From an optimization exercise on the open Yosys and OpenROAD flow, aimed at small area, a short achievable clock period and few clock cycles per item; shortcuts taken in it are not production practice. The RTL was checked by simulation tests, not by an equivalence proof against the original design. The series may have gaps, and a smaller design here may also do less where the tests do not look.

--- flow/design.v: outline only ---
// module fa: 4 lines
// module ha: 4 lines
// module reciprocal: 23 lines
// module imc: 1267 lines
module imc
  #(parameter INPUT_W = 16,
    parameter OUTPUT_W = 16)
(
    input  logic                   clk,
    input  logic                   rst_n,
    input  logic                   start,
    input  logic [INPUT_W-1:0]     aIn,
    input  logic [INPUT_W-1:0]     bIn,
    input  logic [INPUT_W-1:0]     cIn,
    input  logic [INPUT_W-1:0]     dIn,
    output logic                   ready,
    output logic [OUTPUT_W-1:0]    aOut,
    output logic [OUTPUT_W-1:0]    bOut,
    output logic [OUTPUT_W-1:0]    cOut,
    output logic [OUTPUT_W-1:0]    dOut,
    output logic                   aOut_sign,
    output logic                   bOut_sign,
    output logic                   cOut_sign,
    output logic                   dOut_sign
);
  // ...
==> flow/run.sh <==
#!/bin/bash
# synth_recipe.tcl (not shown) runs the flow's synth.tcl, then flattens the netlist and writes it again
# the make line also repeats each setting of config.mk as NAME=value (left out here)
make -C /OpenROAD-flow-scripts/flow DESIGN_CONFIG=/design/flow/config.mk WORK_HOME=/design/flow/orfs CLKGATE_MAP_FILE= SYNTH_SCRIPT=/design/flow/synth_recipe.tcl finish
==> flow/config.mk <==
export PLATFORM = sky130hd
export DESIGN_NAME = imc
export DESIGN_NICKNAME = imc
export VERILOG_FILES = /design/flow/design.v
export SDC_FILE = /design/flow/constraint.sdc
export NUM_CORES = 4
export LEC_CHECK = 0
export CAP_MARGIN = 20
export CORE_MARGIN = 2
export CORE_UTILIZATION = 60
export SETUP_SLACK_MARGIN = 3
export SLEW_MARGIN = 20
export SYNTH_HIERARCHICAL = 1
==> flow/constraint.sdc <==
create_clock -name core_clock -period 11.0 [get_ports {clk}]
set_input_delay 2.2000 -clock core_clock [delete_from_list [all_inputs] [get_ports {clk}]]
set_output_delay 2.2000 -clock core_clock [all_outputs]
set_load 0.01 [all_outputs]
Fig. 1: run 1, supply network
Pins as bars on the die edge. Tap cells in gray.
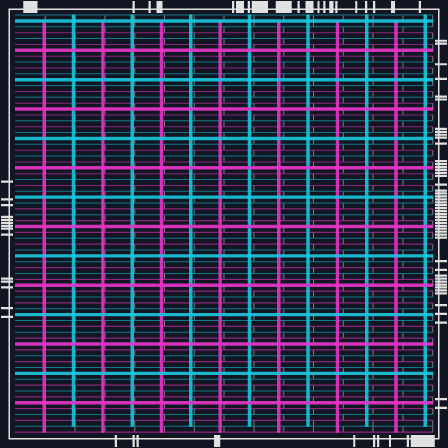
- VSS: magenta
- VDD: cyan
- rows: 71
- met5 straps: 14
- met4 straps: 14
- tap cells: 511
- met1 rails: 72

Fig. 2: run 1, clock wiring as the flow saved it
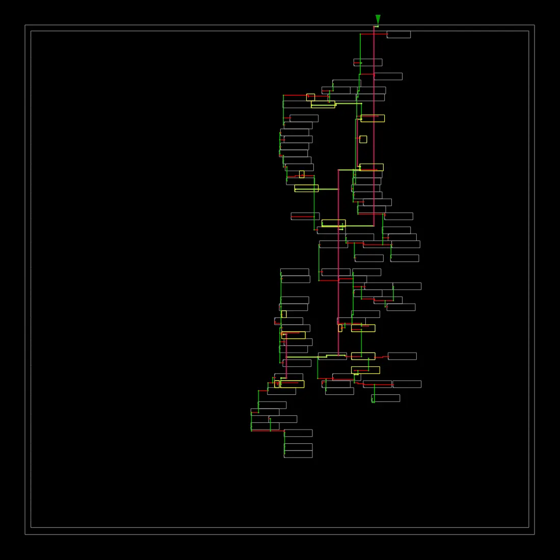
sequential cells: 71
CTS buffer count: 9
CTS sink count: 71

Fig. 3: run 1, gate-type map
Bar = 50 um.
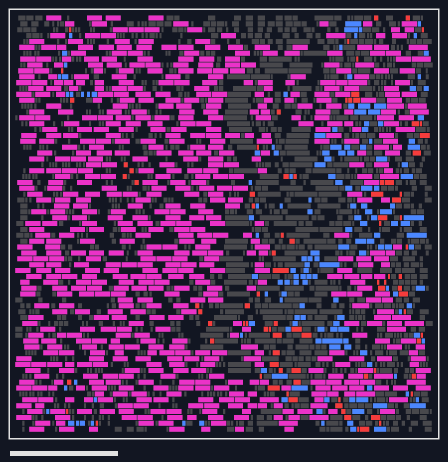
- NOR gates: red (cells 87; where all over the die)
- inverting AOI/OAI gates: blue (cells 161; where all over the die)
- adder and majority cells: magenta (cells 689; where all over the die)

==> run summary, run 1 <==
status=timing/DRC/antenna clean; gr usage total=between 30% and 40%; Synth Flop Type=edfxtp_1; RSZ-0062 raised after global routing=true; highest-count cells in the layout ignoring fill and taps=fa_1 (562), nand2_1 (542), inv_1 (137); antenna viol nets, final=0; worst-margin pin slew=1.15 ns; Core Box Area=37400 um^2; WS Path Type=reg2out; root buffer cell=clkbuf_16; WL/cell=24.6 um; Iter 0 DRT Violations=roughly 1500; TritonCTS clock tree=built; largest family of logic cells by synthesized area=adder cells; #FFs+latches synth=71; Post-Syn Area=between 20000 and 25000 um^2; # DRC=0; number of global-route vias before repair=19739; Post-DP HPWL=48700 um; proportion of layout cells with a drive suffix above 1=17.1%; Rel. slew slack=23.1%; initial antenna violation count=2; Starting Density=60.5%; class of the worst hold path=in2async; Synth Instances=~2200; Synth Area in XOR/XNOR=3.67%; Worst Setup End Kind=output pin; Compound-Gate Fraction of Synth Area=7.08%; Post-synth EDFFs=70; Post-layout nets=3200; Die ar.=about 40000 um^2
Testbench counts for the RTL of run 1, summed over its fixed seeds: cycles 3,200, items 3,200.
run 1: what timing repair did:
item	in CTS	in global routing
pin swaps	88	72
setup buffers	89	29
resized for setup	299	101
setup endpoints to repair	53	48
endpoints found under the hold margin	0	0
gates cloned	8	0
run 1: synthesized netlist by cell type, types with 5 or more instances:
master      n  share of area, %
a21o_1     12              0.40
a21oi_1    20              0.44
a221oi_1   18              0.70
a222oi_1   20              0.88
a22o_1     17              0.66
a22oi_1    27              0.90
and2_1    134               3.7
buf_1      23              0.38
buf_2      19              0.42
buf_6       6              0.30
clkbuf_1  126               2.1
edfxtp_1   70               9.3
fa_1      570                50
ha_1      119               6.6
inv_1     139               2.3
mux2_2      6              0.30
nand2_1   559               9.3
nand2b_1   20              0.55
nand3_1    15              0.33
nand4_1     6              0.17
nor2_1     37              0.61
nor2b_1    11              0.30
nor3_1     14              0.31
nor3b_1    10              0.33
nor4_1     14              0.39
o21a_1      9              0.30
o21ai_0    37              0.82
o31ai_1     9              0.30
or3_1       5              0.14
xnor2_1    62               2.4
xor2_1     31               1.2
run 1: cell type report:
| type | count | area (um^2) | area share [%] |
|---|---|---|---|
| multi-input cells | 1918 | 20800 | 77.0 |
| repair buffers | 305 | 2630 | 9.75 |
| flip-flops and latches | 71 | 2130 | 7.88 |
| well taps | 511 | 639 | 2.37 |
| inverters | 139 | 524 | 1.94 |
| clock buffers | 10 | 229 | 0.849 |
| clock inverters | 6 | 61.3 | 0.227 |
run 1: cell families after synthesis:
logic type | count (synthesis)
and+or+nand+nor | 837
buffers and inverters | 315
AOI/OAI and AO/OA | 213
adders and majority gates | 689
xor gates and xnor gates | 94
muxes | 12
other | 1
DFF | 71
run 1: worst max-delay path: stages, from the launching register on:
cell	delay [ns]
edfxtp_1	0.33
inv_1	0.06
fa_2	0.41
fa_2	0.64
inv_2	0.06
ha_4	0.19
xnor2_4	0.28
buf_4	0.16
nor2b_4	0.14
a22o_1	0.19
a22o_4	0.22
buf_6	0.14
nand2_2	0.06
fa_1	0.50
fa_1	0.57
fa_1	0.42
ha_2	0.19
or3_4	0.40
o21a_1	0.21
a21o_1	0.17
a21o_1	0.18
a211o_4	0.36
buf_4	0.14
o31ai_2	0.21
buf_2	0.17
run 1: per-layer routing:
| layer | GRT usage [%] | vias up | wire (um) |
|---|---|---|---|
| li1 | - | 7482 | - |
| met1 | 47.9 | 9415 | 26600 |
| met2 | 62.9 | 1151 | 35400 |
| met3 | 6.64 | 243 | 6830 |
| met4 | 19.5 | 2 | 3860 |
| met5 | 0 | - | 13 |
run 1: per-stage QoR:
stage	setup WS, ns	cell area [um^2]	cells
finish	2.07	27000	2960
floorplan	2.93	23100	2296
detailed placement	1.24	24700	2818
global route	1.86	27000	2960
CTS	2.22	26400	2931
global placement	1.39	24700	2818
Fig. 4: run 1, cell classes on the final placement
Bar = 50 um.
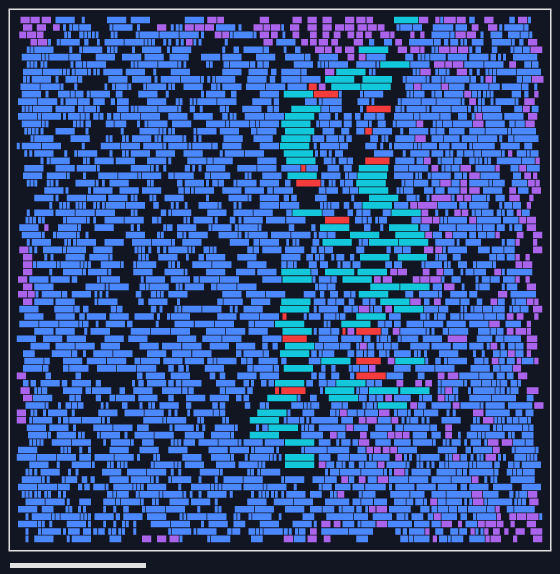

## Run 2: what changed since run 1
--- a/flow/config.mk
+++ b/flow/config.mk
@@ -9,5 +9,5 @@
 export CORE_MARGIN = 2
 export CORE_UTILIZATION = 60
-export SETUP_SLACK_MARGIN = 3
+export SETUP_SLACK_MARGIN = 4
 export SLEW_MARGIN = 20
 export SYNTH_HIERARCHICAL = 1
Fig. 5: run 2, cell classes on the final placement
Bar = 50 um.
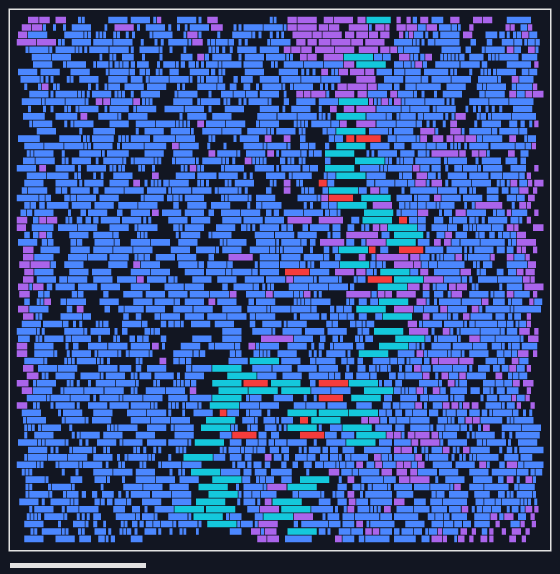
- flops: cyan (cells 71)
- clock drivers and dummy loads: red (cells 16)
- other buffers and delay cells: purple (cells 373)
- combinational and other logic: blue (cells 2051)

Fig. 6: run 2, supply network
Pins as bars on the die edge. Tap cells in gray.
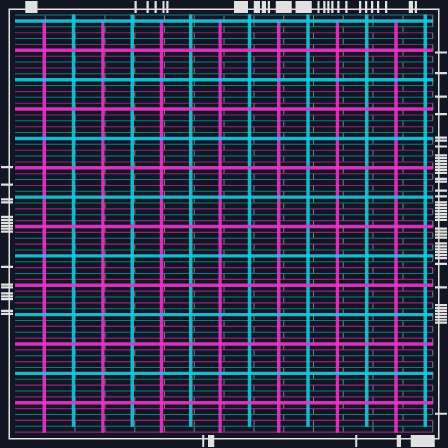
- VDD: cyan
- VSS: magenta
- tap cells: 511
- met5 straps: 14

==> run 2 against run 1 <==
- global-route usage decreased by 0.47 points
- first-iteration DRC count increased by 21%
- critical path depth decreased by 1
- sequential cell count unchanged
- worst hold slack got worse by 0.015 ns
- count of clock-buffer cells in the layout decreased by 1
==> run summary, run 2 <==
Die ar.=39300 um^2 (unchanged); area leader, netlist=fa_1; antenna viol nets, final=0 (unchanged); Rel. slew slack=17.4% (-5.7 points); slowest cell on the critical path=fa_2; TritonCTS clock tree=built; proportion of layout cells with a drive suffix above 1=22.5% (+5.4 points); status=timing/DRC/antenna clean; Post-layout nets=3262 (+1.9%); Post-synth EDFFs=70 (unchanged); Core Box Area=37400 um^2 (unchanged); placed insts=2813 (-0.18%); cells along the critical path=fa_2 -> fa_2 -> inv_2 -> ha_4 -> xnor2_4 -> buf_4 -> mux2i_2 -> nor2_2 -> a22o_4 -> buf_6 -> a22o_1 -> a221oi_4 -> fa_1 -> fa_1 -> ha_2 -> or3_4 -> o21a_1 -> a21o_1 -> a21o_1 -> a211o_1 -> o311ai_2 -> o31ai_2 -> buf_2; initial antenna violation count=2 (unchanged); Compound-Gate Fraction of Synth Area=7.08% (unchanged); worst-margin pin slew=1.24 ns (+0.0856 ns); RSZ-0062 raised after global routing=true; number of global-route vias before repair=19719 (-0.10%); highest-count cells in the layout ignoring fill and taps=fa_1 (541), nand2_1 (537), buf_4 (151); count leader, synth=fa_1; CTS buffer count=9 (unchanged); crit-path max cell delay=0.60 ns (-0.04 ns); Iter 0 DRT Violations=1849 (+21%); CTS sink count=71 (unchanged); Post-DP HPWL=48900 um (+0.34%); number of cells on the critical path=23 (-4.2%); class of the worst hold path=in2async; largest family of logic cells by synthesized area=adder cells; post-synth top area share=50.4% (unchanged); # DRC=0 (unchanged); WS Path Type=reg2out; Post-Syn Area=22600 um^2 (unchanged); CTS Hold Bufs=0; Synth Instances=2232 (unchanged); root buffer cell=clkbuf_16; delay-heaviest family, CP=adder cells; WP buf/inv=4 (-2); commonest non-fill, non-tap cell in the layout=fa_1; gr usage total=37.4% (-0.47 points); top post-synthesis cells by count=fa_1 (570), nand2_1 (559), inv_1 (139), and2_1 (134), clkbuf_1 (126); WL/cell=24.3 um (-1.1%); Synth Flop Type=edfxtp_1; non-filler instance count after layout=3023 (+2.1%); Area contributors post-synth=fa_1 (50%), edfxtp_1 (9.3%), nand2_1 (9.3%), ha_1 (6.6%), and2_1 (3.7%); Worst Setup End Kind=output pin; cell area after layout=28300 um^2 (+4.8%); GPL Wtd Cong=0.894; Synth Area in XOR/XNOR=3.67% (unchanged); #FFs+latches synth=71 (unchanged)
## run 2: area by class of cell
| type | count | area, um^2 | share of cell area [%] |
|---|---|---|---|
| clock buffer | 9 | 225 | 0.797 |
| sequential | 71 | 2130 | 7.52 |
| antenna | 1 | 2.50 | 0.00885 |
| tap | 511 | 639 | 2.26 |
| inverter | 139 | 524 | 1.85 |
| timing repair buffer | 373 | 3750 | 13.3 |
| clock inverter | 7 | 80.1 | 0.283 |
| multi-input combinational | 1912 | 20900 | 74.0 |
## run 2: through the flow
step | setup WS, ns | utilization [%]
after floorplan | 2.93 | -
after global placement | 1.48 | 66.5
after detailed placement | 1.32 | 66.5
after CTS | 2.22 | 72.6
after global routing | 1.92 | 75.6
final | 2.10 | 75.6
## run 2: logic make-up after synthesis
group	count (synthesis)
fa+ha+maj	689
simple gates	837
mux	12
compound gates	213
xor+xnor	94
flops	71
other cells	1
buf+inv	315
## run 2: what timing repair did
item / in CTS / in global routing
setup endpoints to repair: 73 / 63
gates cloned: 7 / 5
pin swaps: 79 / 84
setup buffers: 114 / 66
resized for setup: 496 / 154
## run 2: routing by layer
layer	part of all wire (%)	GRT usage (%)	routed length, um	vias to the layer above
met1	36	47.4	26400	9573
met5	0.018	0.128	13	-
met2	49	63.0	36300	1247
met4	5.5	17.7	4040	2
met3	9.1	6.22	6700	276
li1	-	-	-	7587
Fig. 7: run 2, clock network drawn from the DEF
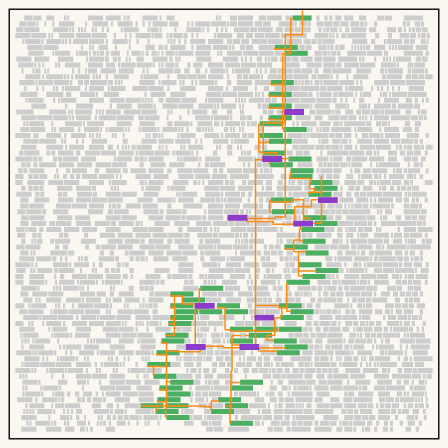

## Run 3: what changed since run 2
--- a/flow/design.v
+++ b/flow/design.v
@@ -1005,7 +1005,12 @@
   assign nC = -cIn;
   assign nD = -aIn;
+  logic [16:0] dxr, dyr;
+  logic [4:0]  lo;
+  assign dxr = {1'b0, dx[15], dx[14], dx[13], dx[12], dx[11], dx[10], dx[9], dx[8], dx[7], dx[6], dx[5], dx[4], dx[3], ~dx[2], ~dx[1], ~dx[0]};
+  assign dyr = {dy[16], dy[15], dy[14], dy[13], dy[12], dy[11], dy[10], dy[9], dy[8], dy[7], dy[6], dy[5], dy[4], ~dy[3], ~dy[2], ~dy[1], dy[0]};
+  assign lo  = ~({1'b0, dxr[3:0]} + {1'b0, dyr[3:0]} + {4'd0, ~cp});
   logic        ready_r;
-  logic [16:0] dx_r, dy_r;
-  logic        cp_r;
+  logic [16:4] dx_r, dy_r;
+  logic [4:0]  lo_r;
   logic [7:0]  mA_r, mB_r, mC_r, mD_r;
   logic        sA_r, sB_r, sC_r, sD_r;
@@ -1016,7 +1021,7 @@
   always_ff @(posedge clk) begin
     if (start) begin
-      dx_r <= dx;
-      dy_r <= dy;
-      cp_r <= cp;
+      dx_r <= dx[16:4];
+      dy_r <= dy[16:4];
+      lo_r <= lo;
       mA_r <= dIn[15] ? nA[15:8] : dIn[15:8];
       mB_r <= bIn[15] ? nB[15:8] : bIn[15:8];
@@ -1029,24 +1034,22 @@
     end
   end
-  logic [16:0] dr, yr, dv, yv, diff;
+  logic [16:4] dr, yr, dv, yv, dhi;
   logic        det_sign;
-  logic [4:0]  lo;          
   logic [16:4] p, zc, oc;
   logic        all0, all1;
   logic [8:0]  r, rpos, rneg;
-  assign dr       = {1'b0, dx_r[15], dx_r[14], dx_r[13], dx_r[12], dx_r[11], dx_r[10], dx_r[9], dx_r[8], dx_r[7], dx_r[6], dx_r[5], dx_r[4], dx_r[3], ~dx_r[2], ~dx_r[1], ~dx_r[0]};
-  assign yr       = {dy_r[16], dy_r[15], dy_r[14], dy_r[13], dy_r[12], dy_r[11], dy_r[10], dy_r[9], dy_r[8], dy_r[7], dy_r[6], dy_r[5], dy_r[4], ~dy_r[3], ~dy_r[2], ~dy_r[1], dy_r[0]};
+  assign dr       = {1'b0, dx_r[15], dx_r[14], dx_r[13], dx_r[12], dx_r[11], dx_r[10], dx_r[9], dx_r[8], dx_r[7], dx_r[6], dx_r[5], dx_r[4]};
+  assign yr       = {dy_r[16], dy_r[15], dy_r[14], dy_r[13], dy_r[12], dy_r[11], dy_r[10], dy_r[9], dy_r[8], dy_r[7], dy_r[6], dy_r[5], dy_r[4]};
   assign dv       = ~dr;
   assign yv       = ~yr;
-  assign diff     = ~(dr + yr + {16'd0, ~cp_r});
-  assign det_sign = diff[16];
-  assign lo       = ~({1'b0, dr[3:0]} + {1'b0, yr[3:0]} + {4'd0, ~cp_r});
+  assign dhi      = ~(dr + yr + {12'd0, ~lo_r[4]});
+  assign det_sign = dhi[16];
   assign p  = dv[16:4] ^ yv[16:4];
-  assign zc = {dv[15:4] | yv[15:4], lo[4]};
-  assign oc = {dv[15:4] & yv[15:4], lo[4]};
+  assign zc = {dv[15:4] | yv[15:4], lo_r[4]};
+  assign oc = {dv[15:4] & yv[15:4], lo_r[4]};
   assign all0 = (p == zc);
   assign all1 = (~p == oc);
-  reciprocal u_rpos (.x(lo[3:0]), .y(rpos));
-  reciprocal u_rneg (.x(-lo[3:0]), .y(rneg));
+  reciprocal u_rpos (.x(lo_r[3:0]), .y(rpos));
+  reciprocal u_rneg (.x(-lo_r[3:0]), .y(rneg));
   assign r = ({9{all0}} & rpos) | ({9{all1}} & rneg);
   logic [15:0] oax, oay, obx, oby, ocx, ocy, odx, ody;
--- a/flow/config.mk
+++ b/flow/config.mk
@@ -9,5 +9,5 @@
 export CORE_MARGIN = 2
 export CORE_UTILIZATION = 60
-export SETUP_SLACK_MARGIN = 4
+export SETUP_SLACK_MARGIN = 3
 export SLEW_MARGIN = 20
 export SYNTH_HIERARCHICAL = 1
Fig. 8: run 3, clock network drawn from the DEF
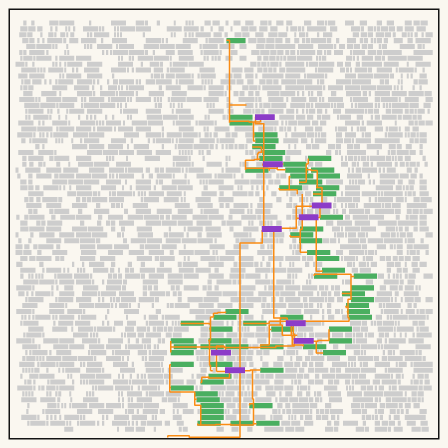
- clock wires: orange (length 1020 um)
- clock drivers: purple (count 9)
- flip-flops: green (count 67)
- routed clock nets: 10

==> run 3 against run 2 <==
- fmax rose by 9.5%
- global-route usage fell by 1.6 points
- wire length fell by 5.8%
- sequential share of layout area rose by 0.14 points
- worst hold slack improved by 0.0058 ns
- synthesized area fell by 0.43%
- worst setup slack improved by 0.77 ns
- highest routed layer unchanged
==> run summary, run 3 <==
worst-margin pin slew=0.881 ns (-0.358 ns); Area contributors post-synth=fa_1 (51%), nand2_1 (9.3%), edfxtp_1 (8.8%), ha_1 (6.6%), and2_1 (3.8%); Worst Setup End Kind=output pin; #FFs+latches synth=67 (-5.6%); maximum fanout along the worst path=8; die width=just under 200 um; ant diodes=0 (-1); number of global-route vias before repair=19331 (-2.0%); commonest non-fill, non-tap cell in the layout=fa_1; WS Path Type=reg2out; antenna viol nets, final=0 (unchanged); Die ar.=39100 um^2 (-0.41%); Rel. slew slack=41.1% (+24 points); Core Box Area=36800 um^2 (-1.6%); CTS sink count=67 (-5.6%); GPL Wtd Cong=0.936 (+4.7%); Worst EP required=8.80 ns; RSZ-0062 raised after global routing=true; Synth Instances=2241 (+0.40%); TritonCTS clock tree=built; WL/cell=24.2 um (-0.28%); # DRC=0 (unchanged); Post-DP HPWL=48300 um (-1.1%); pin count of the biggest net entering global routing=67; proportion of layout cells with a drive suffix above 1=12.9% (-9.6 points); area leader, netlist=fa_1; count leader, synth=fa_1; top post-synthesis cells by count=fa_1 (570), nand2_1 (559), inv_1 (145), and2_1 (137), clkbuf_1 (133); Post-Syn Area=22500 um^2 (-0.43%); class of the worst hold path=in2async; status=timing/DRC/antenna clean; Post-layout nets=3140 (-3.7%); post-synth top area share=50.7% (+0.22 points); CTS buffer count=9 (unchanged); root buffer cell=clkbuf_16; initial antenna violation count=2 (unchanged); Distinct cells, synth=60; gr usage total=35.8% (-1.6 points); flip-flop and latch area=2010 um^2 (-5.6%); min Tclk post-route=8.13 ns; highest-count cells in the layout ignoring fill and taps=fa_1 (559), nand2_1 (542), inv_1 (145); Core Util, Final=71.2% (-4.4 points); Synth Flop Type=edfxtp_1; post-route worst setup slack=2.87 ns (+0.770 ns); Iter 0 DRT Violations=1625 (-12%); Post-synth EDFFs=66 (-5.7%); Place WS=1.85 ns (+0.526 ns); multi-input combinational cell area=20400 um^2 (-2.5%)
Testbench counts for the RTL of run 3, summed over its fixed seeds: cycles 3,200, items 3,200.
Fig. 9: run 3, gate-type map
Bar = 50 um.
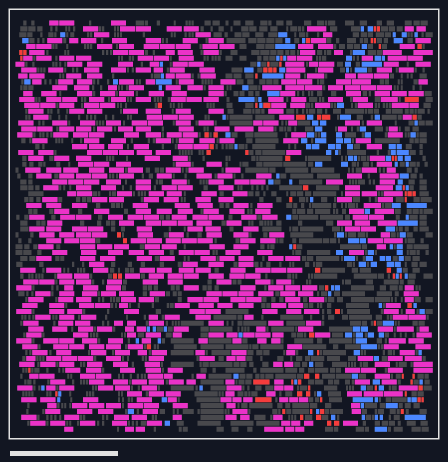
- inverting AOI/OAI gates: blue (cells 170)
- NOR gates: red (cells 84; where all over the die)
- adder and majority cells: magenta (cells 689; where all over the die)

-- run 3: changes by cell type after synthesis, moves of 7 or more --
cell,delta
clkbuf_1,+7
xor2_1,+16
buf_2,-13
a21oi_1,+12
a22oi_1,-9
buf_1,+7
xnor2_1,-8
-- run 3: final cells by class --
| type | instances | share of cell area [%] |
|---|---|---|
| Tap cell | 468 | 2.24 |
| Timing Repair Buffer | 243 | 9.02 |
| Inverter | 145 | 2.08 |
| Clock buffer | 9 | 0.860 |
| Multi-Input combinational cell | 1918 | 77.9 |
| Clock inverter | 7 | 0.220 |
| Sequential cell | 67 | 7.67 |
-- run 3: repair_timing --
action,in CTS,in global routing
buffers inserted,35,29
gates cloned,4,3
hold buffers,0,0
setup endpoints to repair,48,36
pin swaps,32,78
resized for setup,180,233
-- run 3: cell families after synthesis --
logic type	after synthesis	share of synthesized area (%)
AND/OR/NAND/NOR	839	16.9
buffers and inverters	323	5.62
adder cells (fa/ha/maj)	689	57.3
other	1	0.0166
multiplexers	8	0.478
AO/OA/AOI/OAI	213	6.87
flip-flops	67	8.91
XOR/XNOR	101	3.93
-- run 3: per-layer routing --
metal,vias to the layer above,routed length (um),GRT usage (%)
met5,-,12,0
met4,2,3140,15.0
met3,224,5920,5.04
met2,1110,34100,60.3
met1,9307,26100,47.0
li1,7352,-,-
-- run 3: critical path, cell delays in order (launching register included) --
cell and delay [ns]:
edfxtp_1 0.41, ha_2 0.21, fa_1 0.53, nand4b_1 0.16
nor4_4 0.29, buf_6 0.18, a22o_4 0.17, buf_12 0.12
buf_12 0.14, nand2_1 0.07, fa_1 0.51, fa_1 0.44
fa_1 0.50, ha_4 0.21, or3_4 0.41, o2111ai_4 0.26
a31oi_4 0.13, o21a_1 0.25, nor3b_2 0.24, xnor2_2 0.17
buf_2 0.17
-- run 3: per-stage QoR --
stage | cell area [um^2] | std cells
floorplan | 22800 | 2305
global placement | 24300 | 2770
finish | 26200 | 2857
detailed placement | 24300 | 2770
global route | 26200 | 2857
CTS | 25300 | 2825
## Run 4: what changed since run 3
--- a/flow/config.mk
+++ b/flow/config.mk
@@ -6,4 +6,5 @@
 export NUM_CORES = 4
 export LEC_CHECK = 0
+export ABC_CLOCK_PERIOD_IN_PS = 5000
 export CAP_MARGIN = 20
 export CORE_MARGIN = 2
Fig. 10: run 4, supply network
Pins as bars on the die edge. Tap cells in gray.
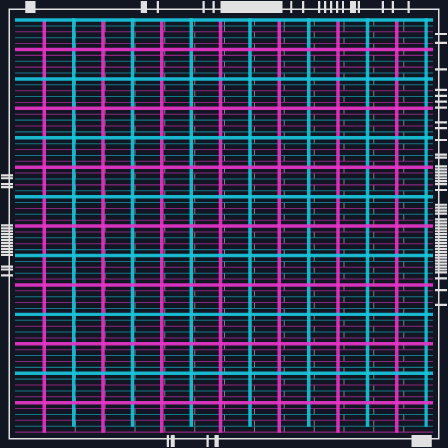
- VDD: cyan
- VSS: magenta
- tap cells: 468
- rows: 70
- met4 straps: 14
Core Box Area: 36800 um^2
Die Y-Extent: 198 um
die width: 198 um

==> run 4 against run 3 <==
- cell area stayed put
- wire length stayed put
- sequential share of layout area stayed put
- synthesized cell count stayed put
==> run summary, run 4 <==
status=timing/DRC/antenna clean; Post-Syn Area=22500 um^2 (unchanged); post-synth top area share=50.7% (unchanged); CP most frequent cell=fa_1; highest-count cells in the layout ignoring fill and taps=fa_1 (559), nand2_1 (542), inv_1 (145); global-route track usage on met2=60.3% (unchanged); proportion of layout cells with a drive suffix above 1=12.9% (unchanged); class of the worst hold path=in2async; Die ar.=39100 um^2 (unchanged); RSZ-0062 raised after global routing=true; antenna viol nets, final=0 (unchanged); Place WS=1.85 ns (unchanged); WP buf/inv=4 (unchanged); # DRC=0 (unchanged); pin count of the biggest net entering global routing=67 (unchanged); crit-path max cell delay=0.53 ns (about the same); Distinct cells, synth=60 (unchanged); worst-margin pin slew=0.881 ns (unchanged); initial antenna violation count=2 (unchanged); post-route worst setup slack=2.87 ns (unchanged); WL/cell=24.2 um (unchanged); number of cells on the critical path=20 (unchanged); top post-synthesis cells by count=fa_1 (570), nand2_1 (559), inv_1 (145), and2_1 (137), clkbuf_1 (133); TritonCTS clock tree=built; Synth Flop Type=edfxtp_1; Post-synth EDFFs=66 (unchanged)
Fig. 11: run 4, cell classes on the final placement
Bar = 50 um.
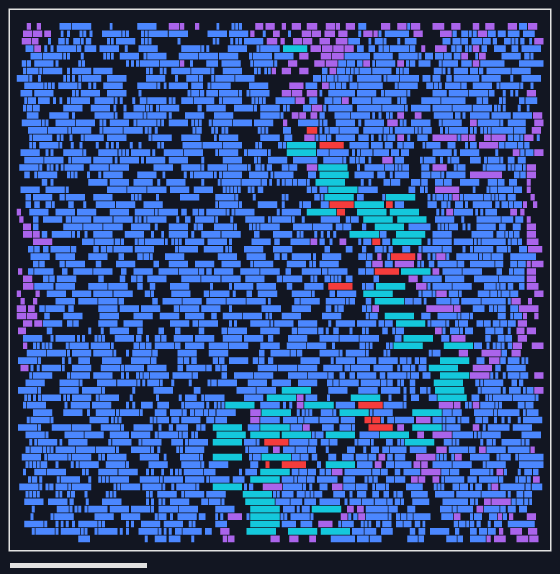
- other buffers and delay cells: purple (cells 243)
- clock drivers and dummy loads: red (cells 16)
- combinational and other logic: blue (cells 2063)
- flops: cyan (cells 67)

==> run 4: cell counts in the layout (fill, tap and decap cells not counted) <==
No cell type changed its count.
==> run 4: repair_timing <==
item                       4_1_cts  5_1_grt
gates cloned                     4        3
pin swaps                       32       78
hold endpoints to repair         0        0
setup endpoints to repair       48       36
buffers inserted                35       29
gates resized for setup        180      233
==> run 4: metal layers <==
metal,wire (um),vias up
li1,-,7352
met1,26100,9307
met2,34100,1110
met3,5920,224
met4,3140,2
met5,12,-
==> run 4: logic make-up after synthesis <==
family | after synthesis | share of synthesized area, %
DFF | 67 | 8.91
muxes | 8 | 0.478
and+or+nand+nor | 839 | 16.9
AOI/OAI and AO/OA | 213 | 6.87
buffers and inverters | 323 | 5.62
other | 1 | 0.0166
adders and majority gates | 689 | 57.3
xor gates and xnor gates | 101 | 3.93
==> run 4: cell type report <==
class	count	area, um^2	area share, %
multi-input cells	1918	20400	77.9
well taps	468	586	2.24
clock buffers	9	225	0.860
repair buffers	243	2360	9.02
inverters	145	544	2.08
clock inverters	7	57.6	0.220
flip-flops and latches	67	2010	7.67
==> run 4: metrics by stage <==
stage | utilization (%) | instance area (um^2) | hold slack (ns) | instances
finish | 71.2 | 26200 | 1.99 | 2857
global route | 71.2 | 26200 | 1.99 | 2857
CTS | 68.8 | 25300 | 1.99 | 2825
detailed placement | 66.0 | 24300 | 2.35 | 2770
global placement | 66.0 | 24300 | 2.35 | 2770
floorplan | - | 22800 | 1.90 | 2305
Fig. 12: run 4, clock wiring as the flow saved it
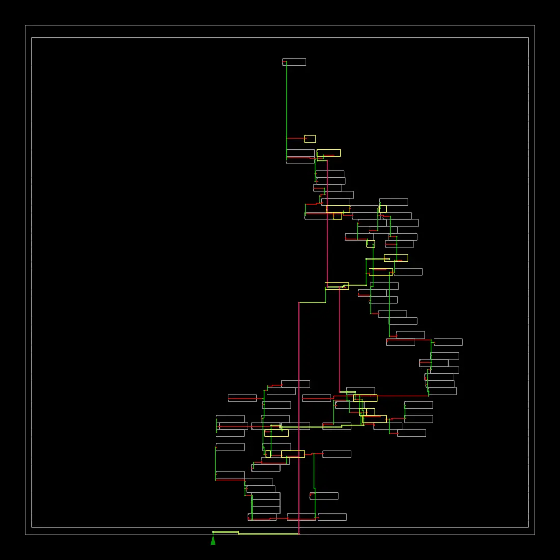

--- run 5: outline of the changes from run 4 ---
flow/design.v: 1301 -> 1353 lines; modules unchanged: 3
  imc: edited, 1270 -> 1322 lines
--- a/flow/config.mk
+++ b/flow/config.mk
@@ -6,8 +6,7 @@
 export NUM_CORES = 4
 export LEC_CHECK = 0
-export ABC_CLOCK_PERIOD_IN_PS = 5000
 export CAP_MARGIN = 20
 export CORE_MARGIN = 2
-export CORE_UTILIZATION = 60
+export CORE_UTILIZATION = 75
 export SETUP_SLACK_MARGIN = 3
 export SLEW_MARGIN = 20
Fig. 13: run 5, clock wiring as the flow saved it
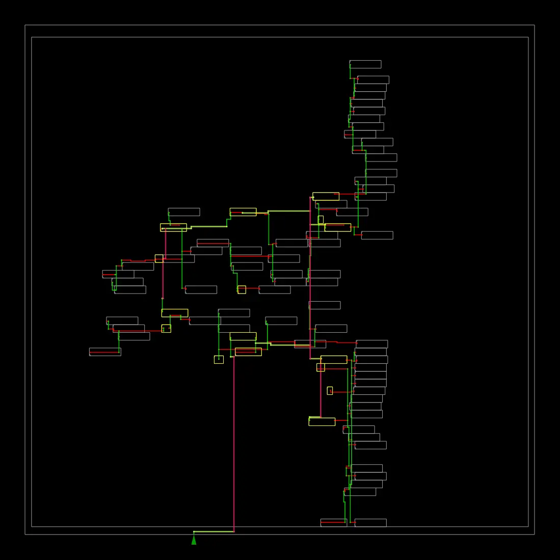
CTS sink count: 69
sequential cells: 69
# clk buffers: 9

Fig. 14: run 5, gate-type map
Bar = 50 um.
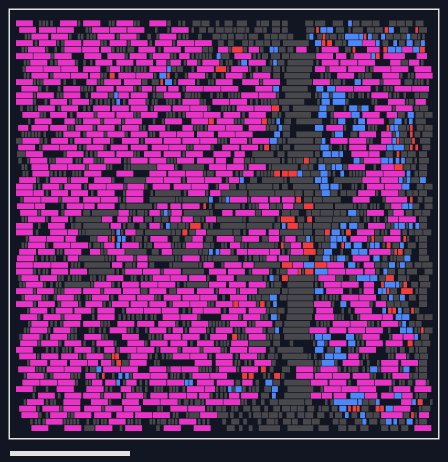
- adder and majority cells: magenta (cells 693; where all over the die)
- inverting AOI/OAI gates: blue (cells 192)
- NOR gates: red (cells 87)

==> run 5 against run 4 <==
- sequential share of layout area rose by 0.56 points
- global-route usage rose by 4.7 points
- cell area is 4.0% lower
- die area fell by 19%
- worst hold slack better by 0.0099 ns
- fmax hardly changed
- worst setup slack better by 0.0020 ns
- synthesized area is 1.2% higher
- via count increased by 3.1%
- critical endpoint is now bOut[15]
==> run summary, run 5 <==
post-route worst setup slack=2.88 ns (+0.00203 ns); # DRC=0 (unchanged); Place WS=1.89 ns (+0.0426 ns); Post-synth EDFFs=68 (+3.0%); TritonCTS clock tree=built; Rel. slew slack=38.2%; syn_area_per_cell=9.62 um^2; worst-margin pin slew=0.927 ns (+0.0461 ns); Die ar.=31800 um^2 (-19%); hold_ws=2.00 ns (+0.00991 ns); flip-flop and latch area=2070 um^2 (+3.0%); WL/cell=21.8 um (-9.9%); Starting Density=between 70% and 80%; Synth Instances=2370; highest-count cells in the layout ignoring fill and taps=nand2_1 (692), fa_1 (555), inv_1 (196); Distinct cells, synth=60 (unchanged); synth warn=8; Core Box Area=29800 um^2 (-19%); number of cells on the critical path=20 (unchanged); pin count of the biggest net entering global routing=69 (+3.0%); gr usage total=40.4%; RSZ-0062 raised after global routing=true; WP buf/inv=4 (unchanged); post-synth top area share=49.0% (-1.7 points); Post-layout nets=3189; antenna viol nets, final=0 (unchanged); class of the worst hold path=in2async; top post-synthesis cells by count=nand2_1 (692), fa_1 (558), inv_1 (196), clkbuf_1 (147), ha_1 (135); Post-Syn Area=22800 um^2 (+1.2%); Synth Flop Type=edfxtp_1; Placed Area=24300 um^2 (about the same); crit-path max cell delay=0.60 ns (+0.07 ns); multi-input combinational cell area=19800 um^2 (-2.7%); status=timing/DRC/antenna clean
Testbench counts for the RTL of run 5, summed over its fixed seeds: cycles 3,200, items 3,200.
[run 5: cell types whose count changed in the layout (fill, tap and decap cells not counted), moves of 10 or more]
cell             previous run  this run
nand2_1                   542       692
buf_4                      66        42
a21o_1                     16        28
ha_1                       91       120
buf_2                      16         1
buf_6                      17         6
ha_4                       21         7
nand2_2                    13         0
and2_1                    135        16
clkdlybuf4s15_2            10         0
a21oi_1                    27        47
clkdlybuf4s50_1            66        76
inv_1                     145       196
[run 5: metrics by stage]
stage               util (%)  instances
finish                  84.4       2824
global route            84.4       2824
CTS                     83.6       2812
detailed placement      81.5       2782
global placement        81.5       2782
floorplan                  -       2427
[run 5: repair_timing]
item	CTS	global route
buffers inserted	13	11
endpoints found under the setup margin	48	35
hold endpoints to repair	0	0
resized for setup	96	125
cloned	1	1
pin swaps	7	17
[run 5: logic make-up (layout without fill, tap and decap cells)]
logic type | count (synthesis) | in the layout | synth area share (%)
and+or+nand+nor | 842 | 842 | 15.1
adders and majority gates | 693 | 693 | 56.4
buffers and inverters | 394 | 400 | 6.66
AOI/OAI and AO/OA | 259 | 260 | 8.22
xor gates and xnor gates | 104 | 104 | 4.00
DFF | 69 | 69 | 9.07
muxes | 8 | 8 | 0.472
other | 1 | 58 | 0.0165
[run 5: area by class of cell]
class / instances / share of cell area [%]
Multi-Input combinational cell: 1965 / 79.0
Sequential cell: 69 / 8.22
Timing Repair Buffer: 188 / 6.85
Inverter: 196 / 2.93
Tap cell: 390 / 1.94
Clock buffer: 9 / 0.896
Clock inverter: 7 / 0.199
[run 5: layer usage]
| metal | global-route usage (%) | wire length (um) | vias to the layer above |
|---|---|---|---|
| li1 | - | - | 7597 |
| met5 | 0 | 0 | - |
| met4 | 17.9 | 3280 | 0 |
| met3 | 9.10 | 7130 | 350 |
| met1 | 53.2 | 21400 | 9151 |
| met2 | 65.3 | 29800 | 1451 |
Fig. 15: run 5, clock network drawn from the DEF
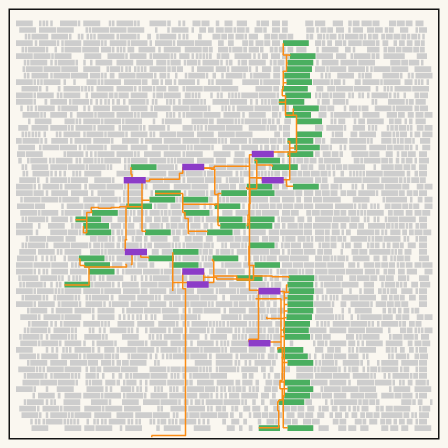

## Run 6: what changed since run 5
--- a/flow/config.mk
+++ b/flow/config.mk
@@ -8,5 +8,5 @@
 export CAP_MARGIN = 20
 export CORE_MARGIN = 2
-export CORE_UTILIZATION = 75
+export CORE_UTILIZATION = 60
 export SETUP_SLACK_MARGIN = 3
 export SLEW_MARGIN = 20
Fig. 16: run 6, clock network drawn from the DEF
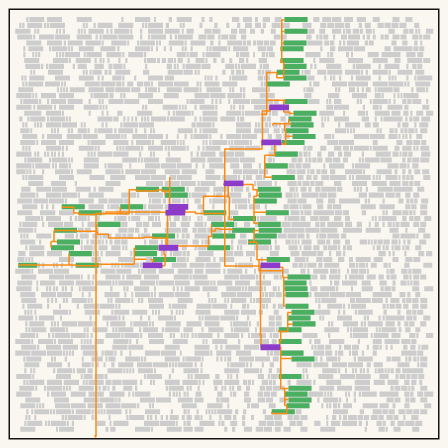
- clock drivers: purple (count 9)
- flip-flops: green (count 69)
- clock wires: orange (length 1000 um)
- routed clock nets: 10

Fig. 17: run 6, clock wiring as the flow saved it
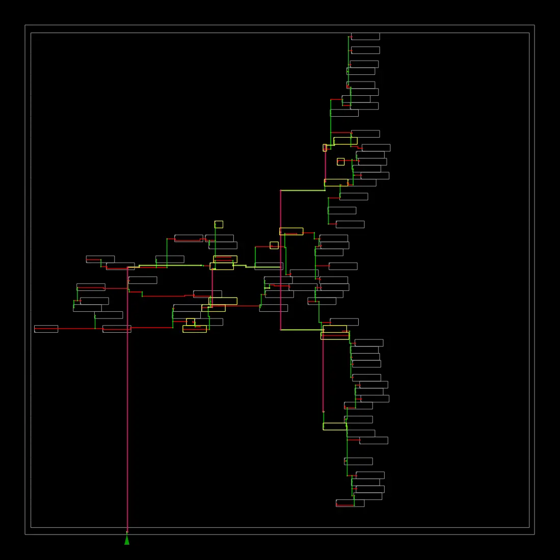

==> run 6 against run 5 <==
- die area up 24%
- worst hold slack worse by 0.0075 ns
- cell count up 4.6%
- non-clock buffer count up 7
- first-iteration DRC count down 36%
- sequential share of layout area down 0.12 points
- wire length up 1.2%
- critical endpoint is now lo_r[4]
- largest cell class unchanged
==> run summary, run 6 <==
RSZ-0062 raised after global routing=true; Hold Fails Final Rpt=0; Synth Instances=2370 (unchanged); Post-synth EDFFs=68 (unchanged); class of the worst hold path=in2async; CTS sink count=69 (unchanged); gr usage total=32.8% (-7.7 points); hold_ws=2.00 ns (-0.00753 ns); Post-layout nets=3197 (+0.25%); post-synth top area share=49.0% (unchanged); Distinct cells, synth=60 (unchanged); syn_area_per_cell=9.62 um^2 (unchanged); Core Util, Final=67.9% (-17 points); Starting Density=60.7% (-16 points); # DRC=0 (unchanged); number of global-route vias before repair=18515; Rel. slew slack=40.6% (+2.4 points); top post-synthesis cells by count=nand2_1 (692), fa_1 (558), inv_1 (196), clkbuf_1 (147), ha_1 (135); Die ar.=39600 um^2 (+24%); WL/cell=21.1 um (-3.2%); worst-margin pin slew=0.891 ns (-0.0361 ns); Core Box Area=37600 um^2 (+26%); TritonCTS clock tree=built; status=timing/DRC/antenna clean; count leader, synth=nand2_1; #FFs+latches synth=roughly 70; Worst Setup End Kind=register; synth warn=8 (unchanged); Synth Flop Type=edfxtp_1; first-pass GRT wire length=99400 um; pin count of the biggest net entering global routing=69 (unchanged); highest-count cells in the layout ignoring fill and taps=nand2_1 (692), fa_1 (553), inv_1 (196); Die Y-Extent=199 um; Post-Syn Area=22800 um^2 (unchanged); Placed Area=24500 um^2 (+0.84%)
[run 6: cell counts after synthesis]
Identical to the previous run, type by type.
[run 6: cell families after synthesis]
| logic type | share of synthesized area (%) |
|---|---|
| and+or+nand+nor | 15.1 |
| adders and majority gates | 56.4 |
| buffers and inverters | 6.66 |
| AOI/OAI and AO/OA | 8.22 |
| xor gates and xnor gates | 4.00 |
| DFF | 9.07 |
| muxes | 0.472 |
| other | 0.0165 |
[run 6: area by class of cell]
type / count / area, um^2
tap: 511 / 639
multi-input combinational: 1966 / 19900
fill: 3042 / 12100
sequential: 69 / 2070
timing repair buffer: 195 / 1800
clock inverter: 7 / 97.6
inverter: 196 / 736
clock buffer: 9 / 225
[run 6: stage by stage]
stage	worst slack, ns	instances
final	3.15	2953
after global routing	2.94	2953
after CTS	2.85	2934
after detailed placement	2.11	2910
after global placement	2.31	2910
after floorplan	3.33	2427
[run 6: critical path, stage by stage]
cell and delay (ns):
clkdlybuf4s15_1 0.69, nand2_1 0.17, fa_1 0.55, fa_1 0.43, fa_1 0.48, fa_1 0.40
fa_1 0.46, fa_1 0.42, fa_1 0.57, inv_1 0.07, fa_1 0.53, fa_2 0.23
inv_1 0.08, fa_1 0.41, a21o_1 0.20, a21oi_1 0.14
[run 6: routing by layer]
layer	wire length, um	global-route usage, %	share of wire [%]
met1	24800	45.1	40
met2	31000	55.2	50
met5	0	0	0
met3	4820	4.95	7.7
met4	1670	8.21	2.7
[run 6: repair_timing]
action | in CTS | in global routing
setup buffers | 7 | 16
resized for setup | 114 | 154
pin swaps | 10 | 19
setup endpoints to repair | 44 | 35
cloned | 1 | 3
hold buffers | 0 | 0
Fig. 18: run 6, supply network
Pins as bars on the die edge. Tap cells in gray.
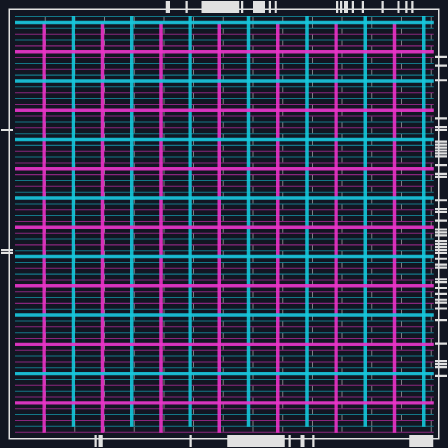

## Run 7: what changed since run 6
--- a/flow/config.mk
+++ b/flow/config.mk
@@ -9,5 +9,5 @@
 export CORE_MARGIN = 2
 export CORE_UTILIZATION = 60
-export SETUP_SLACK_MARGIN = 3
+export SETUP_SLACK_MARGIN = 4
 export SLEW_MARGIN = 20
 export SYNTH_HIERARCHICAL = 1
Fig. 19: run 7, supply network
Pins as bars on the die edge. Tap cells in gray.
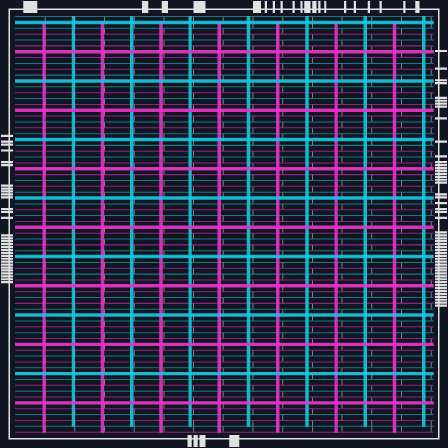
- VDD: cyan
- VSS: magenta
- met1 rails: 72
- tap cells: 511

==> run 7 against run 6 <==
- count of clock-buffer cells in the layout unchanged
- cell area grew 11%
- still clean
- critical endpoint is now aOut[12]
- core utilization up 7.5 points
- largest cell class unchanged
- via count grew 8.2%
- wire length grew 12%
- cell count rose by 4.7%
- global-route usage increased by 3.8 points
- sequential cell count unchanged
- synthesized cell count did not move
- worst hold slack got worse by 0.019 ns
==> run summary, run 7 <==
status=timing/DRC/antenna clean; number of global-route vias before repair=20446 (+10%); top post-synthesis cells by count=nand2_1 (692), fa_1 (558), inv_1 (196), clkbuf_1 (147), ha_1 (135); pin count of the biggest net entering global routing=69 (unchanged); TritonCTS clock tree=built; # DRC=0 (unchanged); Core Util, Final=75.4% (+7.5 points); Core Box Area=37600 um^2 (unchanged); Post-layout nets=3335 (+4.3%); crit-path max cell delay=0.59 ns (-0.10 ns); post-synth top area share=49.0% (unchanged); CTS sink count=69 (unchanged); slowest cell on the critical path=fa_1; delay-heaviest family, CP=adder cells; Rel. slew slack=36.6% (-4.0 points); #FFs+latches synth=69 (unchanged); number of cells on the critical path=22 (+6); Die ar.=39600 um^2 (unchanged); Hold Fails Final Rpt=0 (unchanged); highest-count cells in the layout ignoring fill and taps=nand2_1 (663), fa_1 (438), inv_1 (182); Post-synth EDFFs=68 (unchanged); non-filler instance count after layout=3091 (+4.7%); cells along the critical path=buf_6 -> nor3_4 -> buf_6 -> xnor2_4 -> nor2b_4 -> a22o_1 -> a32o_2 -> buf_12 -> buf_12 -> nand2_4 -> fa_1 -> fa_1 -> fa_1 -> ha_4 -> a211o_1 -> nor3_2 -> a21oi_2 -> a41oi_2 -> buf_4 -> nor2b_4 -> xnor2_2 -> buf_2; Die Y-Extent=199 um (unchanged); syn_area_per_cell=9.62 um^2 (unchanged); Filler Cells Inserted=2620 (-14%); class of the worst hold path=in2async
Fig. 20: run 7, clock wiring as the flow saved it
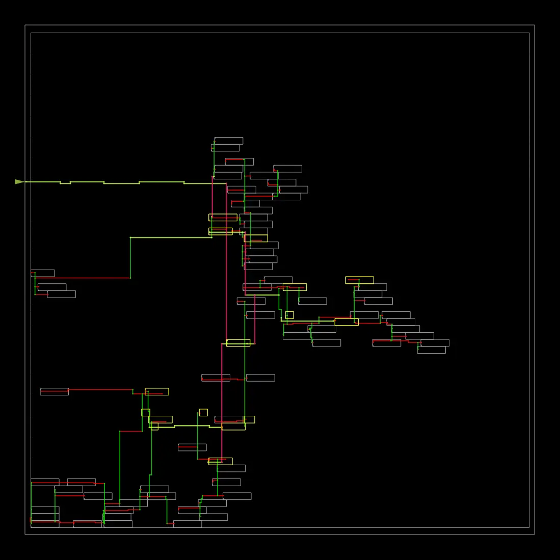

run 7: cell count changes in the layout (fill, tap and decap cells not counted), moves of 27 or more:
cell,previous run,this run
buf_12,4,35
buf_2,1,41
buf_4,40,136
buf_6,14,51
clkbuf_2,35,8
clkdlybuf4s50_1,67,23
fa_1,553,438
fa_2,5,120
nand2_1,692,663
run 7: logic make-up after synthesis:
logic type      Yosys count  share of synthesized area [%]
compound gates          259                           8.22
xor+xnor                104                           4.00
fa+ha+maj               693                           56.4
buf+inv                 394                           6.66
flops                    69                           9.07
mux                       8                          0.472
other cells               1                         0.0165
simple gates            842                           15.1
run 7: layout make-up:
class | count | area [um^2] | share of cell area [%]
multi-input cells | 1969 | 21100 | 74.3
clock buffers | 9 | 225 | 0.795
repair buffers | 330 | 3490 | 12.3
flip-flops and latches | 69 | 2070 | 7.30
clock inverters | 7 | 105 | 0.371
inverters | 196 | 738 | 2.61
well taps | 511 | 639 | 2.26
run 7: per-stage QoR:
| step | cell area, um^2 | setup slack [ns] | hold WS (ns) |
|---|---|---|---|
| after floorplan | 24000 | 3.80 | 1.90 |
| after global placement | 24600 | 2.01 | 2.35 |
| after detailed placement | 24600 | 1.92 | 2.35 |
| after CTS | 27400 | 3.41 | 1.97 |
| after global routing | 28300 | 3.04 | 1.99 |
| final | 28300 | 3.24 | 1.98 |
run 7: timing repair:
item | in CTS | in global routing
cloned | 13 | 2
setup endpoints to repair | 68 | 56
hold endpoints to repair | 0 | 0
pin swaps | 176 | 149
hold buffers | 0 | 0
setup buffers | 123 | 35
gates resized for setup | 779 | 216
run 7: metal layers:
layer | up-vias | track usage [%] | share of wire, %
li1 | 7915 | - | -
met2 | 1183 | 59.2 | 48
met3 | 215 | 6.02 | 9.6
met1 | 9718 | 49.5 | 38
met5 | - | 0 | 0
met4 | 0 | 15.3 | 3.8
Fig. 21: run 7, cell classes on the final placement
Bar = 50 um.
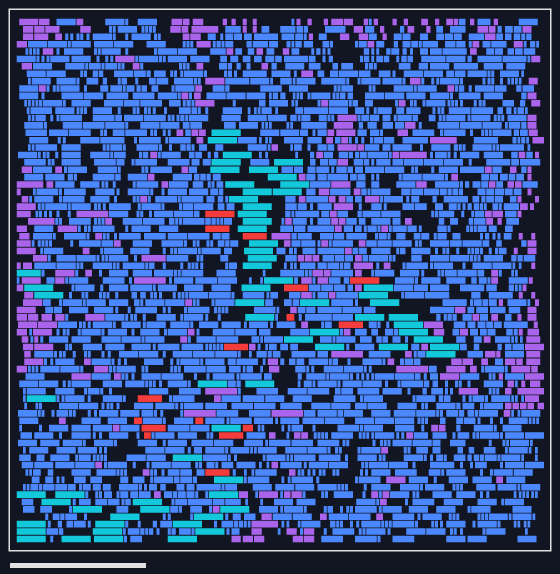

## Run 8: what changed since run 7
--- a/flow/config.mk
+++ b/flow/config.mk
@@ -9,5 +9,5 @@
 export CORE_MARGIN = 2
 export CORE_UTILIZATION = 60
-export SETUP_SLACK_MARGIN = 4
+export SETUP_SLACK_MARGIN = 5
 export SLEW_MARGIN = 20
 export SYNTH_HIERARCHICAL = 1
Fig. 22: run 8, cell classes on the final placement
Bar = 50 um.
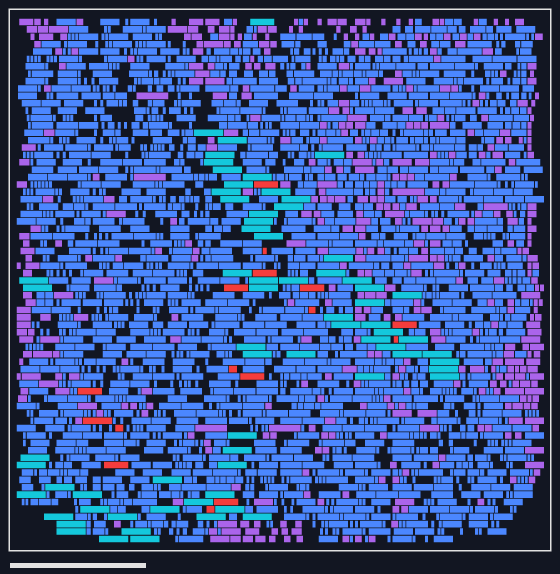
- other buffers and delay cells: purple (cells 473)
- flops: cyan (cells 69)
- combinational and other logic: blue (cells 2172)
- clock drivers and dummy loads: red (cells 16)
cell area after layout: 30300 um^2
Site Rows: 71

Fig. 23: run 8, clock wiring as the flow saved it
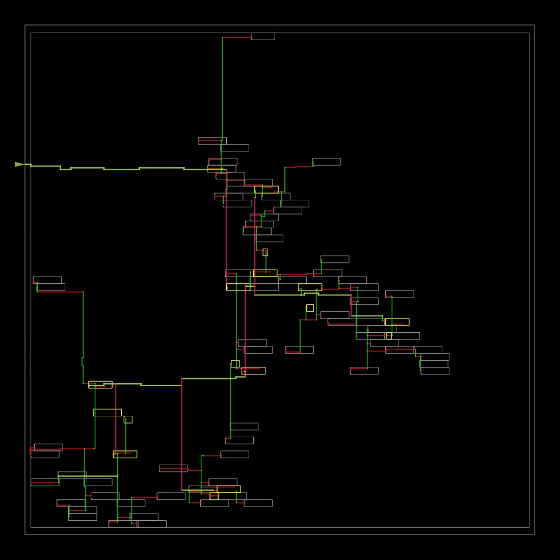

==> run 8 against run 7 <==
- still clean on timing, DRC and antenna
- core utilization increased by 5.4 points
- cell count increased by 4.9%
==> run summary, run 8 <==
grt ovf=0; maximum fanout along the worst path=11; gr usage total=39.1%; status=timing/DRC/antenna clean; syn_area_per_cell=9.62 um^2 (unchanged); post-synth top area share=49.0% (unchanged); initial antenna violation count=1; CTS Hold Bufs=0 (unchanged); top post-synthesis cells by count=nand2_1 (692), fa_1 (558), inv_1 (196), clkbuf_1 (147), ha_1 (135); Die ar.=39600 um^2 (unchanged); Post-synth EDFFs=68 (unchanged); RSZ-0062 raised after global routing=true; vias per inst=6.35; Area contributors post-synth=fa_1 (49%), nand2_1 (11%), edfxtp_1 (9.0%), ha_1 (7.4%), inv_1 (3.2%); Iter 0 DRT Violations=2515; ant diodes=0; Worst-path clk slew=0.07 ns; total wire length=78700 um; highest-count cells in the layout ignoring fill and taps=nand2_1 (619), fa_1 (383), buf_4 (235); #FFs+latches synth=69 (unchanged); drt pass-1 iters=15; min Tclk post-route=between 7 and 8 ns; Hold Fails Final Rpt=0 (unchanged); Max Clk Rate=128 MHz; # DRC=0 (unchanged); multi-input combinational cell area=22000 um^2 (+4.4%); Starting Density=60.7%; Rel. slew slack=15.3% (-21 points); die width=199 um; proportion of layout cells with a drive suffix above 1=35.2%; antenna viol nets, final=0; root buffer cell=clkbuf_16; Setup TNS=0 ns; TritonCTS clock tree=built; CTS sink count=69 (unchanged); H-tree depth=3; Core Box Area=37600 um^2 (unchanged); class of the worst hold path=in2async; # setup viols final=0; Filler Cells Inserted=2236 (-15%); Post-layout nets=3485 (+4.5%); pin count of the biggest net entering global routing=45 (-35%); first-pass GRT wire length=approximately 120000 um; flip-flop and latch area=2070 um^2 (unchanged); crit share post-route=71.2%; number of global-route vias before repair=21670 (+6.0%); worst-margin pin slew=~1.3 ns; Die Y-Extent=199 um (unchanged)
run 8: cell counts after synthesis:
Identical to the previous run, type by type.
run 8: through the flow:
stage / hold slack (ns) / utilization (%) / instances / cell area [um^2] / setup WS, ns
floorplan: 1.90 / - / 2427 / 24900 / 3.81
global route: 1.96 / 80.7 / 3241 / 30300 / 3.04
detailed placement: 2.35 / 67.4 / 2901 / 25300 / 2.09
global placement: 2.35 / 67.4 / 2901 / 25300 / 2.21
finish: 1.96 / 80.7 / 3241 / 30300 / 3.17
CTS: 1.96 / 77.2 / 3154 / 29000 / 3.48
run 8: cell families (layout without fill, tap and decap cells):
group                      Yosys count  in the layout  synth area share [%]
AOI/OAI and AO/OA                  259            268                  8.22
and+or+nand+nor                    842            843                  15.1
other                                1             58                0.0165
adders and majority gates          693            693                  56.4
muxes                                8              8                 0.472
buffers and inverters              394            685                  6.66
xor gates and xnor gates           104            106                  4.00
DFF                                 69             69                  9.07
run 8: worst max-delay path, stage by stage, from the launching register on:
cell,delay [ns]
edfxtp_1,0.60
buf_4,0.29
nor2b_1,0.39
a22o_4,0.26
a32o_4,0.27
buf_12,0.15
nand2_4,0.05
fa_1,0.58
fa_1,0.45
fa_1,0.61
ha_4,0.24
o211ai_1,0.14
o21ai_4,0.10
a211oi_4,0.23
o21ai_2,0.12
or3_1,0.36
a32o_2,0.31
buf_6,0.12
run 8: area by class of cell:
| type | instances | share of cell area [%] |
|---|---|---|
| Multi-Input combinational cell | 1976 | 72.5 |
| Inverter | 196 | 2.44 |
| Sequential cell | 69 | 6.81 |
| Clock buffer | 9 | 0.742 |
| Tap cell | 511 | 2.11 |
| Timing Repair Buffer | 473 | 15.2 |
| Clock inverter | 7 | 0.243 |
run 8: timing repair:
| item | 4_1_cts | 5_1_grt |
|---|---|---|
| endpoints found under the setup margin | 89 | 72 |
| resized for setup | 911 | 197 |
| gates cloned | 16 | 2 |
| pin swaps | 238 | 195 |
| buffers inserted | 221 | 85 |
run 8: layer usage:
layer,track usage (%),routed length (um),vias to the layer above
li1,-,-,8216
met3,8.44,8730,375
met2,64.6,37800,1570
met4,18.3,4430,2
met1,49.6,27700,10411
met5,0,16,-
Fig. 24: run 8, clock network drawn from the DEF
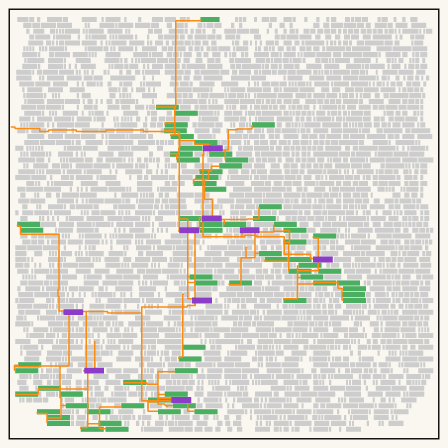

## Run 9: what changed since run 8
==> flow/flow/run.sh (new file) <==
#!/bin/bash
# The standard layout (standard.sh, all ORFS steps from synthesis
# to finish), except that buffer_ports puts a buf_2 on every input and
# output port instead of the cell it picks on its own (a slow delay cell,
# clkdlybuf4s50_1). Timing repair still resizes port buffers as it needs.
# make's output goes to flow_make.log; ORFS keeps each step's log under
# orfs/logs.
set -euo pipefail
bash standard.sh "BUFFER_PORTS_ARGS=-buffer_cell sky130_fd_sc_hd__buf_2" finish > flow_make.log 2>&1
==> flow/standard.sh (new file) <==
#!/bin/bash
# synth_recipe.tcl (not shown) runs the flow's synth.tcl, then flattens the netlist and writes it again
# the make line also repeats each setting of config.mk as NAME=value (left out here)
make -C /OpenROAD-flow-scripts/flow DESIGN_CONFIG=/design/flow/config.mk WORK_HOME=/design/flow/orfs CLKGATE_MAP_FILE= SYNTH_SCRIPT=/design/flow/synth_recipe.tcl "${@:-finish}"
--- a/flow/config.mk
+++ b/flow/config.mk
@@ -9,5 +9,5 @@
 export CORE_MARGIN = 2
 export CORE_UTILIZATION = 60
-export SETUP_SLACK_MARGIN = 5
+export SETUP_SLACK_MARGIN = 3
 export SLEW_MARGIN = 20
 export SYNTH_HIERARCHICAL = 1
removed: flow/run.sh
Fig. 25: run 9, clock network drawn from the DEF
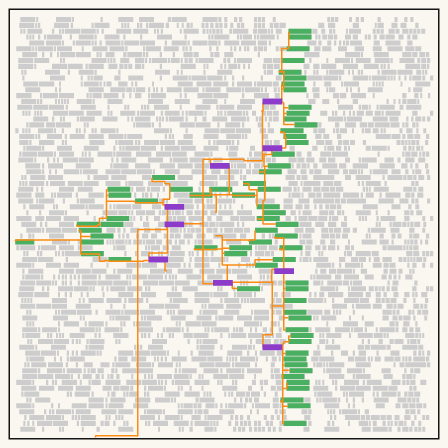
- clock drivers: purple (count 9)
- flip-flops: green (count 69)
- clock wires: orange (length 988 um)
- routed clock nets: 10

Fig. 26: run 9, cell classes on the final placement
Bar = 50 um.
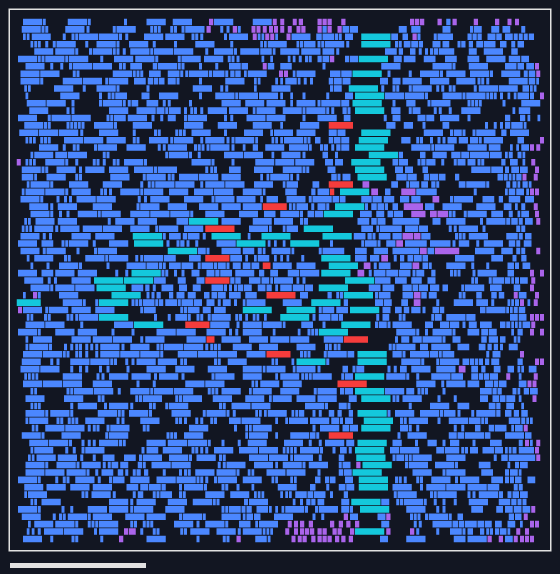
- other buffers and delay cells: purple (cells 156)
- clock drivers and dummy loads: red (cells 15)
- combinational and other logic: blue (cells 2162)
- flops: cyan (cells 69)
Core Util, Final: 64.6%
register share of the cell area: 8.51%
cell area after layout: 24300 um^2

==> run 9 against run 8 <==
- still clean
- wire length decreased by 22%
- count of clock-buffer cells in the layout unchanged
- first-iteration DRC count decreased by 39%
- sequential cell count unchanged
- via count decreased by 15%
- die area unchanged
- critical path type unchanged
==> run summary, run 9 <==
Setup TNS=0 ns (unchanged); TritonCTS clock tree=built; met1 Usage GRT=46.4% (-3.1 points); non-filler instance count after layout=2913 (-10%); #FFs+latches synth=69 (unchanged); Die ar.=39600 um^2 (unchanged); H-tree depth=3 (unchanged); number of cells on the critical path=20 (+3); global-route track usage on met2=54.1% (-11 points); slowest cell on the critical path=fa_1; # DRC=0 (unchanged); min Tclk post-route=7.89 ns (+0.0622 ns); met3 Use GR=3.58% (-4.9 points); class of the worst hold path=in2async; gr usage total=32.5% (-6.6 points); Iter 0 DRT Violations=1545 (-39%); Hold Fails Final Rpt=0 (unchanged); maximum fanout along the worst path=16 (+5); cells along the critical path=buf_4 -> nor3_4 -> xnor2_4 -> buf_4 -> nand2b_1 -> a31oi_1 -> a32o_2 -> buf_12 -> nand2_1 -> fa_1 -> fa_1 -> fa_1 -> ha_1 -> a21oi_1 -> o21ai_1 -> a211oi_2 -> o21ai_0 -> or3_1 -> a32o_1 -> buf_2; GR peak layer=met2; Max Clk Rate=127 MHz (-0.79%); # setup viols final=0 (unchanged); crit-path max cell delay=0.57 ns (-0.04 ns); status=timing/DRC/antenna clean; worst-margin pin slew=0.882 ns (-0.389 ns); post-synth top area share=49.0% (unchanged); vias per inst=5.97 (-6.0%); syn_area_per_cell=9.62 um^2 (unchanged); Site Rows=71 (unchanged); first-pass GRT wire length=98600 um (-16%); Starting Density=60.7% (unchanged); crit share post-route=71.8% (+0.57 points); proportion of layout cells with a drive suffix above 1=8.53% (-27 points)
[run 9: layout make-up]
type                    instances  area, um^2  area share [%]
repair buffers                156         886            3.65
multi-input cells            1966       19600            80.8
flip-flops and latches         69        2070            8.51
clock buffers                   9         225           0.927
inverters                     196         736            3.03
clock inverters                 6         113           0.464
well taps                     511         639            2.63
[run 9: cells by family after synthesis]
family	after synthesis	share of synthesized area, %
compound gates	259	8.22
fa+ha+maj	693	56.4
mux	8	0.472
buf+inv	394	6.66
xor+xnor	104	4.00
simple gates	842	15.1
flops	69	9.07
other cells	1	0.0165
[run 9: timing repair]
| action | 4_1_cts | 5_1_grt |
|---|---|---|
| endpoints found under the setup margin | 32 | 23 |
| gates resized for setup | 16 | 29 |
| pin swaps | 1 | 2 |
| hold endpoints to repair | 0 | 0 |
| gates cloned | 0 | 3 |
| hold buffers | 0 | 0 |
| buffers inserted | 5 | 6 |
[run 9: metal layers]
layer  vias to the layer above  wire, um  share of wire, %
li1                       7525         -                 -
met1                      8993     25900                42
met2                       780     30200                49
met3                        89      4340               7.0
met4                         0      1200               1.9
met5                         -         0                 0
[run 9: per-stage QoR]
stage	hold WS [ns]	instance area (um^2)	util [%]	setup slack [ns]
finish	1.62	24300	64.6	3.11
global route	1.62	24300	64.6	2.89
floorplan	1.90	23000	-	3.33
global placement	1.98	23600	62.8	2.71
detailed placement	1.98	23600	62.8	2.47
CTS	1.61	24100	64.1	3.00
Fig. 27: run 9, clock wiring as the flow saved it
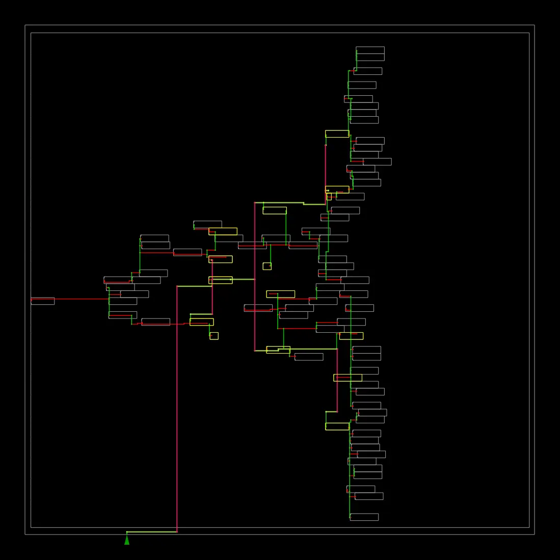

==> run 10: too many edits to list; what changed since run 9 <==
flow/design.v: 1353 -> 1336 lines; modules unchanged: 3
  imc: edited, 1322 -> 1305 lines
Fig. 28: run 10, clock wiring as the flow saved it
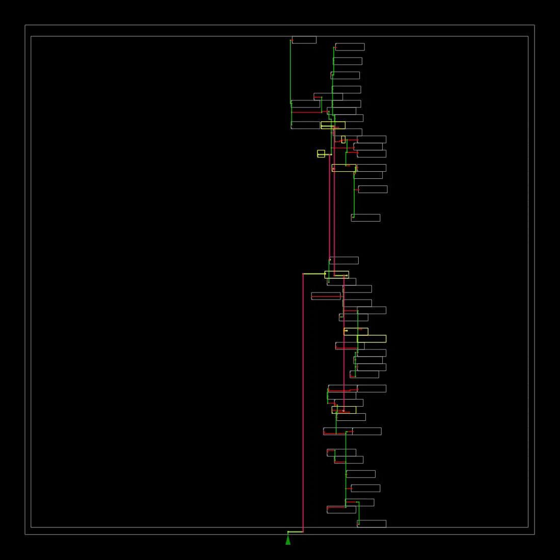
# clk buffers: 5
CTS sink count: 45

Fig. 29: run 10, cell classes on the final placement
Bar = 50 um.
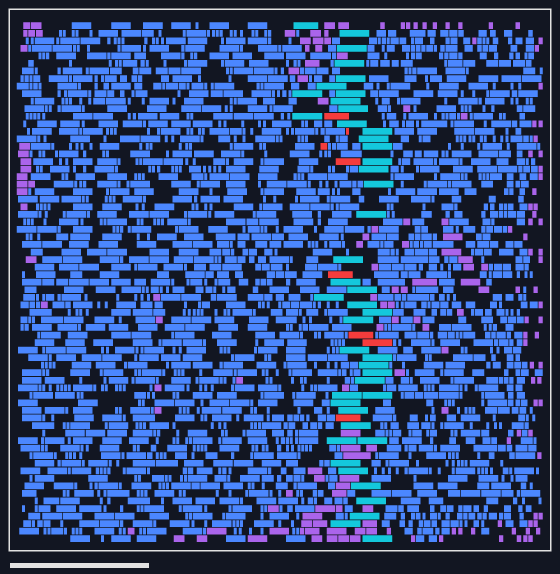
- flops: cyan (cells 45)
- combinational and other logic: blue (cells 2089)
- other buffers and delay cells: purple (cells 169)
- clock drivers and dummy loads: red (cells 8)

==> run 10 against run 9 <==
- count of clock-buffer cells in the layout is 4 lower
- largest cell class unchanged
- synthesized cell count down 4.1%
- cell area down 2.3%
- non-clock buffer count grew 13
- sequential share of layout area fell by 2.8 points
- global-route usage shrank 0.48 points
- still clean
==> run summary, run 10 <==
GR peak layer=met2; Starting Density=61.2% (+0.54 points); min Tclk post-route=7.80 ns (-0.0930 ns); first-pass GRT wire length=95400 um (-3.2%); Die ar.=37900 um^2 (-4.2%); vias per inst=6.05 (+1.4%); cells along the critical path=buf_4 -> nand2_1 -> fa_1 -> fa_1 -> fa_1 -> fa_1 -> fa_1 -> fa_1 -> fa_1 -> fa_1 -> inv_1 -> ha_1 -> nor2b_1 -> o21ai_1 -> nand2b_1 -> buf_4 -> buf_4 -> xnor2_1; Setup TNS=0 ns (unchanged); #FFs+latches synth=45 (-35%); TritonCTS clock tree=built; global-route track usage on met2=52.4% (-1.7 points); Core Util, Final=66.5% (+1.9 points); syn_area_per_cell=9.60 um^2 (-0.22%); Max Clk Rate=128 MHz (+1.2%); Site Rows=69 (-2.8%); proportion of layout cells with a drive suffix above 1=10.5% (+1.9 points); # setup viols final=0 (unchanged); gr usage total=32.0% (-0.48 points); worst-margin pin slew=0.975 ns (+0.0933 ns); met1 Usage GRT=45.4% (-1.1 points); Placed Area=22500 um^2 (-4.5%); class of the worst hold path=in2async; status=timing/DRC/antenna clean; Hold Fails Final Rpt=0 (unchanged)
Testbench counts for the RTL of run 10, summed over its fixed seeds: cycles 3,200, items 3,200.
[run 10: cell type report]
cell class,count,area [um^2]
tap,461,577
timing repair buffer,169,1470
multi-input combinational,1925,19500
clock buffer,5,125
sequential,45,1350
inverter,164,616
fill,2938,11900
clock inverter,3,41.3
[run 10: cell families (layout without fill, tap and decap cells)]
kind of cell             count (synthesis)  after routing  share of synthesized area (%)
other                                    1             55                         0.0172
multiplexers                             8              8                          0.493
AND/OR/NAND/NOR                        831            831                           15.9
buffers and inverters                  359            341                           6.56
XOR/XNOR                               102            102                           4.09
adder cells (fa/ha/maj)                689            689                           58.8
flip-flops                              45             45                           6.17
AO/OA/AOI/OAI                          239            240                           8.04
[run 10: repair_timing]
| action | in CTS | in global routing |
|---|---|---|
| setup endpoints to repair | 39 | 22 |
| gates cloned | 1 | 1 |
| gates resized for setup | 79 | 153 |
| pin swaps | 5 | 11 |
| hold buffers | 0 | 0 |
| setup buffers | 8 | 16 |
[run 10: metal layers]
metal | wire length (um) | vias up
met5 | 0 | -
met4 | 1440 | 0
met3 | 4810 | 109
met2 | 28100 | 782
met1 | 23800 | 8668
li1 | - | 7211
[run 10: through the flow]
step	worst slack, ns	instances	hold WS [ns]
final	3.20	2772	1.66
after detailed placement	2.17	2738	1.98
after global routing	2.95	2772	1.66
after CTS	2.97	2755	1.65
after floorplan	3.01	2328	1.90
after global placement	2.39	2738	1.97
Fig. 30: run 10, clock network drawn from the DEF
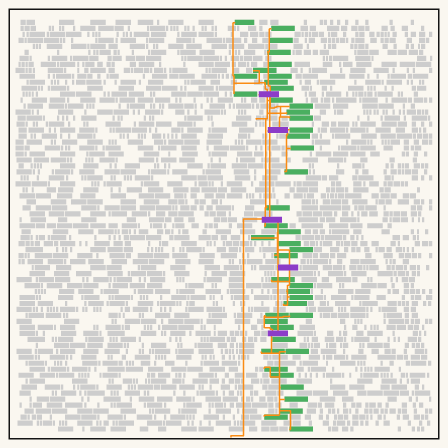

## Run 11: what changed since run 10
--- a/flow/config.mk
+++ b/flow/config.mk
@@ -9,5 +9,5 @@
 export CORE_MARGIN = 2
 export CORE_UTILIZATION = 60
-export SETUP_SLACK_MARGIN = 3
+export SETUP_SLACK_MARGIN = 3.5
 export SLEW_MARGIN = 20
 export SYNTH_HIERARCHICAL = 1
Fig. 31: run 11, clock network drawn from the DEF
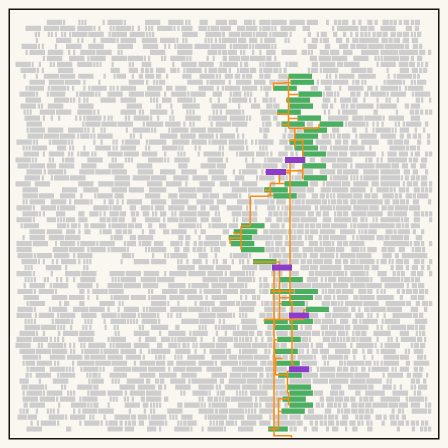
- flip-flops: green (count 45)
- clock drivers: purple (count 5)
- clock wires: orange (length 539 um)
- routed clock nets: 6

==> run 11 against run 10 <==
- non-clock buffer count rose by 87
- sequential share of layout area fell by 0.48 points
- synthesized area did not move
- still clean on timing, DRC and antenna
- critical path depth rose by 5
- highest routed layer unchanged
- core utilization rose by 6.1 points
- worst setup slack improved by 0.026 ns
- wire length rose by 9.7%
==> run summary, run 11 <==
status=timing/DRC/antenna clean; clock tree buffer depth=2; highest-count cells in the layout ignoring fill and taps=nand2_1 (650), fa_1 (495), inv_1 (155); initial antenna violation count=0; Post-Route M1 WL=25200 um (+5.9%); RSZ-0062 raised after global routing=true; # setup viols final=0 (unchanged); highest metal used=met4; Synth Flop Type=edfxtp_1; first-pass GRT wire length=97600 um (+2.3%); Distinct cells, synth=65; Die ar.=37900 um^2 (unchanged); maximum fanout along the worst path=6; top post-synthesis cells by count=nand2_1 (678), fa_1 (560), inv_1 (164), clkbuf_1 (134), ha_1 (129); Iter 0 DRT Violations=about 1700; async set-reset flop share out of synthesis=2.22%; met2 wire len=31100 um (+11%); Worst-path clk slew=about 0.06 ns; gr usage total=32.8% (+0.74 points); min Tclk post-route=7.78 ns (-0.0263 ns); #FFs+latches synth=45 (unchanged); CTS sink count=45 (unchanged); Hold Fails Final Rpt=0 (unchanged); WS Path Type=reg2out; vias per inst=6.18 (+2.1%); pin count of the biggest net entering global routing=45; Worst EP required=8.80 ns; total wire length=63800 um; Setup TNS=0 ns (unchanged); proportion of layout cells with a drive suffix above 1=20.8% (+10 points); Starting Density=61.2% (unchanged); CP arrival=between 5 and 6 ns; TritonCTS clock tree=built; Placed Area=22600 um^2 (+0.37%); antenna viol nets, final=0; DR WL met3=5200 um (+8.2%); worst-margin pin slew=0.983 ns (+0.00828 ns); class of the worst hold path=in2async; CTS Hold Bufs=0 (unchanged); count leader, synth=nand2_1; Max Clk Rate=129 MHz (+0.34%); syn_area_per_cell=9.60 um^2 (unchanged); post-synth top area share=51.4%; hold_ws=1.68 ns (+0.0158 ns)
Fig. 32: run 11, cell classes on the final placement
Bar = 50 um.
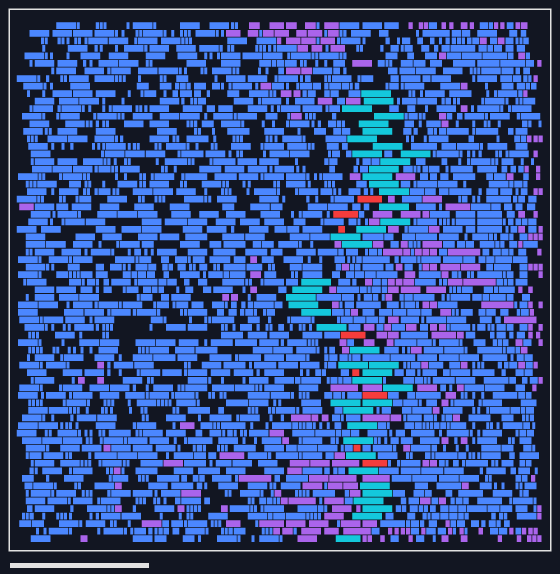
- combinational and other logic: blue (cells 2092)
- flops: cyan (cells 45)
- clock drivers and dummy loads: red (cells 8)
- other buffers and delay cells: purple (cells 256)
cell area after layout: 25900 um^2
Core Box Area: 35700 um^2
Core Util, Final: 72.6%
Site Rows: 69
register share of the cell area: 5.20%

-- run 11: layout make-up --
type | instances | area [um^2]
clock buffers | 5 | 125
flip-flops and latches | 45 | 1350
inverters | 164 | 626
fillers | 2592 | 9760
well taps | 461 | 577
multi-input cells | 1928 | 20500
repair buffers | 256 | 2740
clock inverters | 3 | 22.5
-- run 11: what timing repair did --
action | in CTS | in global routing
gates cloned | 8 | 5
endpoints found under the setup margin | 52 | 26
gates resized for setup | 255 | 214
buffers inserted | 48 | 56
pin swaps | 46 | 106
-- run 11: cells by family after synthesis --
| kind of cell | Yosys count | synth area share, % |
|---|---|---|
| AND/OR/NAND/NOR | 831 | 15.9 |
| XOR/XNOR | 102 | 4.09 |
| buffers and inverters | 359 | 6.56 |
| flip-flops | 45 | 6.17 |
| adder cells (fa/ha/maj) | 689 | 58.8 |
| multiplexers | 8 | 0.493 |
| AO/OA/AOI/OAI | 239 | 8.04 |
| other | 1 | 0.0172 |
-- run 11: per-stage QoR --
step,worst slack [ns],cells,utilization [%]
floorplan,3.25,2328,-
global placement,2.56,2737,63.5
detailed placement,2.35,2737,63.5
CTS,3.30,2801,68.4
global route,3.05,2862,72.6
finish,3.22,2862,72.6
-- run 11: per-layer routing --
layer,GRT usage (%),up-vias
met3,3.99,171
met2,53.5,999
li1,-,7412
met1,46.2,9095
met4,10.7,0
met5,0,-
-- run 11: critical path, stage by stage (launching register included) --
cell and delay [ns]:
edfxtp_1 0.42, buf_6 0.15, inv_4 0.05, ha_4 0.15, xnor2_4 0.08, buf_6 0.13, buf_4 0.14, nor2b_4 0.13
a22o_1 0.20, a32o_4 0.33, buf_12 0.14, buf_4 0.16, buf_4 0.14, nand2_1 0.11, fa_1 0.45, fa_1 0.44
fa_2 0.42, ha_4 0.27, and2_2 0.23, a22o_4 0.25, a31o_4 0.22, a311oi_2 0.29, xnor2_1 0.20, buf_2 0.18
Fig. 33: run 11, supply network
Pins as bars on the die edge. Tap cells in gray.
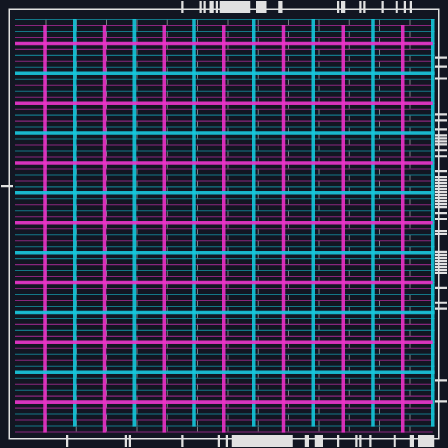

## Run 12: what changed since run 11
--- a/flow/config.mk
+++ b/flow/config.mk
@@ -8,6 +8,6 @@
 export CAP_MARGIN = 20
 export CORE_MARGIN = 2
-export CORE_UTILIZATION = 60
-export SETUP_SLACK_MARGIN = 3.5
+export CORE_UTILIZATION = 50
+export SETUP_SLACK_MARGIN = 3.3
 export SLEW_MARGIN = 20
 export SYNTH_HIERARCHICAL = 1
Fig. 34: run 12, supply network
Pins as bars on the die edge. Tap cells in gray.
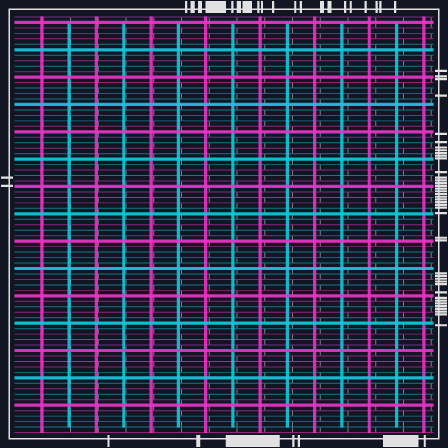
- VSS: magenta
- VDD: cyan
- rows: 76
- met1 rails: 77

==> run 12 against run 11 <==
- sequential share of layout area grew 0.19 points
- highest routed layer unchanged
- still clean
- worst setup slack gained 0.14 ns
- global-route usage shrank 5.3 points
- core utilization shrank 15 points
==> run summary, run 12 <==
Starting Density=50.7% (-11 points); proportion of layout cells with a drive suffix above 1=15.3% (-5.5 points); count leader, synth=nand2_1; Synth Area in Adders=58.8% (unchanged); WS Path Type=reg2out; Max Clk Rate=131 MHz (+1.9%); Site Rows=76 (+10%); antenna viol nets, final=0 (unchanged); TritonCTS clock tree=built; total wire length=61300 um (-3.9%); top post-synthesis cells by count=nand2_1 (678), fa_1 (560), inv_1 (164), clkbuf_1 (134), ha_1 (129); mux share of post-synthesis cell area=0.493% (unchanged); Synth Area in XOR/XNOR=4.09% (unchanged); gr usage total=27.5% (-5.3 points); Distinct cells, synth=65 (unchanged); Iter 0 DRT Violations=1188 (-30%); # setup viols final=0 (unchanged); Compound-Gate Fraction of Synth Area=8.04% (unchanged); largest family of logic cells by synthesized area=adder cells; RSZ-0062 raised after global routing=true; Seq/Total Area, Yosys=6.17%; syn_area_per_cell=9.60 um^2 (unchanged); vias per inst=5.75 (-6.8%); hold_ws=1.67 ns (-0.00822 ns); min Tclk post-route=7.63 ns (-0.142 ns); Core Box Area=43100 um^2 (+21%); highest-count cells in the layout ignoring fill and taps=nand2_1 (671), fa_1 (522), inv_1 (159); clock tree buffer depth=2 (unchanged); Final Max Tran Viols=0; CTS sink count=45 (unchanged); class of the worst hold path=in2async; Worst-path clk slew=0.06 ns (about the same); MaxCap Viol Count=0; Port Buffers=approximately 140; placed insts=2862 (+4.6%); Synth Flop Type=edfxtp_1; Die ar.=45300 um^2 (+20%); initial antenna violation count=0 (unchanged); post-synth top area share=51.4% (unchanged); maximum fanout along the worst path=8 (+2); CP arrival=5.43 ns (-0.15 ns); CTS Hold Bufs=0 (unchanged); status=timing/DRC/antenna clean; Hold Fails Final Rpt=0 (unchanged); #FFs+latches synth=45 (unchanged); first-pass GRT wire length=96600 um (-1.1%); worst-margin pin slew=0.966 ns (-0.0169 ns); GPL Wtd Cong=0.872; ant diodes=0; pin count of the biggest net entering global routing=45 (unchanged); Setup TNS=0 ns (unchanged); async set-reset flop share out of synthesis=2.22% (unchanged); non-filler instance count after layout=2936 (+2.6%); simple-gate area share of the yosys netlist=15.9% (unchanged); Worst EP required=8.80 ns (about the same)
Fig. 35: run 12, clock network drawn from the DEF
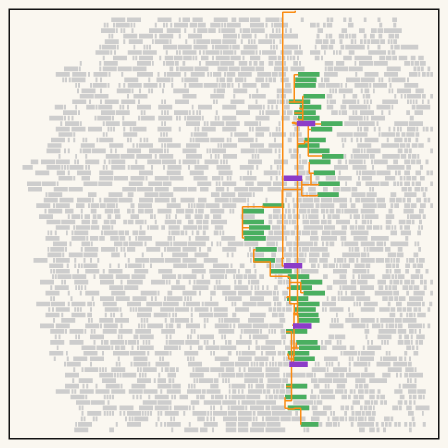
- flip-flops: green (count 45)
- clock drivers: purple (count 5)
- clock wires: orange (length 622 um)
- routed clock nets: 6

-- run 12: cell counts after synthesis --
No cell type changed its count.
-- run 12: worst max-delay path, cell delays in order, from the launching register on --
cell and delay, ns:
edfxtp_1 0.49, buf_6 0.17, buf_4 0.15, inv_2 0.10
ha_2 0.29, a22o_1 0.22, a32o_2 0.34, buf_12 0.17
buf_4 0.13, nand2_1 0.09, fa_2 0.46, fa_1 0.52
fa_1 0.46, ha_4 0.31, o211ai_1 0.11, o21ai_2 0.23
a211oi_2 0.09, o41ai_4 0.41, o311ai_1 0.13, o31ai_1 0.10
buf_2 0.17
-- run 12: cell type report --
type | count | area, um^2
clock buffer | 5 | 125
clock inverter | 3 | 41.3
fill | 3673 | 18100
inverter | 164 | 618
multi-input combinational | 1925 | 19900
sequential | 45 | 1350
tap | 585 | 732
timing repair buffer | 209 | 2210
-- run 12: kinds of logic after synthesis --
logic type                 after synthesis
AOI/OAI and AO/OA                      239
xor gates and xnor gates               102
adders and majority gates              689
buffers and inverters                  359
DFF                                     45
muxes                                    8
other                                    1
and+or+nand+nor                        831
-- run 12: stage by stage --
| stage | setup slack (ns) | utilization, % | area [um^2] |
|---|---|---|---|
| 6_report | 3.37 | 58.0 | 25000 |
| 5_1_grt | 3.16 | 58.0 | 25000 |
| 4_1_cts | 3.29 | 55.3 | 23800 |
| 3_5_place_dp | 2.47 | 52.7 | 22700 |
| 3_3_place_gp | 2.58 | 52.7 | 22700 |
| 2_1_floorplan | 3.25 | - | 22300 |
-- run 12: repair_timing --
action / CTS / global route
cloned: 0 / 7
buffers inserted: 26 / 33
resized for setup: 199 / 178
pin swaps: 10 / 65
endpoints found under the setup margin: 41 / 23
-- run 12: per-layer routing --
| layer | wire length (um) | GRT usage, % |
|---|---|---|
| met5 | 0 | 0 |
| met4 | 1540 | 8.44 |
| met3 | 4370 | 3.41 |
| met2 | 31200 | 47.3 |
| met1 | 24100 | 36.5 |
Fig. 36: run 12, clock wiring as the flow saved it
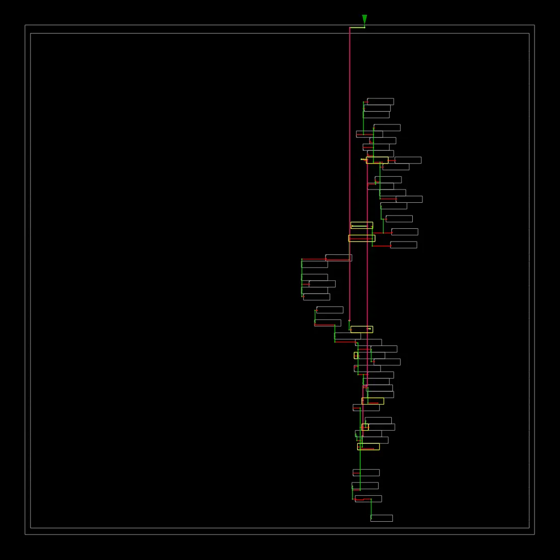

## Run 13: what changed since run 12
--- a/flow/design.v
+++ b/flow/design.v
@@ -52,5 +52,5 @@
 );
   logic [16:0] dx, dy;
-  logic        cp;
+  logic        cp, cn;
   wire t1, t2;
   fa u_t1 (.a(~(aIn[0] & dIn[13])), .b(~(aIn[1] & dIn[12])), .c(1'b1), .s(t1), .co(t2));
@@ -1036,6 +1036,7 @@
   ha u_t977 (.a(t887), .b(t931), .s(t977), .co(t978));
   assign dx = {1'b1, t977, t973, t972, t967, t966, t963, t958, t957, t952, t949, t946, t943, t940, t937, t934, t933};
-  assign dy = {t978, t976, t975, t970, t969, t964, t961, t960, t955, t954, t951, t948, t945, t942, t939, t936, tcy_bc};
+  assign dy = {t978, t976, t975, t970, t969, t964, t961, t960, t955, t954, t951, t948, t945, t942, t939, t936, 1'b0};
   assign cp = tcy_ad;
+  assign cn = tcy_bc;
   logic [15:0] nA, nB, nC, nD;
   assign nA = -dIn;
@@ -1043,10 +1044,17 @@
   assign nC = -cIn;
   assign nD = -aIn;
-  logic [16:0] dxr, dyr, diff;
+  logic [16:0] dxr, dyr, A;
+  logic [1:0]  tc;
+  logic [4:0]  a0, a1, a2, dlo;       
   logic        det_sign;
-  assign dxr      = {1'b0, ~dx[15], ~dx[14], ~dx[13], ~dx[12], ~dx[11], ~dx[10], ~dx[9], ~dx[8], ~dx[7], ~dx[6], ~dx[5], ~dx[4], ~dx[3], ~dx[2], ~dx[1], ~dx[0]};
-  assign dyr      = {~dy[16], ~dy[15], ~dy[14], ~dy[13], ~dy[12], ~dy[11], ~dy[10], ~dy[9], ~dy[8], ~dy[7], ~dy[6], ~dy[5], ~dy[4], ~dy[3], ~dy[2], ~dy[1], dy[0]};
-  assign diff     = ~(dxr + dyr + {16'd0, ~cp});
-  assign det_sign = diff[16];
+  assign dxr = {1'b0, ~dx[15], ~dx[14], ~dx[13], ~dx[12], ~dx[11], ~dx[10], ~dx[9], ~dx[8], ~dx[7], ~dx[6], ~dx[5], ~dx[4], ~dx[3], ~dx[2], ~dx[1], ~dx[0]};
+  assign dyr = {~dy[16], ~dy[15], ~dy[14], ~dy[13], ~dy[12], ~dy[11], ~dy[10], ~dy[9], ~dy[8], ~dy[7], ~dy[6], ~dy[5], ~dy[4], ~dy[3], ~dy[2], ~dy[1], 1'b1};
+  assign A   = ~(dxr + dyr + 17'd1);
+  assign tc  = {1'b0, cp} + {1'b0, ~cn};
+  assign a0  = A[4:0];
+  assign a1  = A[4:0] + 5'd1;
+  assign a2  = A[4:0] + 5'd2;
+  assign dlo = tc[1] ? a2 : tc[0] ? a1 : a0;
+  assign det_sign = A[16] ^ ((tc == 2'd1) & (&A[15:0]) | (tc == 2'd2) & (&A[15:1]));
   logic [16:4] dvw, yvw, pw;
   logic        up0, up1;
@@ -1067,5 +1075,5 @@
   always_ff @(posedge clk) begin
     if (start) begin
-      lo_r    <= diff[4:0];
+      lo_r    <= dlo;
       up0_r   <= up0;
       up1_r   <= up1;
--- a/flow/config.mk
+++ b/flow/config.mk
@@ -8,6 +8,6 @@
 export CAP_MARGIN = 20
 export CORE_MARGIN = 2
-export CORE_UTILIZATION = 50
-export SETUP_SLACK_MARGIN = 3.3
+export CORE_UTILIZATION = 60
+export SETUP_SLACK_MARGIN = 3
 export SLEW_MARGIN = 20
 export SYNTH_HIERARCHICAL = 1
Fig. 37: run 13, clock wiring as the flow saved it
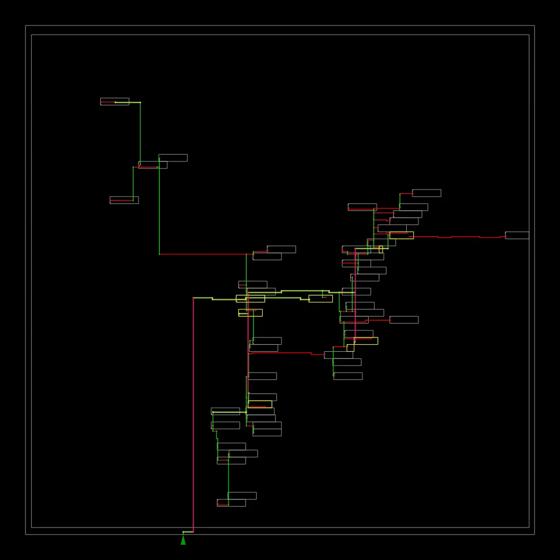
CTS buffer count: 5
sequential cells: 45

Fig. 38: run 13, clock network drawn from the DEF
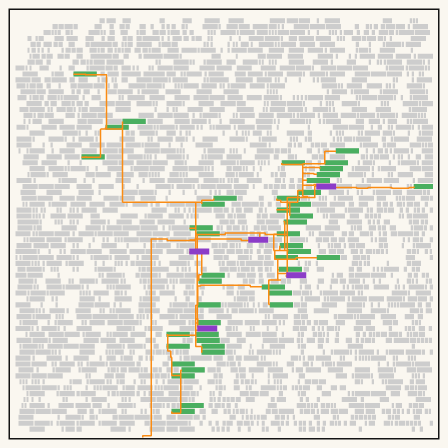
- flip-flops: green (count 45)
- clock wires: orange (length 872 um)
- clock drivers: purple (count 5)
- routed clock nets: 6

==> run 13 against run 12 <==
- fmax fell by 12%
- worst setup slack got worse by 0.99 ns
- cell area decreased by 1.3%
- worst hold slack got worse by 0.011 ns
- count of clock-buffer cells in the layout unchanged
- first-iteration DRC count up 22%
- critical endpoint is now dsign_r
==> run summary, run 13 <==
gr usage total=33.3% (+5.8 points); proportion of layout cells with a drive suffix above 1=11.6% (-3.7 points); Starting Density=60.8% (+10 points); WP buf/inv=3 (-3); syn_area_per_cell=9.42 um^2 (-1.9%); Filler Cells Inserted=2923 (-20%); status=timing/DRC/antenna clean; multi-input combinational cell area=20000 um^2 (+0.58%); Worst-path clk slew=0.08 ns (+0.02 ns); Hold Fails Final Rpt=0 (unchanged); clock tree buffer depth=2 (unchanged); # setup viols final=0 (unchanged); Core Box Area=36600 um^2 (-15%); highest-count cells in the layout ignoring fill and taps=nand2_1 (688), fa_1 (524), inv_1 (182); Final Max Tran Viols=0 (unchanged); GPL Wtd Cong=0.910 (+4.4%); non-filler instance count after layout=2866 (-2.4%); maximum fanout along the worst path=17 (+9); placed insts=2828 (-1.2%); antenna viol nets, final=0 (unchanged); top post-synthesis cells by count=nand2_1 (696), fa_1 (564), inv_1 (184), clkbuf_1 (159), ha_1 (133); number of cells on the critical path=22 (+10%); async set-reset flop share out of synthesis=2.22% (unchanged); Max Clk Rate=116 MHz (-12%); total wire length=61700 um (+0.70%); Iter 0 DRT Violations=1455 (+22%); MaxCap Viol Count=0 (unchanged); CTS sink count=45 (unchanged); Synth Flop Type=edfxtp_1; delay-heaviest family, CP=adder cells; initial antenna violation count=0 (unchanged); min Tclk post-route=8.63 ns (+0.995 ns); first-pass GRT wire length=99500 um (+3.0%); Worst EP required=11.06 ns (+2.26 ns); #FFs+latches synth=45 (unchanged); Die ar.=38700 um^2 (-15%); slowest cell on the critical path=fa_2; Distinct cells, synth=64 (-1.5%); ant diodes=0 (unchanged); class of the worst hold path=in2async
Testbench counts for the RTL of run 13, summed over its fixed seeds: cycles 3,200, items 3,200.
==> run 13: cell count changes after synthesis, sizes merged, moves of 9 or more <==
cell / change
nand2: +18
nor3: +11
inv: +21
nand2b: +9
nor2: -11
nand4: +12
a22o: +12
xnor2: +10
clkbuf: +21
xor2: -18
buf: -12
==> run 13: metal layers <==
layer	routed length [um]	global-route usage, %	part of all wire (%)
met1	24400	45.5	40
met2	30700	56.3	50
met3	4670	3.71	7.6
met4	1950	10.9	3.2
met5	0	0	0
==> run 13: kinds of logic after synthesis <==
group	share of synthesized area, %
AND/OR/NAND/NOR	16.5
adder cells (fa/ha/maj)	58.2
buffers and inverters	6.66
AO/OA/AOI/OAI	8.35
XOR/XNOR	3.70
flip-flops	6.04
multiplexers	0.618
other	0.0168
==> run 13: final cells by class <==
cell class                      instances  area share [%]
Inverter                              185            2.82
Tap cell                              468            2.38
Sequential cell                        45            5.46
Clock buffer                            5           0.508
Multi-Input combinational cell       1985            81.3
Timing Repair Buffer                  175            7.42
Clock inverter                          3           0.168
==> run 13: per-stage QoR <==
step                      setup slack, ns  utilization (%)  cell area [um^2]  hold slack, ns
after global routing                 2.20             67.3             24600            1.65
after global placement               1.82             63.1             23100            1.98
after detailed placement             1.69             63.1             23100            1.98
after floorplan                      2.31                -             23100            1.90
after CTS                            2.42             66.6             24400            1.65
final                                2.37             67.3             24600            1.66
==> run 13: what timing repair did <==
item,in CTS,in global routing
resized for setup,254,39
setup endpoints to repair,38,21
gates cloned,2,0
hold buffers,0,0
setup buffers,14,14
pin swaps,22,15
Fig. 39: run 13, gate-type map
Bar = 50 um.
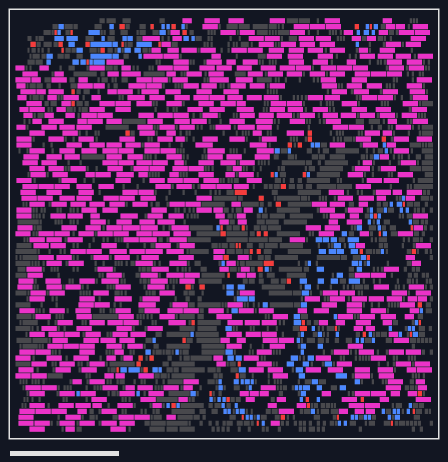

## Run 14: what changed since run 13
--- a/flow/design.v
+++ b/flow/design.v
@@ -7,23 +7,38 @@
   assign co = a & b;
 endmodule
-module reciprocal ( input  logic [3:0] x,
+module reciprocal ( input  logic [4:0] x,
                     output logic [8:0] y);
     always_comb begin
         case (x)
-            4'h1: y = 9'h100;
-            4'h2: y = 9'h080;
-            4'h3: y = 9'h055;
-            4'h4: y = 9'h040;
-            4'h5: y = 9'h033;
-            4'h6: y = 9'h02A;
-            4'h7: y = 9'h024;
-            4'h8: y = 9'h020;
-            4'h9: y = 9'h01C;
-            4'hA: y = 9'h019;
-            4'hB: y = 9'h017;
-            4'hC: y = 9'h015;
-            4'hD: y = 9'h013;
-            4'hE: y = 9'h012;
-            4'hF: y = 9'h011;
+            5'h01: y = 9'h100;   
+            5'h02: y = 9'h080;   
+            5'h03: y = 9'h055;   
+            5'h04: y = 9'h040;   
+            5'h05: y = 9'h033;   
+            5'h06: y = 9'h02A;   
+            5'h07: y = 9'h024;   
+            5'h08: y = 9'h020;   
+            5'h09: y = 9'h01C;   
+            5'h0A: y = 9'h019;   
+            5'h0B: y = 9'h017;   
+            5'h0C: y = 9'h015;   
+            5'h0D: y = 9'h013;   
+            5'h0E: y = 9'h012;   
+            5'h0F: y = 9'h011;   
+            5'h11: y = 9'h011;   
+            5'h12: y = 9'h012;   
+            5'h13: y = 9'h013;   
+            5'h14: y = 9'h015;   
+            5'h15: y = 9'h017;   
+            5'h16: y = 9'h019;   
+            5'h17: y = 9'h01C;   
+            5'h18: y = 9'h020;   
+            5'h19: y = 9'h024;   
+            5'h1A: y = 9'h02A;   
+            5'h1B: y = 9'h033;   
+            5'h1C: y = 9'h040;   
+            5'h1D: y = 9'h055;   
+            5'h1E: y = 9'h080;   
+            5'h1F: y = 9'h100;   
             default: y = 9'h000;
         endcase
@@ -52,5 +67,5 @@
 );
   logic [16:0] dx, dy;
-  logic        cp, cn;
+  logic        cp;
   wire t1, t2;
   fa u_t1 (.a(~(aIn[0] & dIn[13])), .b(~(aIn[1] & dIn[12])), .c(1'b1), .s(t1), .co(t2));
@@ -1036,7 +1051,6 @@
   ha u_t977 (.a(t887), .b(t931), .s(t977), .co(t978));
   assign dx = {1'b1, t977, t973, t972, t967, t966, t963, t958, t957, t952, t949, t946, t943, t940, t937, t934, t933};
-  assign dy = {t978, t976, t975, t970, t969, t964, t961, t960, t955, t954, t951, t948, t945, t942, t939, t936, 1'b0};
+  assign dy = {t978, t976, t975, t970, t969, t964, t961, t960, t955, t954, t951, t948, t945, t942, t939, t936, tcy_bc};
   assign cp = tcy_ad;
-  assign cn = tcy_bc;
   logic [15:0] nA, nB, nC, nD;
   assign nA = -dIn;
@@ -1044,17 +1058,10 @@
   assign nC = -cIn;
   assign nD = -aIn;
-  logic [16:0] dxr, dyr, A;
-  logic [1:0]  tc;
-  logic [4:0]  a0, a1, a2, dlo;       
+  logic [16:0] dxr, dyr, diff;
   logic        det_sign;
-  assign dxr = {1'b0, ~dx[15], ~dx[14], ~dx[13], ~dx[12], ~dx[11], ~dx[10], ~dx[9], ~dx[8], ~dx[7], ~dx[6], ~dx[5], ~dx[4], ~dx[3], ~dx[2], ~dx[1], ~dx[0]};
-  assign dyr = {~dy[16], ~dy[15], ~dy[14], ~dy[13], ~dy[12], ~dy[11], ~dy[10], ~dy[9], ~dy[8], ~dy[7], ~dy[6], ~dy[5], ~dy[4], ~dy[3], ~dy[2], ~dy[1], 1'b1};
-  assign A   = ~(dxr + dyr + 17'd1);
-  assign tc  = {1'b0, cp} + {1'b0, ~cn};
-  assign a0  = A[4:0];
-  assign a1  = A[4:0] + 5'd1;
-  assign a2  = A[4:0] + 5'd2;
-  assign dlo = tc[1] ? a2 : tc[0] ? a1 : a0;
-  assign det_sign = A[16] ^ ((tc == 2'd1) & (&A[15:0]) | (tc == 2'd2) & (&A[15:1]));
+  assign dxr      = {1'b0, ~dx[15], ~dx[14], ~dx[13], ~dx[12], ~dx[11], ~dx[10], ~dx[9], ~dx[8], ~dx[7], ~dx[6], ~dx[5], ~dx[4], ~dx[3], ~dx[2], ~dx[1], ~dx[0]};
+  assign dyr      = {~dy[16], ~dy[15], ~dy[14], ~dy[13], ~dy[12], ~dy[11], ~dy[10], ~dy[9], ~dy[8], ~dy[7], ~dy[6], ~dy[5], ~dy[4], ~dy[3], ~dy[2], ~dy[1], dy[0]};
+  assign diff     = ~(dxr + dyr + {16'd0, ~cp});
+  assign det_sign = diff[16];
   logic [16:4] dvw, yvw, pw;
   logic        up0, up1;
@@ -1075,5 +1082,5 @@
   always_ff @(posedge clk) begin
     if (start) begin
-      lo_r    <= dlo;
+      lo_r    <= diff[4:0];
       up0_r   <= up0;
       up1_r   <= up1;
@@ -1089,11 +1096,9 @@
     end
   end
-  logic        all0, all1;
-  logic [8:0]  r, rpos, rneg;
-  assign all0 = up0_r & ~lo_r[4];
-  assign all1 = up1_r & lo_r[4];
-  reciprocal u_rpos (.x(lo_r[3:0]), .y(rpos));
-  reciprocal u_rneg (.x(-lo_r[3:0]), .y(rneg));
-  assign r = ({9{all0}} & rpos) | ({9{all1}} & rneg);
+  logic        inrange;
+  logic [8:0]  r, rlut;
+  assign inrange = lo_r[4] ? up1_r : up0_r;
+  reciprocal u_recip (.x(lo_r), .y(rlut));
+  assign r = {9{inrange}} & rlut;
   logic [15:0] oax, oay, obx, oby, ocx, ocy, odx, ody;
   wire oa_1, oa_2;
Fig. 40: run 14, gate-type map
Bar = 50 um.
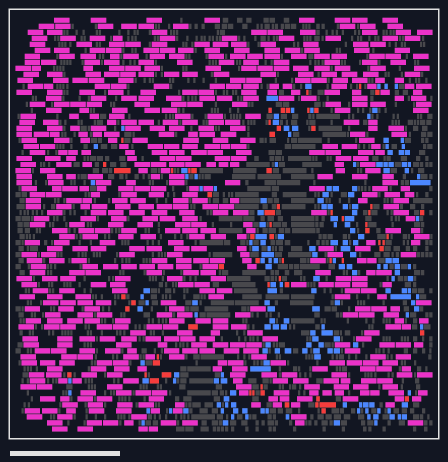
- inverting AOI/OAI gates: blue (cells 184)
- adder and majority cells: magenta (cells 681; where all over the die)
- NOR gates: red (cells 65)

Fig. 41: run 14, clock wiring as the flow saved it
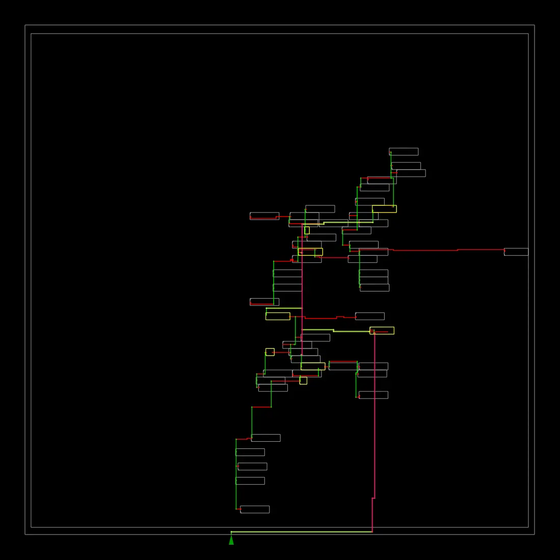

==> run 14 against run 13 <==
- still clean on timing, DRC and antenna
- synthesized area down 3.1%
- sequential cell count is the same
- worst hold slack got worse by 0.0060 ns
- synthesized cell count is 4.1% lower
- critical path depth shrank 3
- via count fell by 5.1%
- non-clock buffer count is 13 lower
- core utilization fell by 2.7 points
- cell area is 6.9% lower
==> run summary, run 14 <==
status=timing/DRC/antenna clean; top post-synthesis cells by count=nand2_1 (706), fa_1 (560), clkbuf_1 (152), inv_1 (149), ha_1 (121); commonest non-fill, non-tap cell in the layout=nand2_1; maximum fanout along the worst path=16 (-1); Final Max Tran Viols=0 (unchanged); Worst-path clk slew=0.07 ns (about the same); CTS buffer count=5 (unchanged); global-route track usage on met2=53.4% (-2.9 points); hold_ws=1.65 ns (-0.00604 ns); initial antenna violation count=0 (unchanged); non-filler instance count after layout=2755 (-3.9%); GR peak layer=met2; CP most frequent cell=fa_1; Core Box Area=35500 um^2 (-3.1%); Hold Fails Final Rpt=0 (unchanged); clock tree buffer depth=2 (unchanged); Iter 0 DRT Violations=1453 (-0.14%); # setup viols final=0 (unchanged); placed insts=2731 (-3.4%); first-pass GRT wire length=94500 um (-5.1%); GPL Wtd Cong=0.887 (-2.6%); antenna viol nets, final=0 (unchanged); CTS sink count=45 (unchanged); Worst EP required=11.14 ns (+0.08 ns); ant diodes=0 (unchanged); Die ar.=37500 um^2 (-3.0%); Post-DP HPWL=43400 um; slowest cell on the critical path=fa_1; proportion of layout cells with a drive suffix above 1=9.07% (-2.5 points); Starting Density=60.8% (about the same); gr usage total=31.7% (-1.6 points); min Tclk post-route=7.82 ns (-0.806 ns); async set-reset flop share out of synthesis=2.22% (unchanged); Post-synth EDFFs=44; Synth Flop Type=edfxtp_1; syn_area_per_cell=9.52 um^2 (+1.1%); met1 Usage GRT=42.8% (-2.8 points); met3 Use GR=4.68% (+0.97 points); Core Util, Final=64.7% (-2.7 points); Placed Area=22300 um^2 (-3.3%); class of the worst hold path=in2async; highest-count cells in the layout ignoring fill and taps=nand2_1 (706), fa_1 (560), inv_1 (149); #FFs+latches synth=45 (unchanged); Max Clk Rate=128 MHz (+10%)
Testbench counts for the RTL of run 14, summed over its fixed seeds: cycles 3,200, items 3,200.
## run 14: cell count changes after synthesis, moves of 15 or more
cell and change:
a222oi_1 -16, a22o_1 -17, a22oi_1 +19, and3_1 +15, inv_1 -35, nand2b_1 -17
nand3_1 +15, nor3_1 -16, o21ai_0 -26
## run 14: final cells by class
class | instances | area, um^2
clock buffers | 5 | 125
clock inverters | 3 | 21.3
fillers | 2957 | 12500
inverters | 150 | 563
multi-input cells | 1929 | 19200
flip-flops and latches | 45 | 1350
well taps | 461 | 577
repair buffers | 162 | 1070
## run 14: routing by layer
| layer | share of wire, % | vias to the layer above | routed length (um) |
|---|---|---|---|
| met5 | 0 | - | 0 |
| met4 | 3.0 | 0 | 1730 |
| met3 | 8.4 | 118 | 4850 |
| met2 | 50 | 820 | 28700 |
| met1 | 39 | 8524 | 22400 |
| li1 | - | 7160 | - |
## run 14: logic make-up (layout without fill, tap and decap cells)
family	after synthesis	count (layout)	share of synthesized area, %
other cells	1	55	0.0174
buf+inv	348	320	6.24
fa+ha+maj	681	681	58.9
mux	7	7	0.359
flops	45	45	6.24
xor+xnor	101	101	4.10
simple gates	866	866	16.8
compound gates	219	219	7.28
## run 14: worst max-delay path, delay by kind of cell
kind	cells	cell delay (ns)
and+or+nand+nor	4	0.54
AOI/OAI and AO/OA	3	0.39
buffers and inverters	2	0.27
adders and majority gates	10	4.55
## run 14: timing repair
| item | CTS | global route |
|---|---|---|
| gates resized for setup | 22 | 88 |
| setup endpoints to repair | 21 | 14 |
| pin swaps | 1 | 0 |
| setup buffers | 7 | 9 |
| hold buffers | 0 | 0 |
## run 14: metrics by stage
| step | setup slack [ns] |
|---|---|
| finish | 3.18 |
| global route | 2.91 |
| CTS | 3.00 |
| detailed placement | 2.46 |
| global placement | 2.52 |
| floorplan | 3.00 |
Fig. 42: run 14, clock network drawn from the DEF
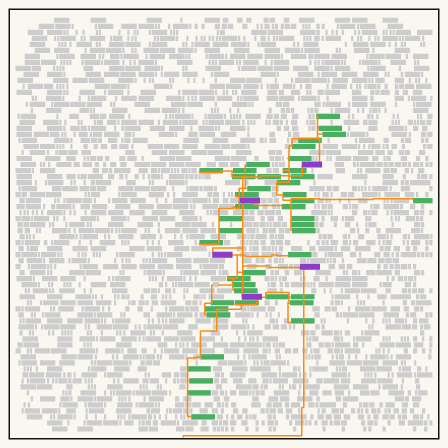

## Run 15: large edit since run 14, in outline
flow/design.v: 1349 -> 1346 lines; modules unchanged: 3
  imc: edited, 1303 -> 1300 lines
Fig. 43: run 15, clock network drawn from the DEF
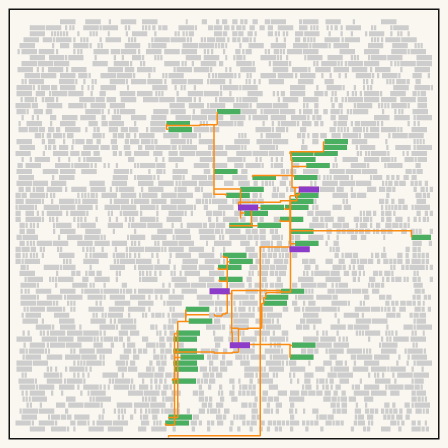
- flip-flops: green (count 45)
- clock drivers: purple (count 5)
- clock wires: orange (length 868 um)
- routed clock nets: 6

Fig. 44: run 15, cell classes on the final placement
Bar = 50 um.
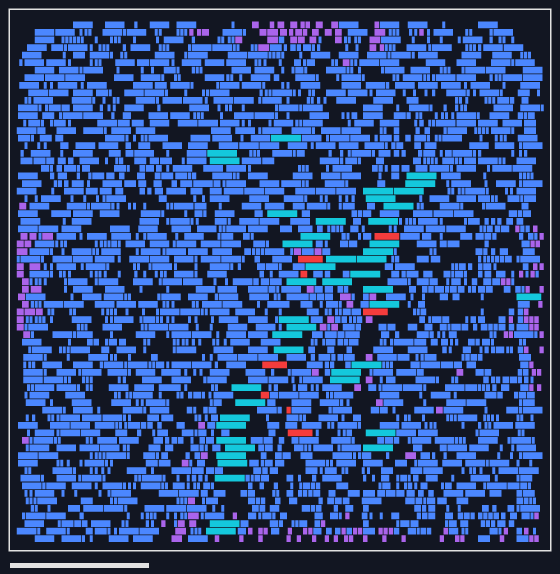
- combinational and other logic: blue (cells 2103)
- other buffers and delay cells: purple (cells 153)
- clock drivers and dummy loads: red (cells 8)
- flops: cyan (cells 45)
cell area after layout: 22900 um^2
Core Util, Final: 64.2%

==> run 15 against run 14 <==
- synthesized cell count rose by 1.0%
- first-iteration DRC count fell by 12%
- worst setup slack got worse by 0.060 ns
- sequential share of layout area barely moved
- core utilization fell by 0.50 points
- sequential cell count did not move
- critical path depth fell by 2
- die area rose by 0.72%
- via count rose by 0.98%
- count of clock-buffer cells in the layout did not move
- wire length rose by 1.6%
- critical endpoint is now up0_r
- largest cell class unchanged
- highest routed layer unchanged
==> run summary, run 15 <==
Hold Fails Final Rpt=0 (unchanged); async set-reset flop share out of synthesis=2.22% (unchanged); Die ar.=37800 um^2 (+0.72%); proportion of layout cells with a drive suffix above 1=8.53% (-0.54 points); clock tree buffer depth=2 (unchanged); highest-count cells in the layout ignoring fill and taps=nand2_1 (697), fa_1 (557), inv_1 (154); post-route worst setup slack=3.12 ns (-0.0603 ns); Place WS=2.54 ns (+0.0837 ns); Max Clk Rate=127 MHz (-0.76%); ant diodes=0 (unchanged); Post-DP HPWL=43900 um (+0.99%); Worst-path clk slew=0.07 ns (about the same); class of the worst hold path=in2async; syn_area_per_cell=9.49 um^2 (-0.28%); Worst EP required=11.09 ns (-0.05 ns); non-filler instance count after layout=2770 (+0.54%); multi-input combinational cell area=19200 um^2 (-0.11%); placed insts=2750 (+0.70%); initial antenna violation count=0 (unchanged); Starting Density=61.0% (+0.15 points); Filler Cells Inserted=2995 (+1.3%); flip-flop and latch area=1350 um^2 (unchanged); # setup viols final=0 (unchanged); first-pass GRT wire length=95100 um (+0.66%); Iter 0 DRT Violations=1285 (-12%); worst-margin pin slew=1.07 ns; maximum fanout along the worst path=17 (+1); antenna viol nets, final=0 (unchanged); GPL Wtd Cong=0.923 (+4.1%); status=timing/DRC/antenna clean; Core Box Area=35700 um^2 (+0.49%); Final Max Tran Viols=0 (unchanged); min Tclk post-route=7.88 ns (+0.0603 ns); CTS buffer count=5 (unchanged); commonest non-fill, non-tap cell in the layout=nand2_1; gr usage total=32.0% (+0.28 points)
Testbench counts for the RTL of run 15, summed over its fixed seeds: cycles 3,200, items 3,200.
run 15: final cells by class:
cell class | count | area share [%]
inverter | 155 | 2.55
sequential | 45 | 5.88
tap | 461 | 2.52
multi-input combinational | 1948 | 84.0
timing repair buffer | 153 | 4.39
clock inverter | 3 | 0.0930
clock buffer | 5 | 0.547
run 15: logic make-up (layout without fill, tap and decap cells):
group,after synthesis,after routing,share of synthesized area [%]
xor+xnor,74,74,3.01
buf+inv,353,316,6.59
mux,16,16,0.765
flops,45,45,6.19
simple gates,884,885,17.1
other cells,1,55,0.0172
fa+ha+maj,681,681,58.5
compound gates,237,237,7.81
run 15: routing by layer:
layer | vias up | track usage (%) | share of wire (%)
met2 | 759 | 54.4 | 50
met4 | 0 | 9.03 | 2.2
li1 | 7230 | - | -
met5 | - | 0 | 0
met1 | 8705 | 42.7 | 39
met3 | 91 | 5.50 | 8.1
run 15: critical path, stage by stage:
cell	delay, ns
buf_2	0.38
nand2_1	0.16
fa_1	0.58
fa_1	0.44
fa_1	0.43
fa_1	0.43
fa_1	0.48
fa_1	0.41
fa_1	0.43
fa_1	0.54
inv_1	0.05
ha_1	0.17
inv_1	0.07
fa_1	0.44
and4b_1	0.28
nand3_1	0.10
nor4_2	0.37
run 15: metrics by stage:
step	hold WS, ns	cell area (um^2)
CTS	1.65	22600
floorplan	1.90	22000
detailed placement	1.98	22400
global placement	1.98	22400
finish	1.65	22900
global route	1.65	22900
run 15: timing repair:
action	in CTS	in global routing
setup endpoints to repair	17	18
buffers inserted	1	10
gates resized for setup	23	72
cloned	0	1
hold endpoints to repair	0	0
pin swaps	1	0

==> gallery <==
Clock wiring as the flow saved it.
Plate I
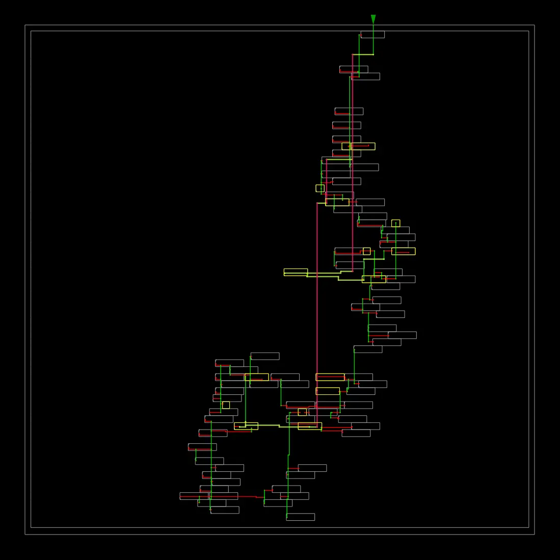
Plate II
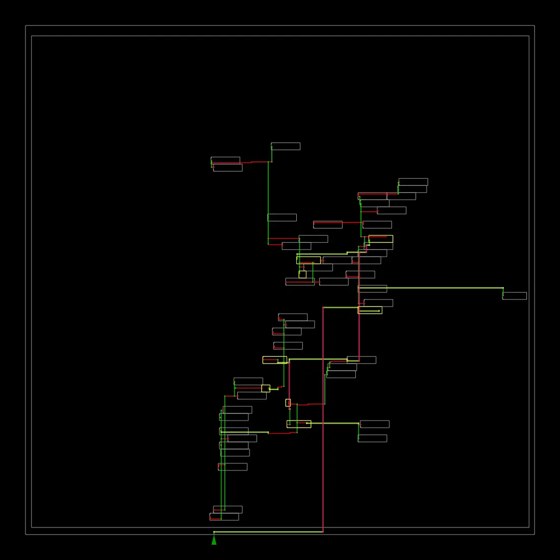
Plate III
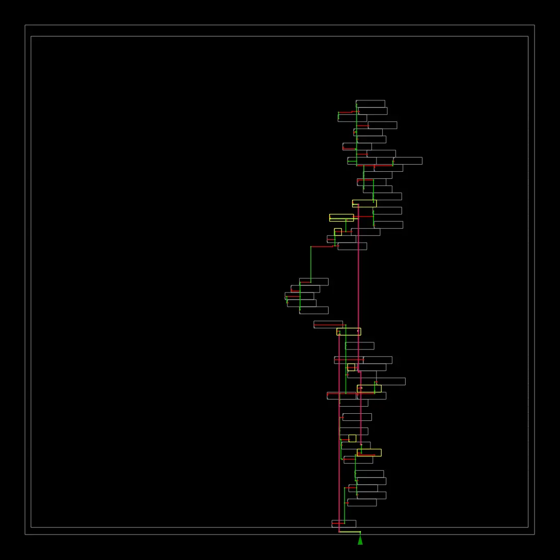
- run 15 = Plate II
- run 2 = Plate I
- run 11 = Plate III


==> screenshots <==
Gate-type map.
Bar = 50 um.
image #1
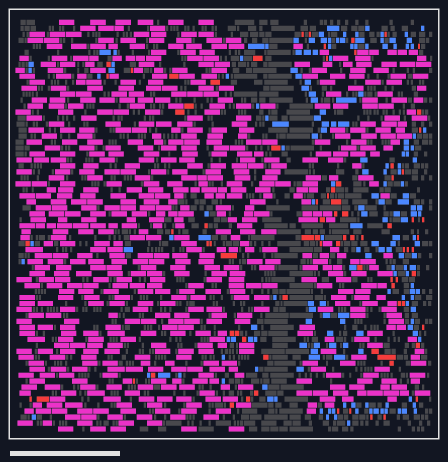
image #2
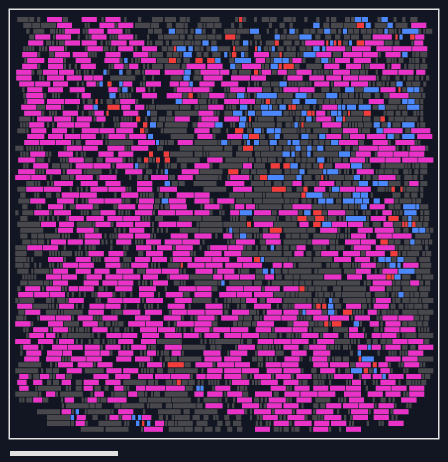
image #3
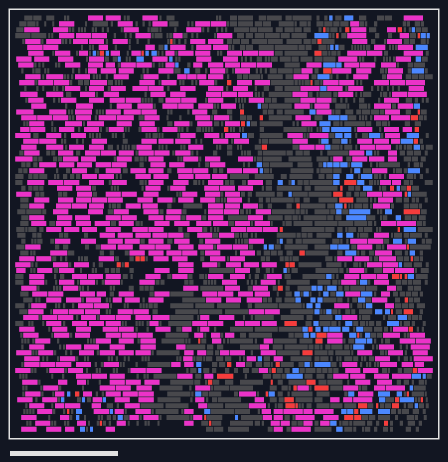
image #4
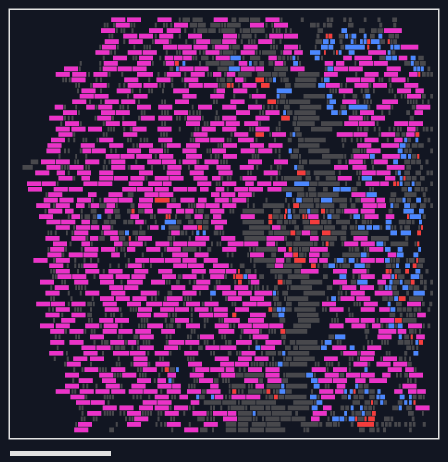
| from | picture |
|---|---|
| run 10 | image #1 |
| run 2 | image #3 |
| run 12 | image #4 |
| run 8 | image #2 |

==> separate check: timing with driven ports <==
No port has a modelled driver above. Below, the same layouts with a new extraction and two added sets of constraints. Step 1 sets driving cells, clkbuf_16 on the clock port and buf_2 on the other inputs (assumed; they add their load-dependent delay and slew). Step 2, shift: input delay + t, output delay - t, t = (earliest + latest rising clock arrival at the registers) / 2. This alone moves slack from input paths to output paths. a / b / c = no drivers / after step 1 / after step 2; a / b = the first two.
run | shift t [ns] | setup WS [ns] | worst hold slack (ns) | worst register clock-pin slew, ns | pins driven straight from the clock port
run 1 | 0.375 | 2.073 / 2.033 / 2.408 | 2.003 / 1.995 / 2.370 | 0.06 / 0.06 | 1
run 2 | 0.390 | 2.105 / 2.058 / 2.447 | 1.988 / 1.965 / 2.354 | 0.07 / 0.07 | 1
run 3 | 0.386 | 2.875 / 2.829 / 2.718 | 1.994 / 1.976 / 2.361 | 0.07 / 0.07 | 1
run 4 | 0.386 | 2.875 / 2.829 / 2.718 | 1.994 / 1.976 / 2.361 | 0.07 / 0.07 | 1
run 5 | 0.374 | 2.877 / 2.840 / 2.725 | 2.004 / 2.000 / 2.375 | 0.06 / 0.06 | 1
run 6 | 0.385 | 3.145 / 3.140 / 2.768 | 1.996 / 1.973 / 2.358 | 0.06 / 0.06 | 1
run 7 | 0.396 | 3.244 / 3.194 / 3.505 | 1.977 / 1.962 / 2.358 | 0.07 / 0.07 | 1
run 8 | 0.408 | 3.167 / 3.120 / 3.477 | 1.965 / 1.942 / 2.350 | 0.07 / 0.07 | 1
run 9 | 0.387 | 3.105 / 3.059 / 2.926 | 1.615 / 1.590 / 1.976 | 0.06 / 0.06 | 1
run 10 | 0.337 | 3.198 / 3.172 / 2.854 | 1.662 / 1.648 / 1.984 | 0.07 / 0.07 | 1
run 11 | 0.327 | 3.224 / 3.153 / 2.826 | 1.678 / 1.673 / 2.000 | 0.06 / 0.06 | 1
run 12 | 0.338 | 3.367 / 3.318 / 3.091 | 1.669 / 1.643 / 1.981 | 0.06 / 0.06 | 1
run 13 | 0.351 | 2.372 / 2.288 / 1.937 | 1.658 / 1.631 / 1.983 | 0.08 / 0.08 | 1
run 14 | 0.337 | 3.178 / 3.142 / 2.835 | 1.652 / 1.634 / 1.971 | 0.07 / 0.07 | 1
run 15 | 0.348 | 3.118 / 3.144 / 2.796 | 1.651 / 1.630 / 1.978 | 0.07 / 0.07 | 1
After both steps every run listed still meets setup and hold. For run 13, which loses most, drivers alone change the setup slack by -0.084 ns; drivers and shift together by -0.435 ns.
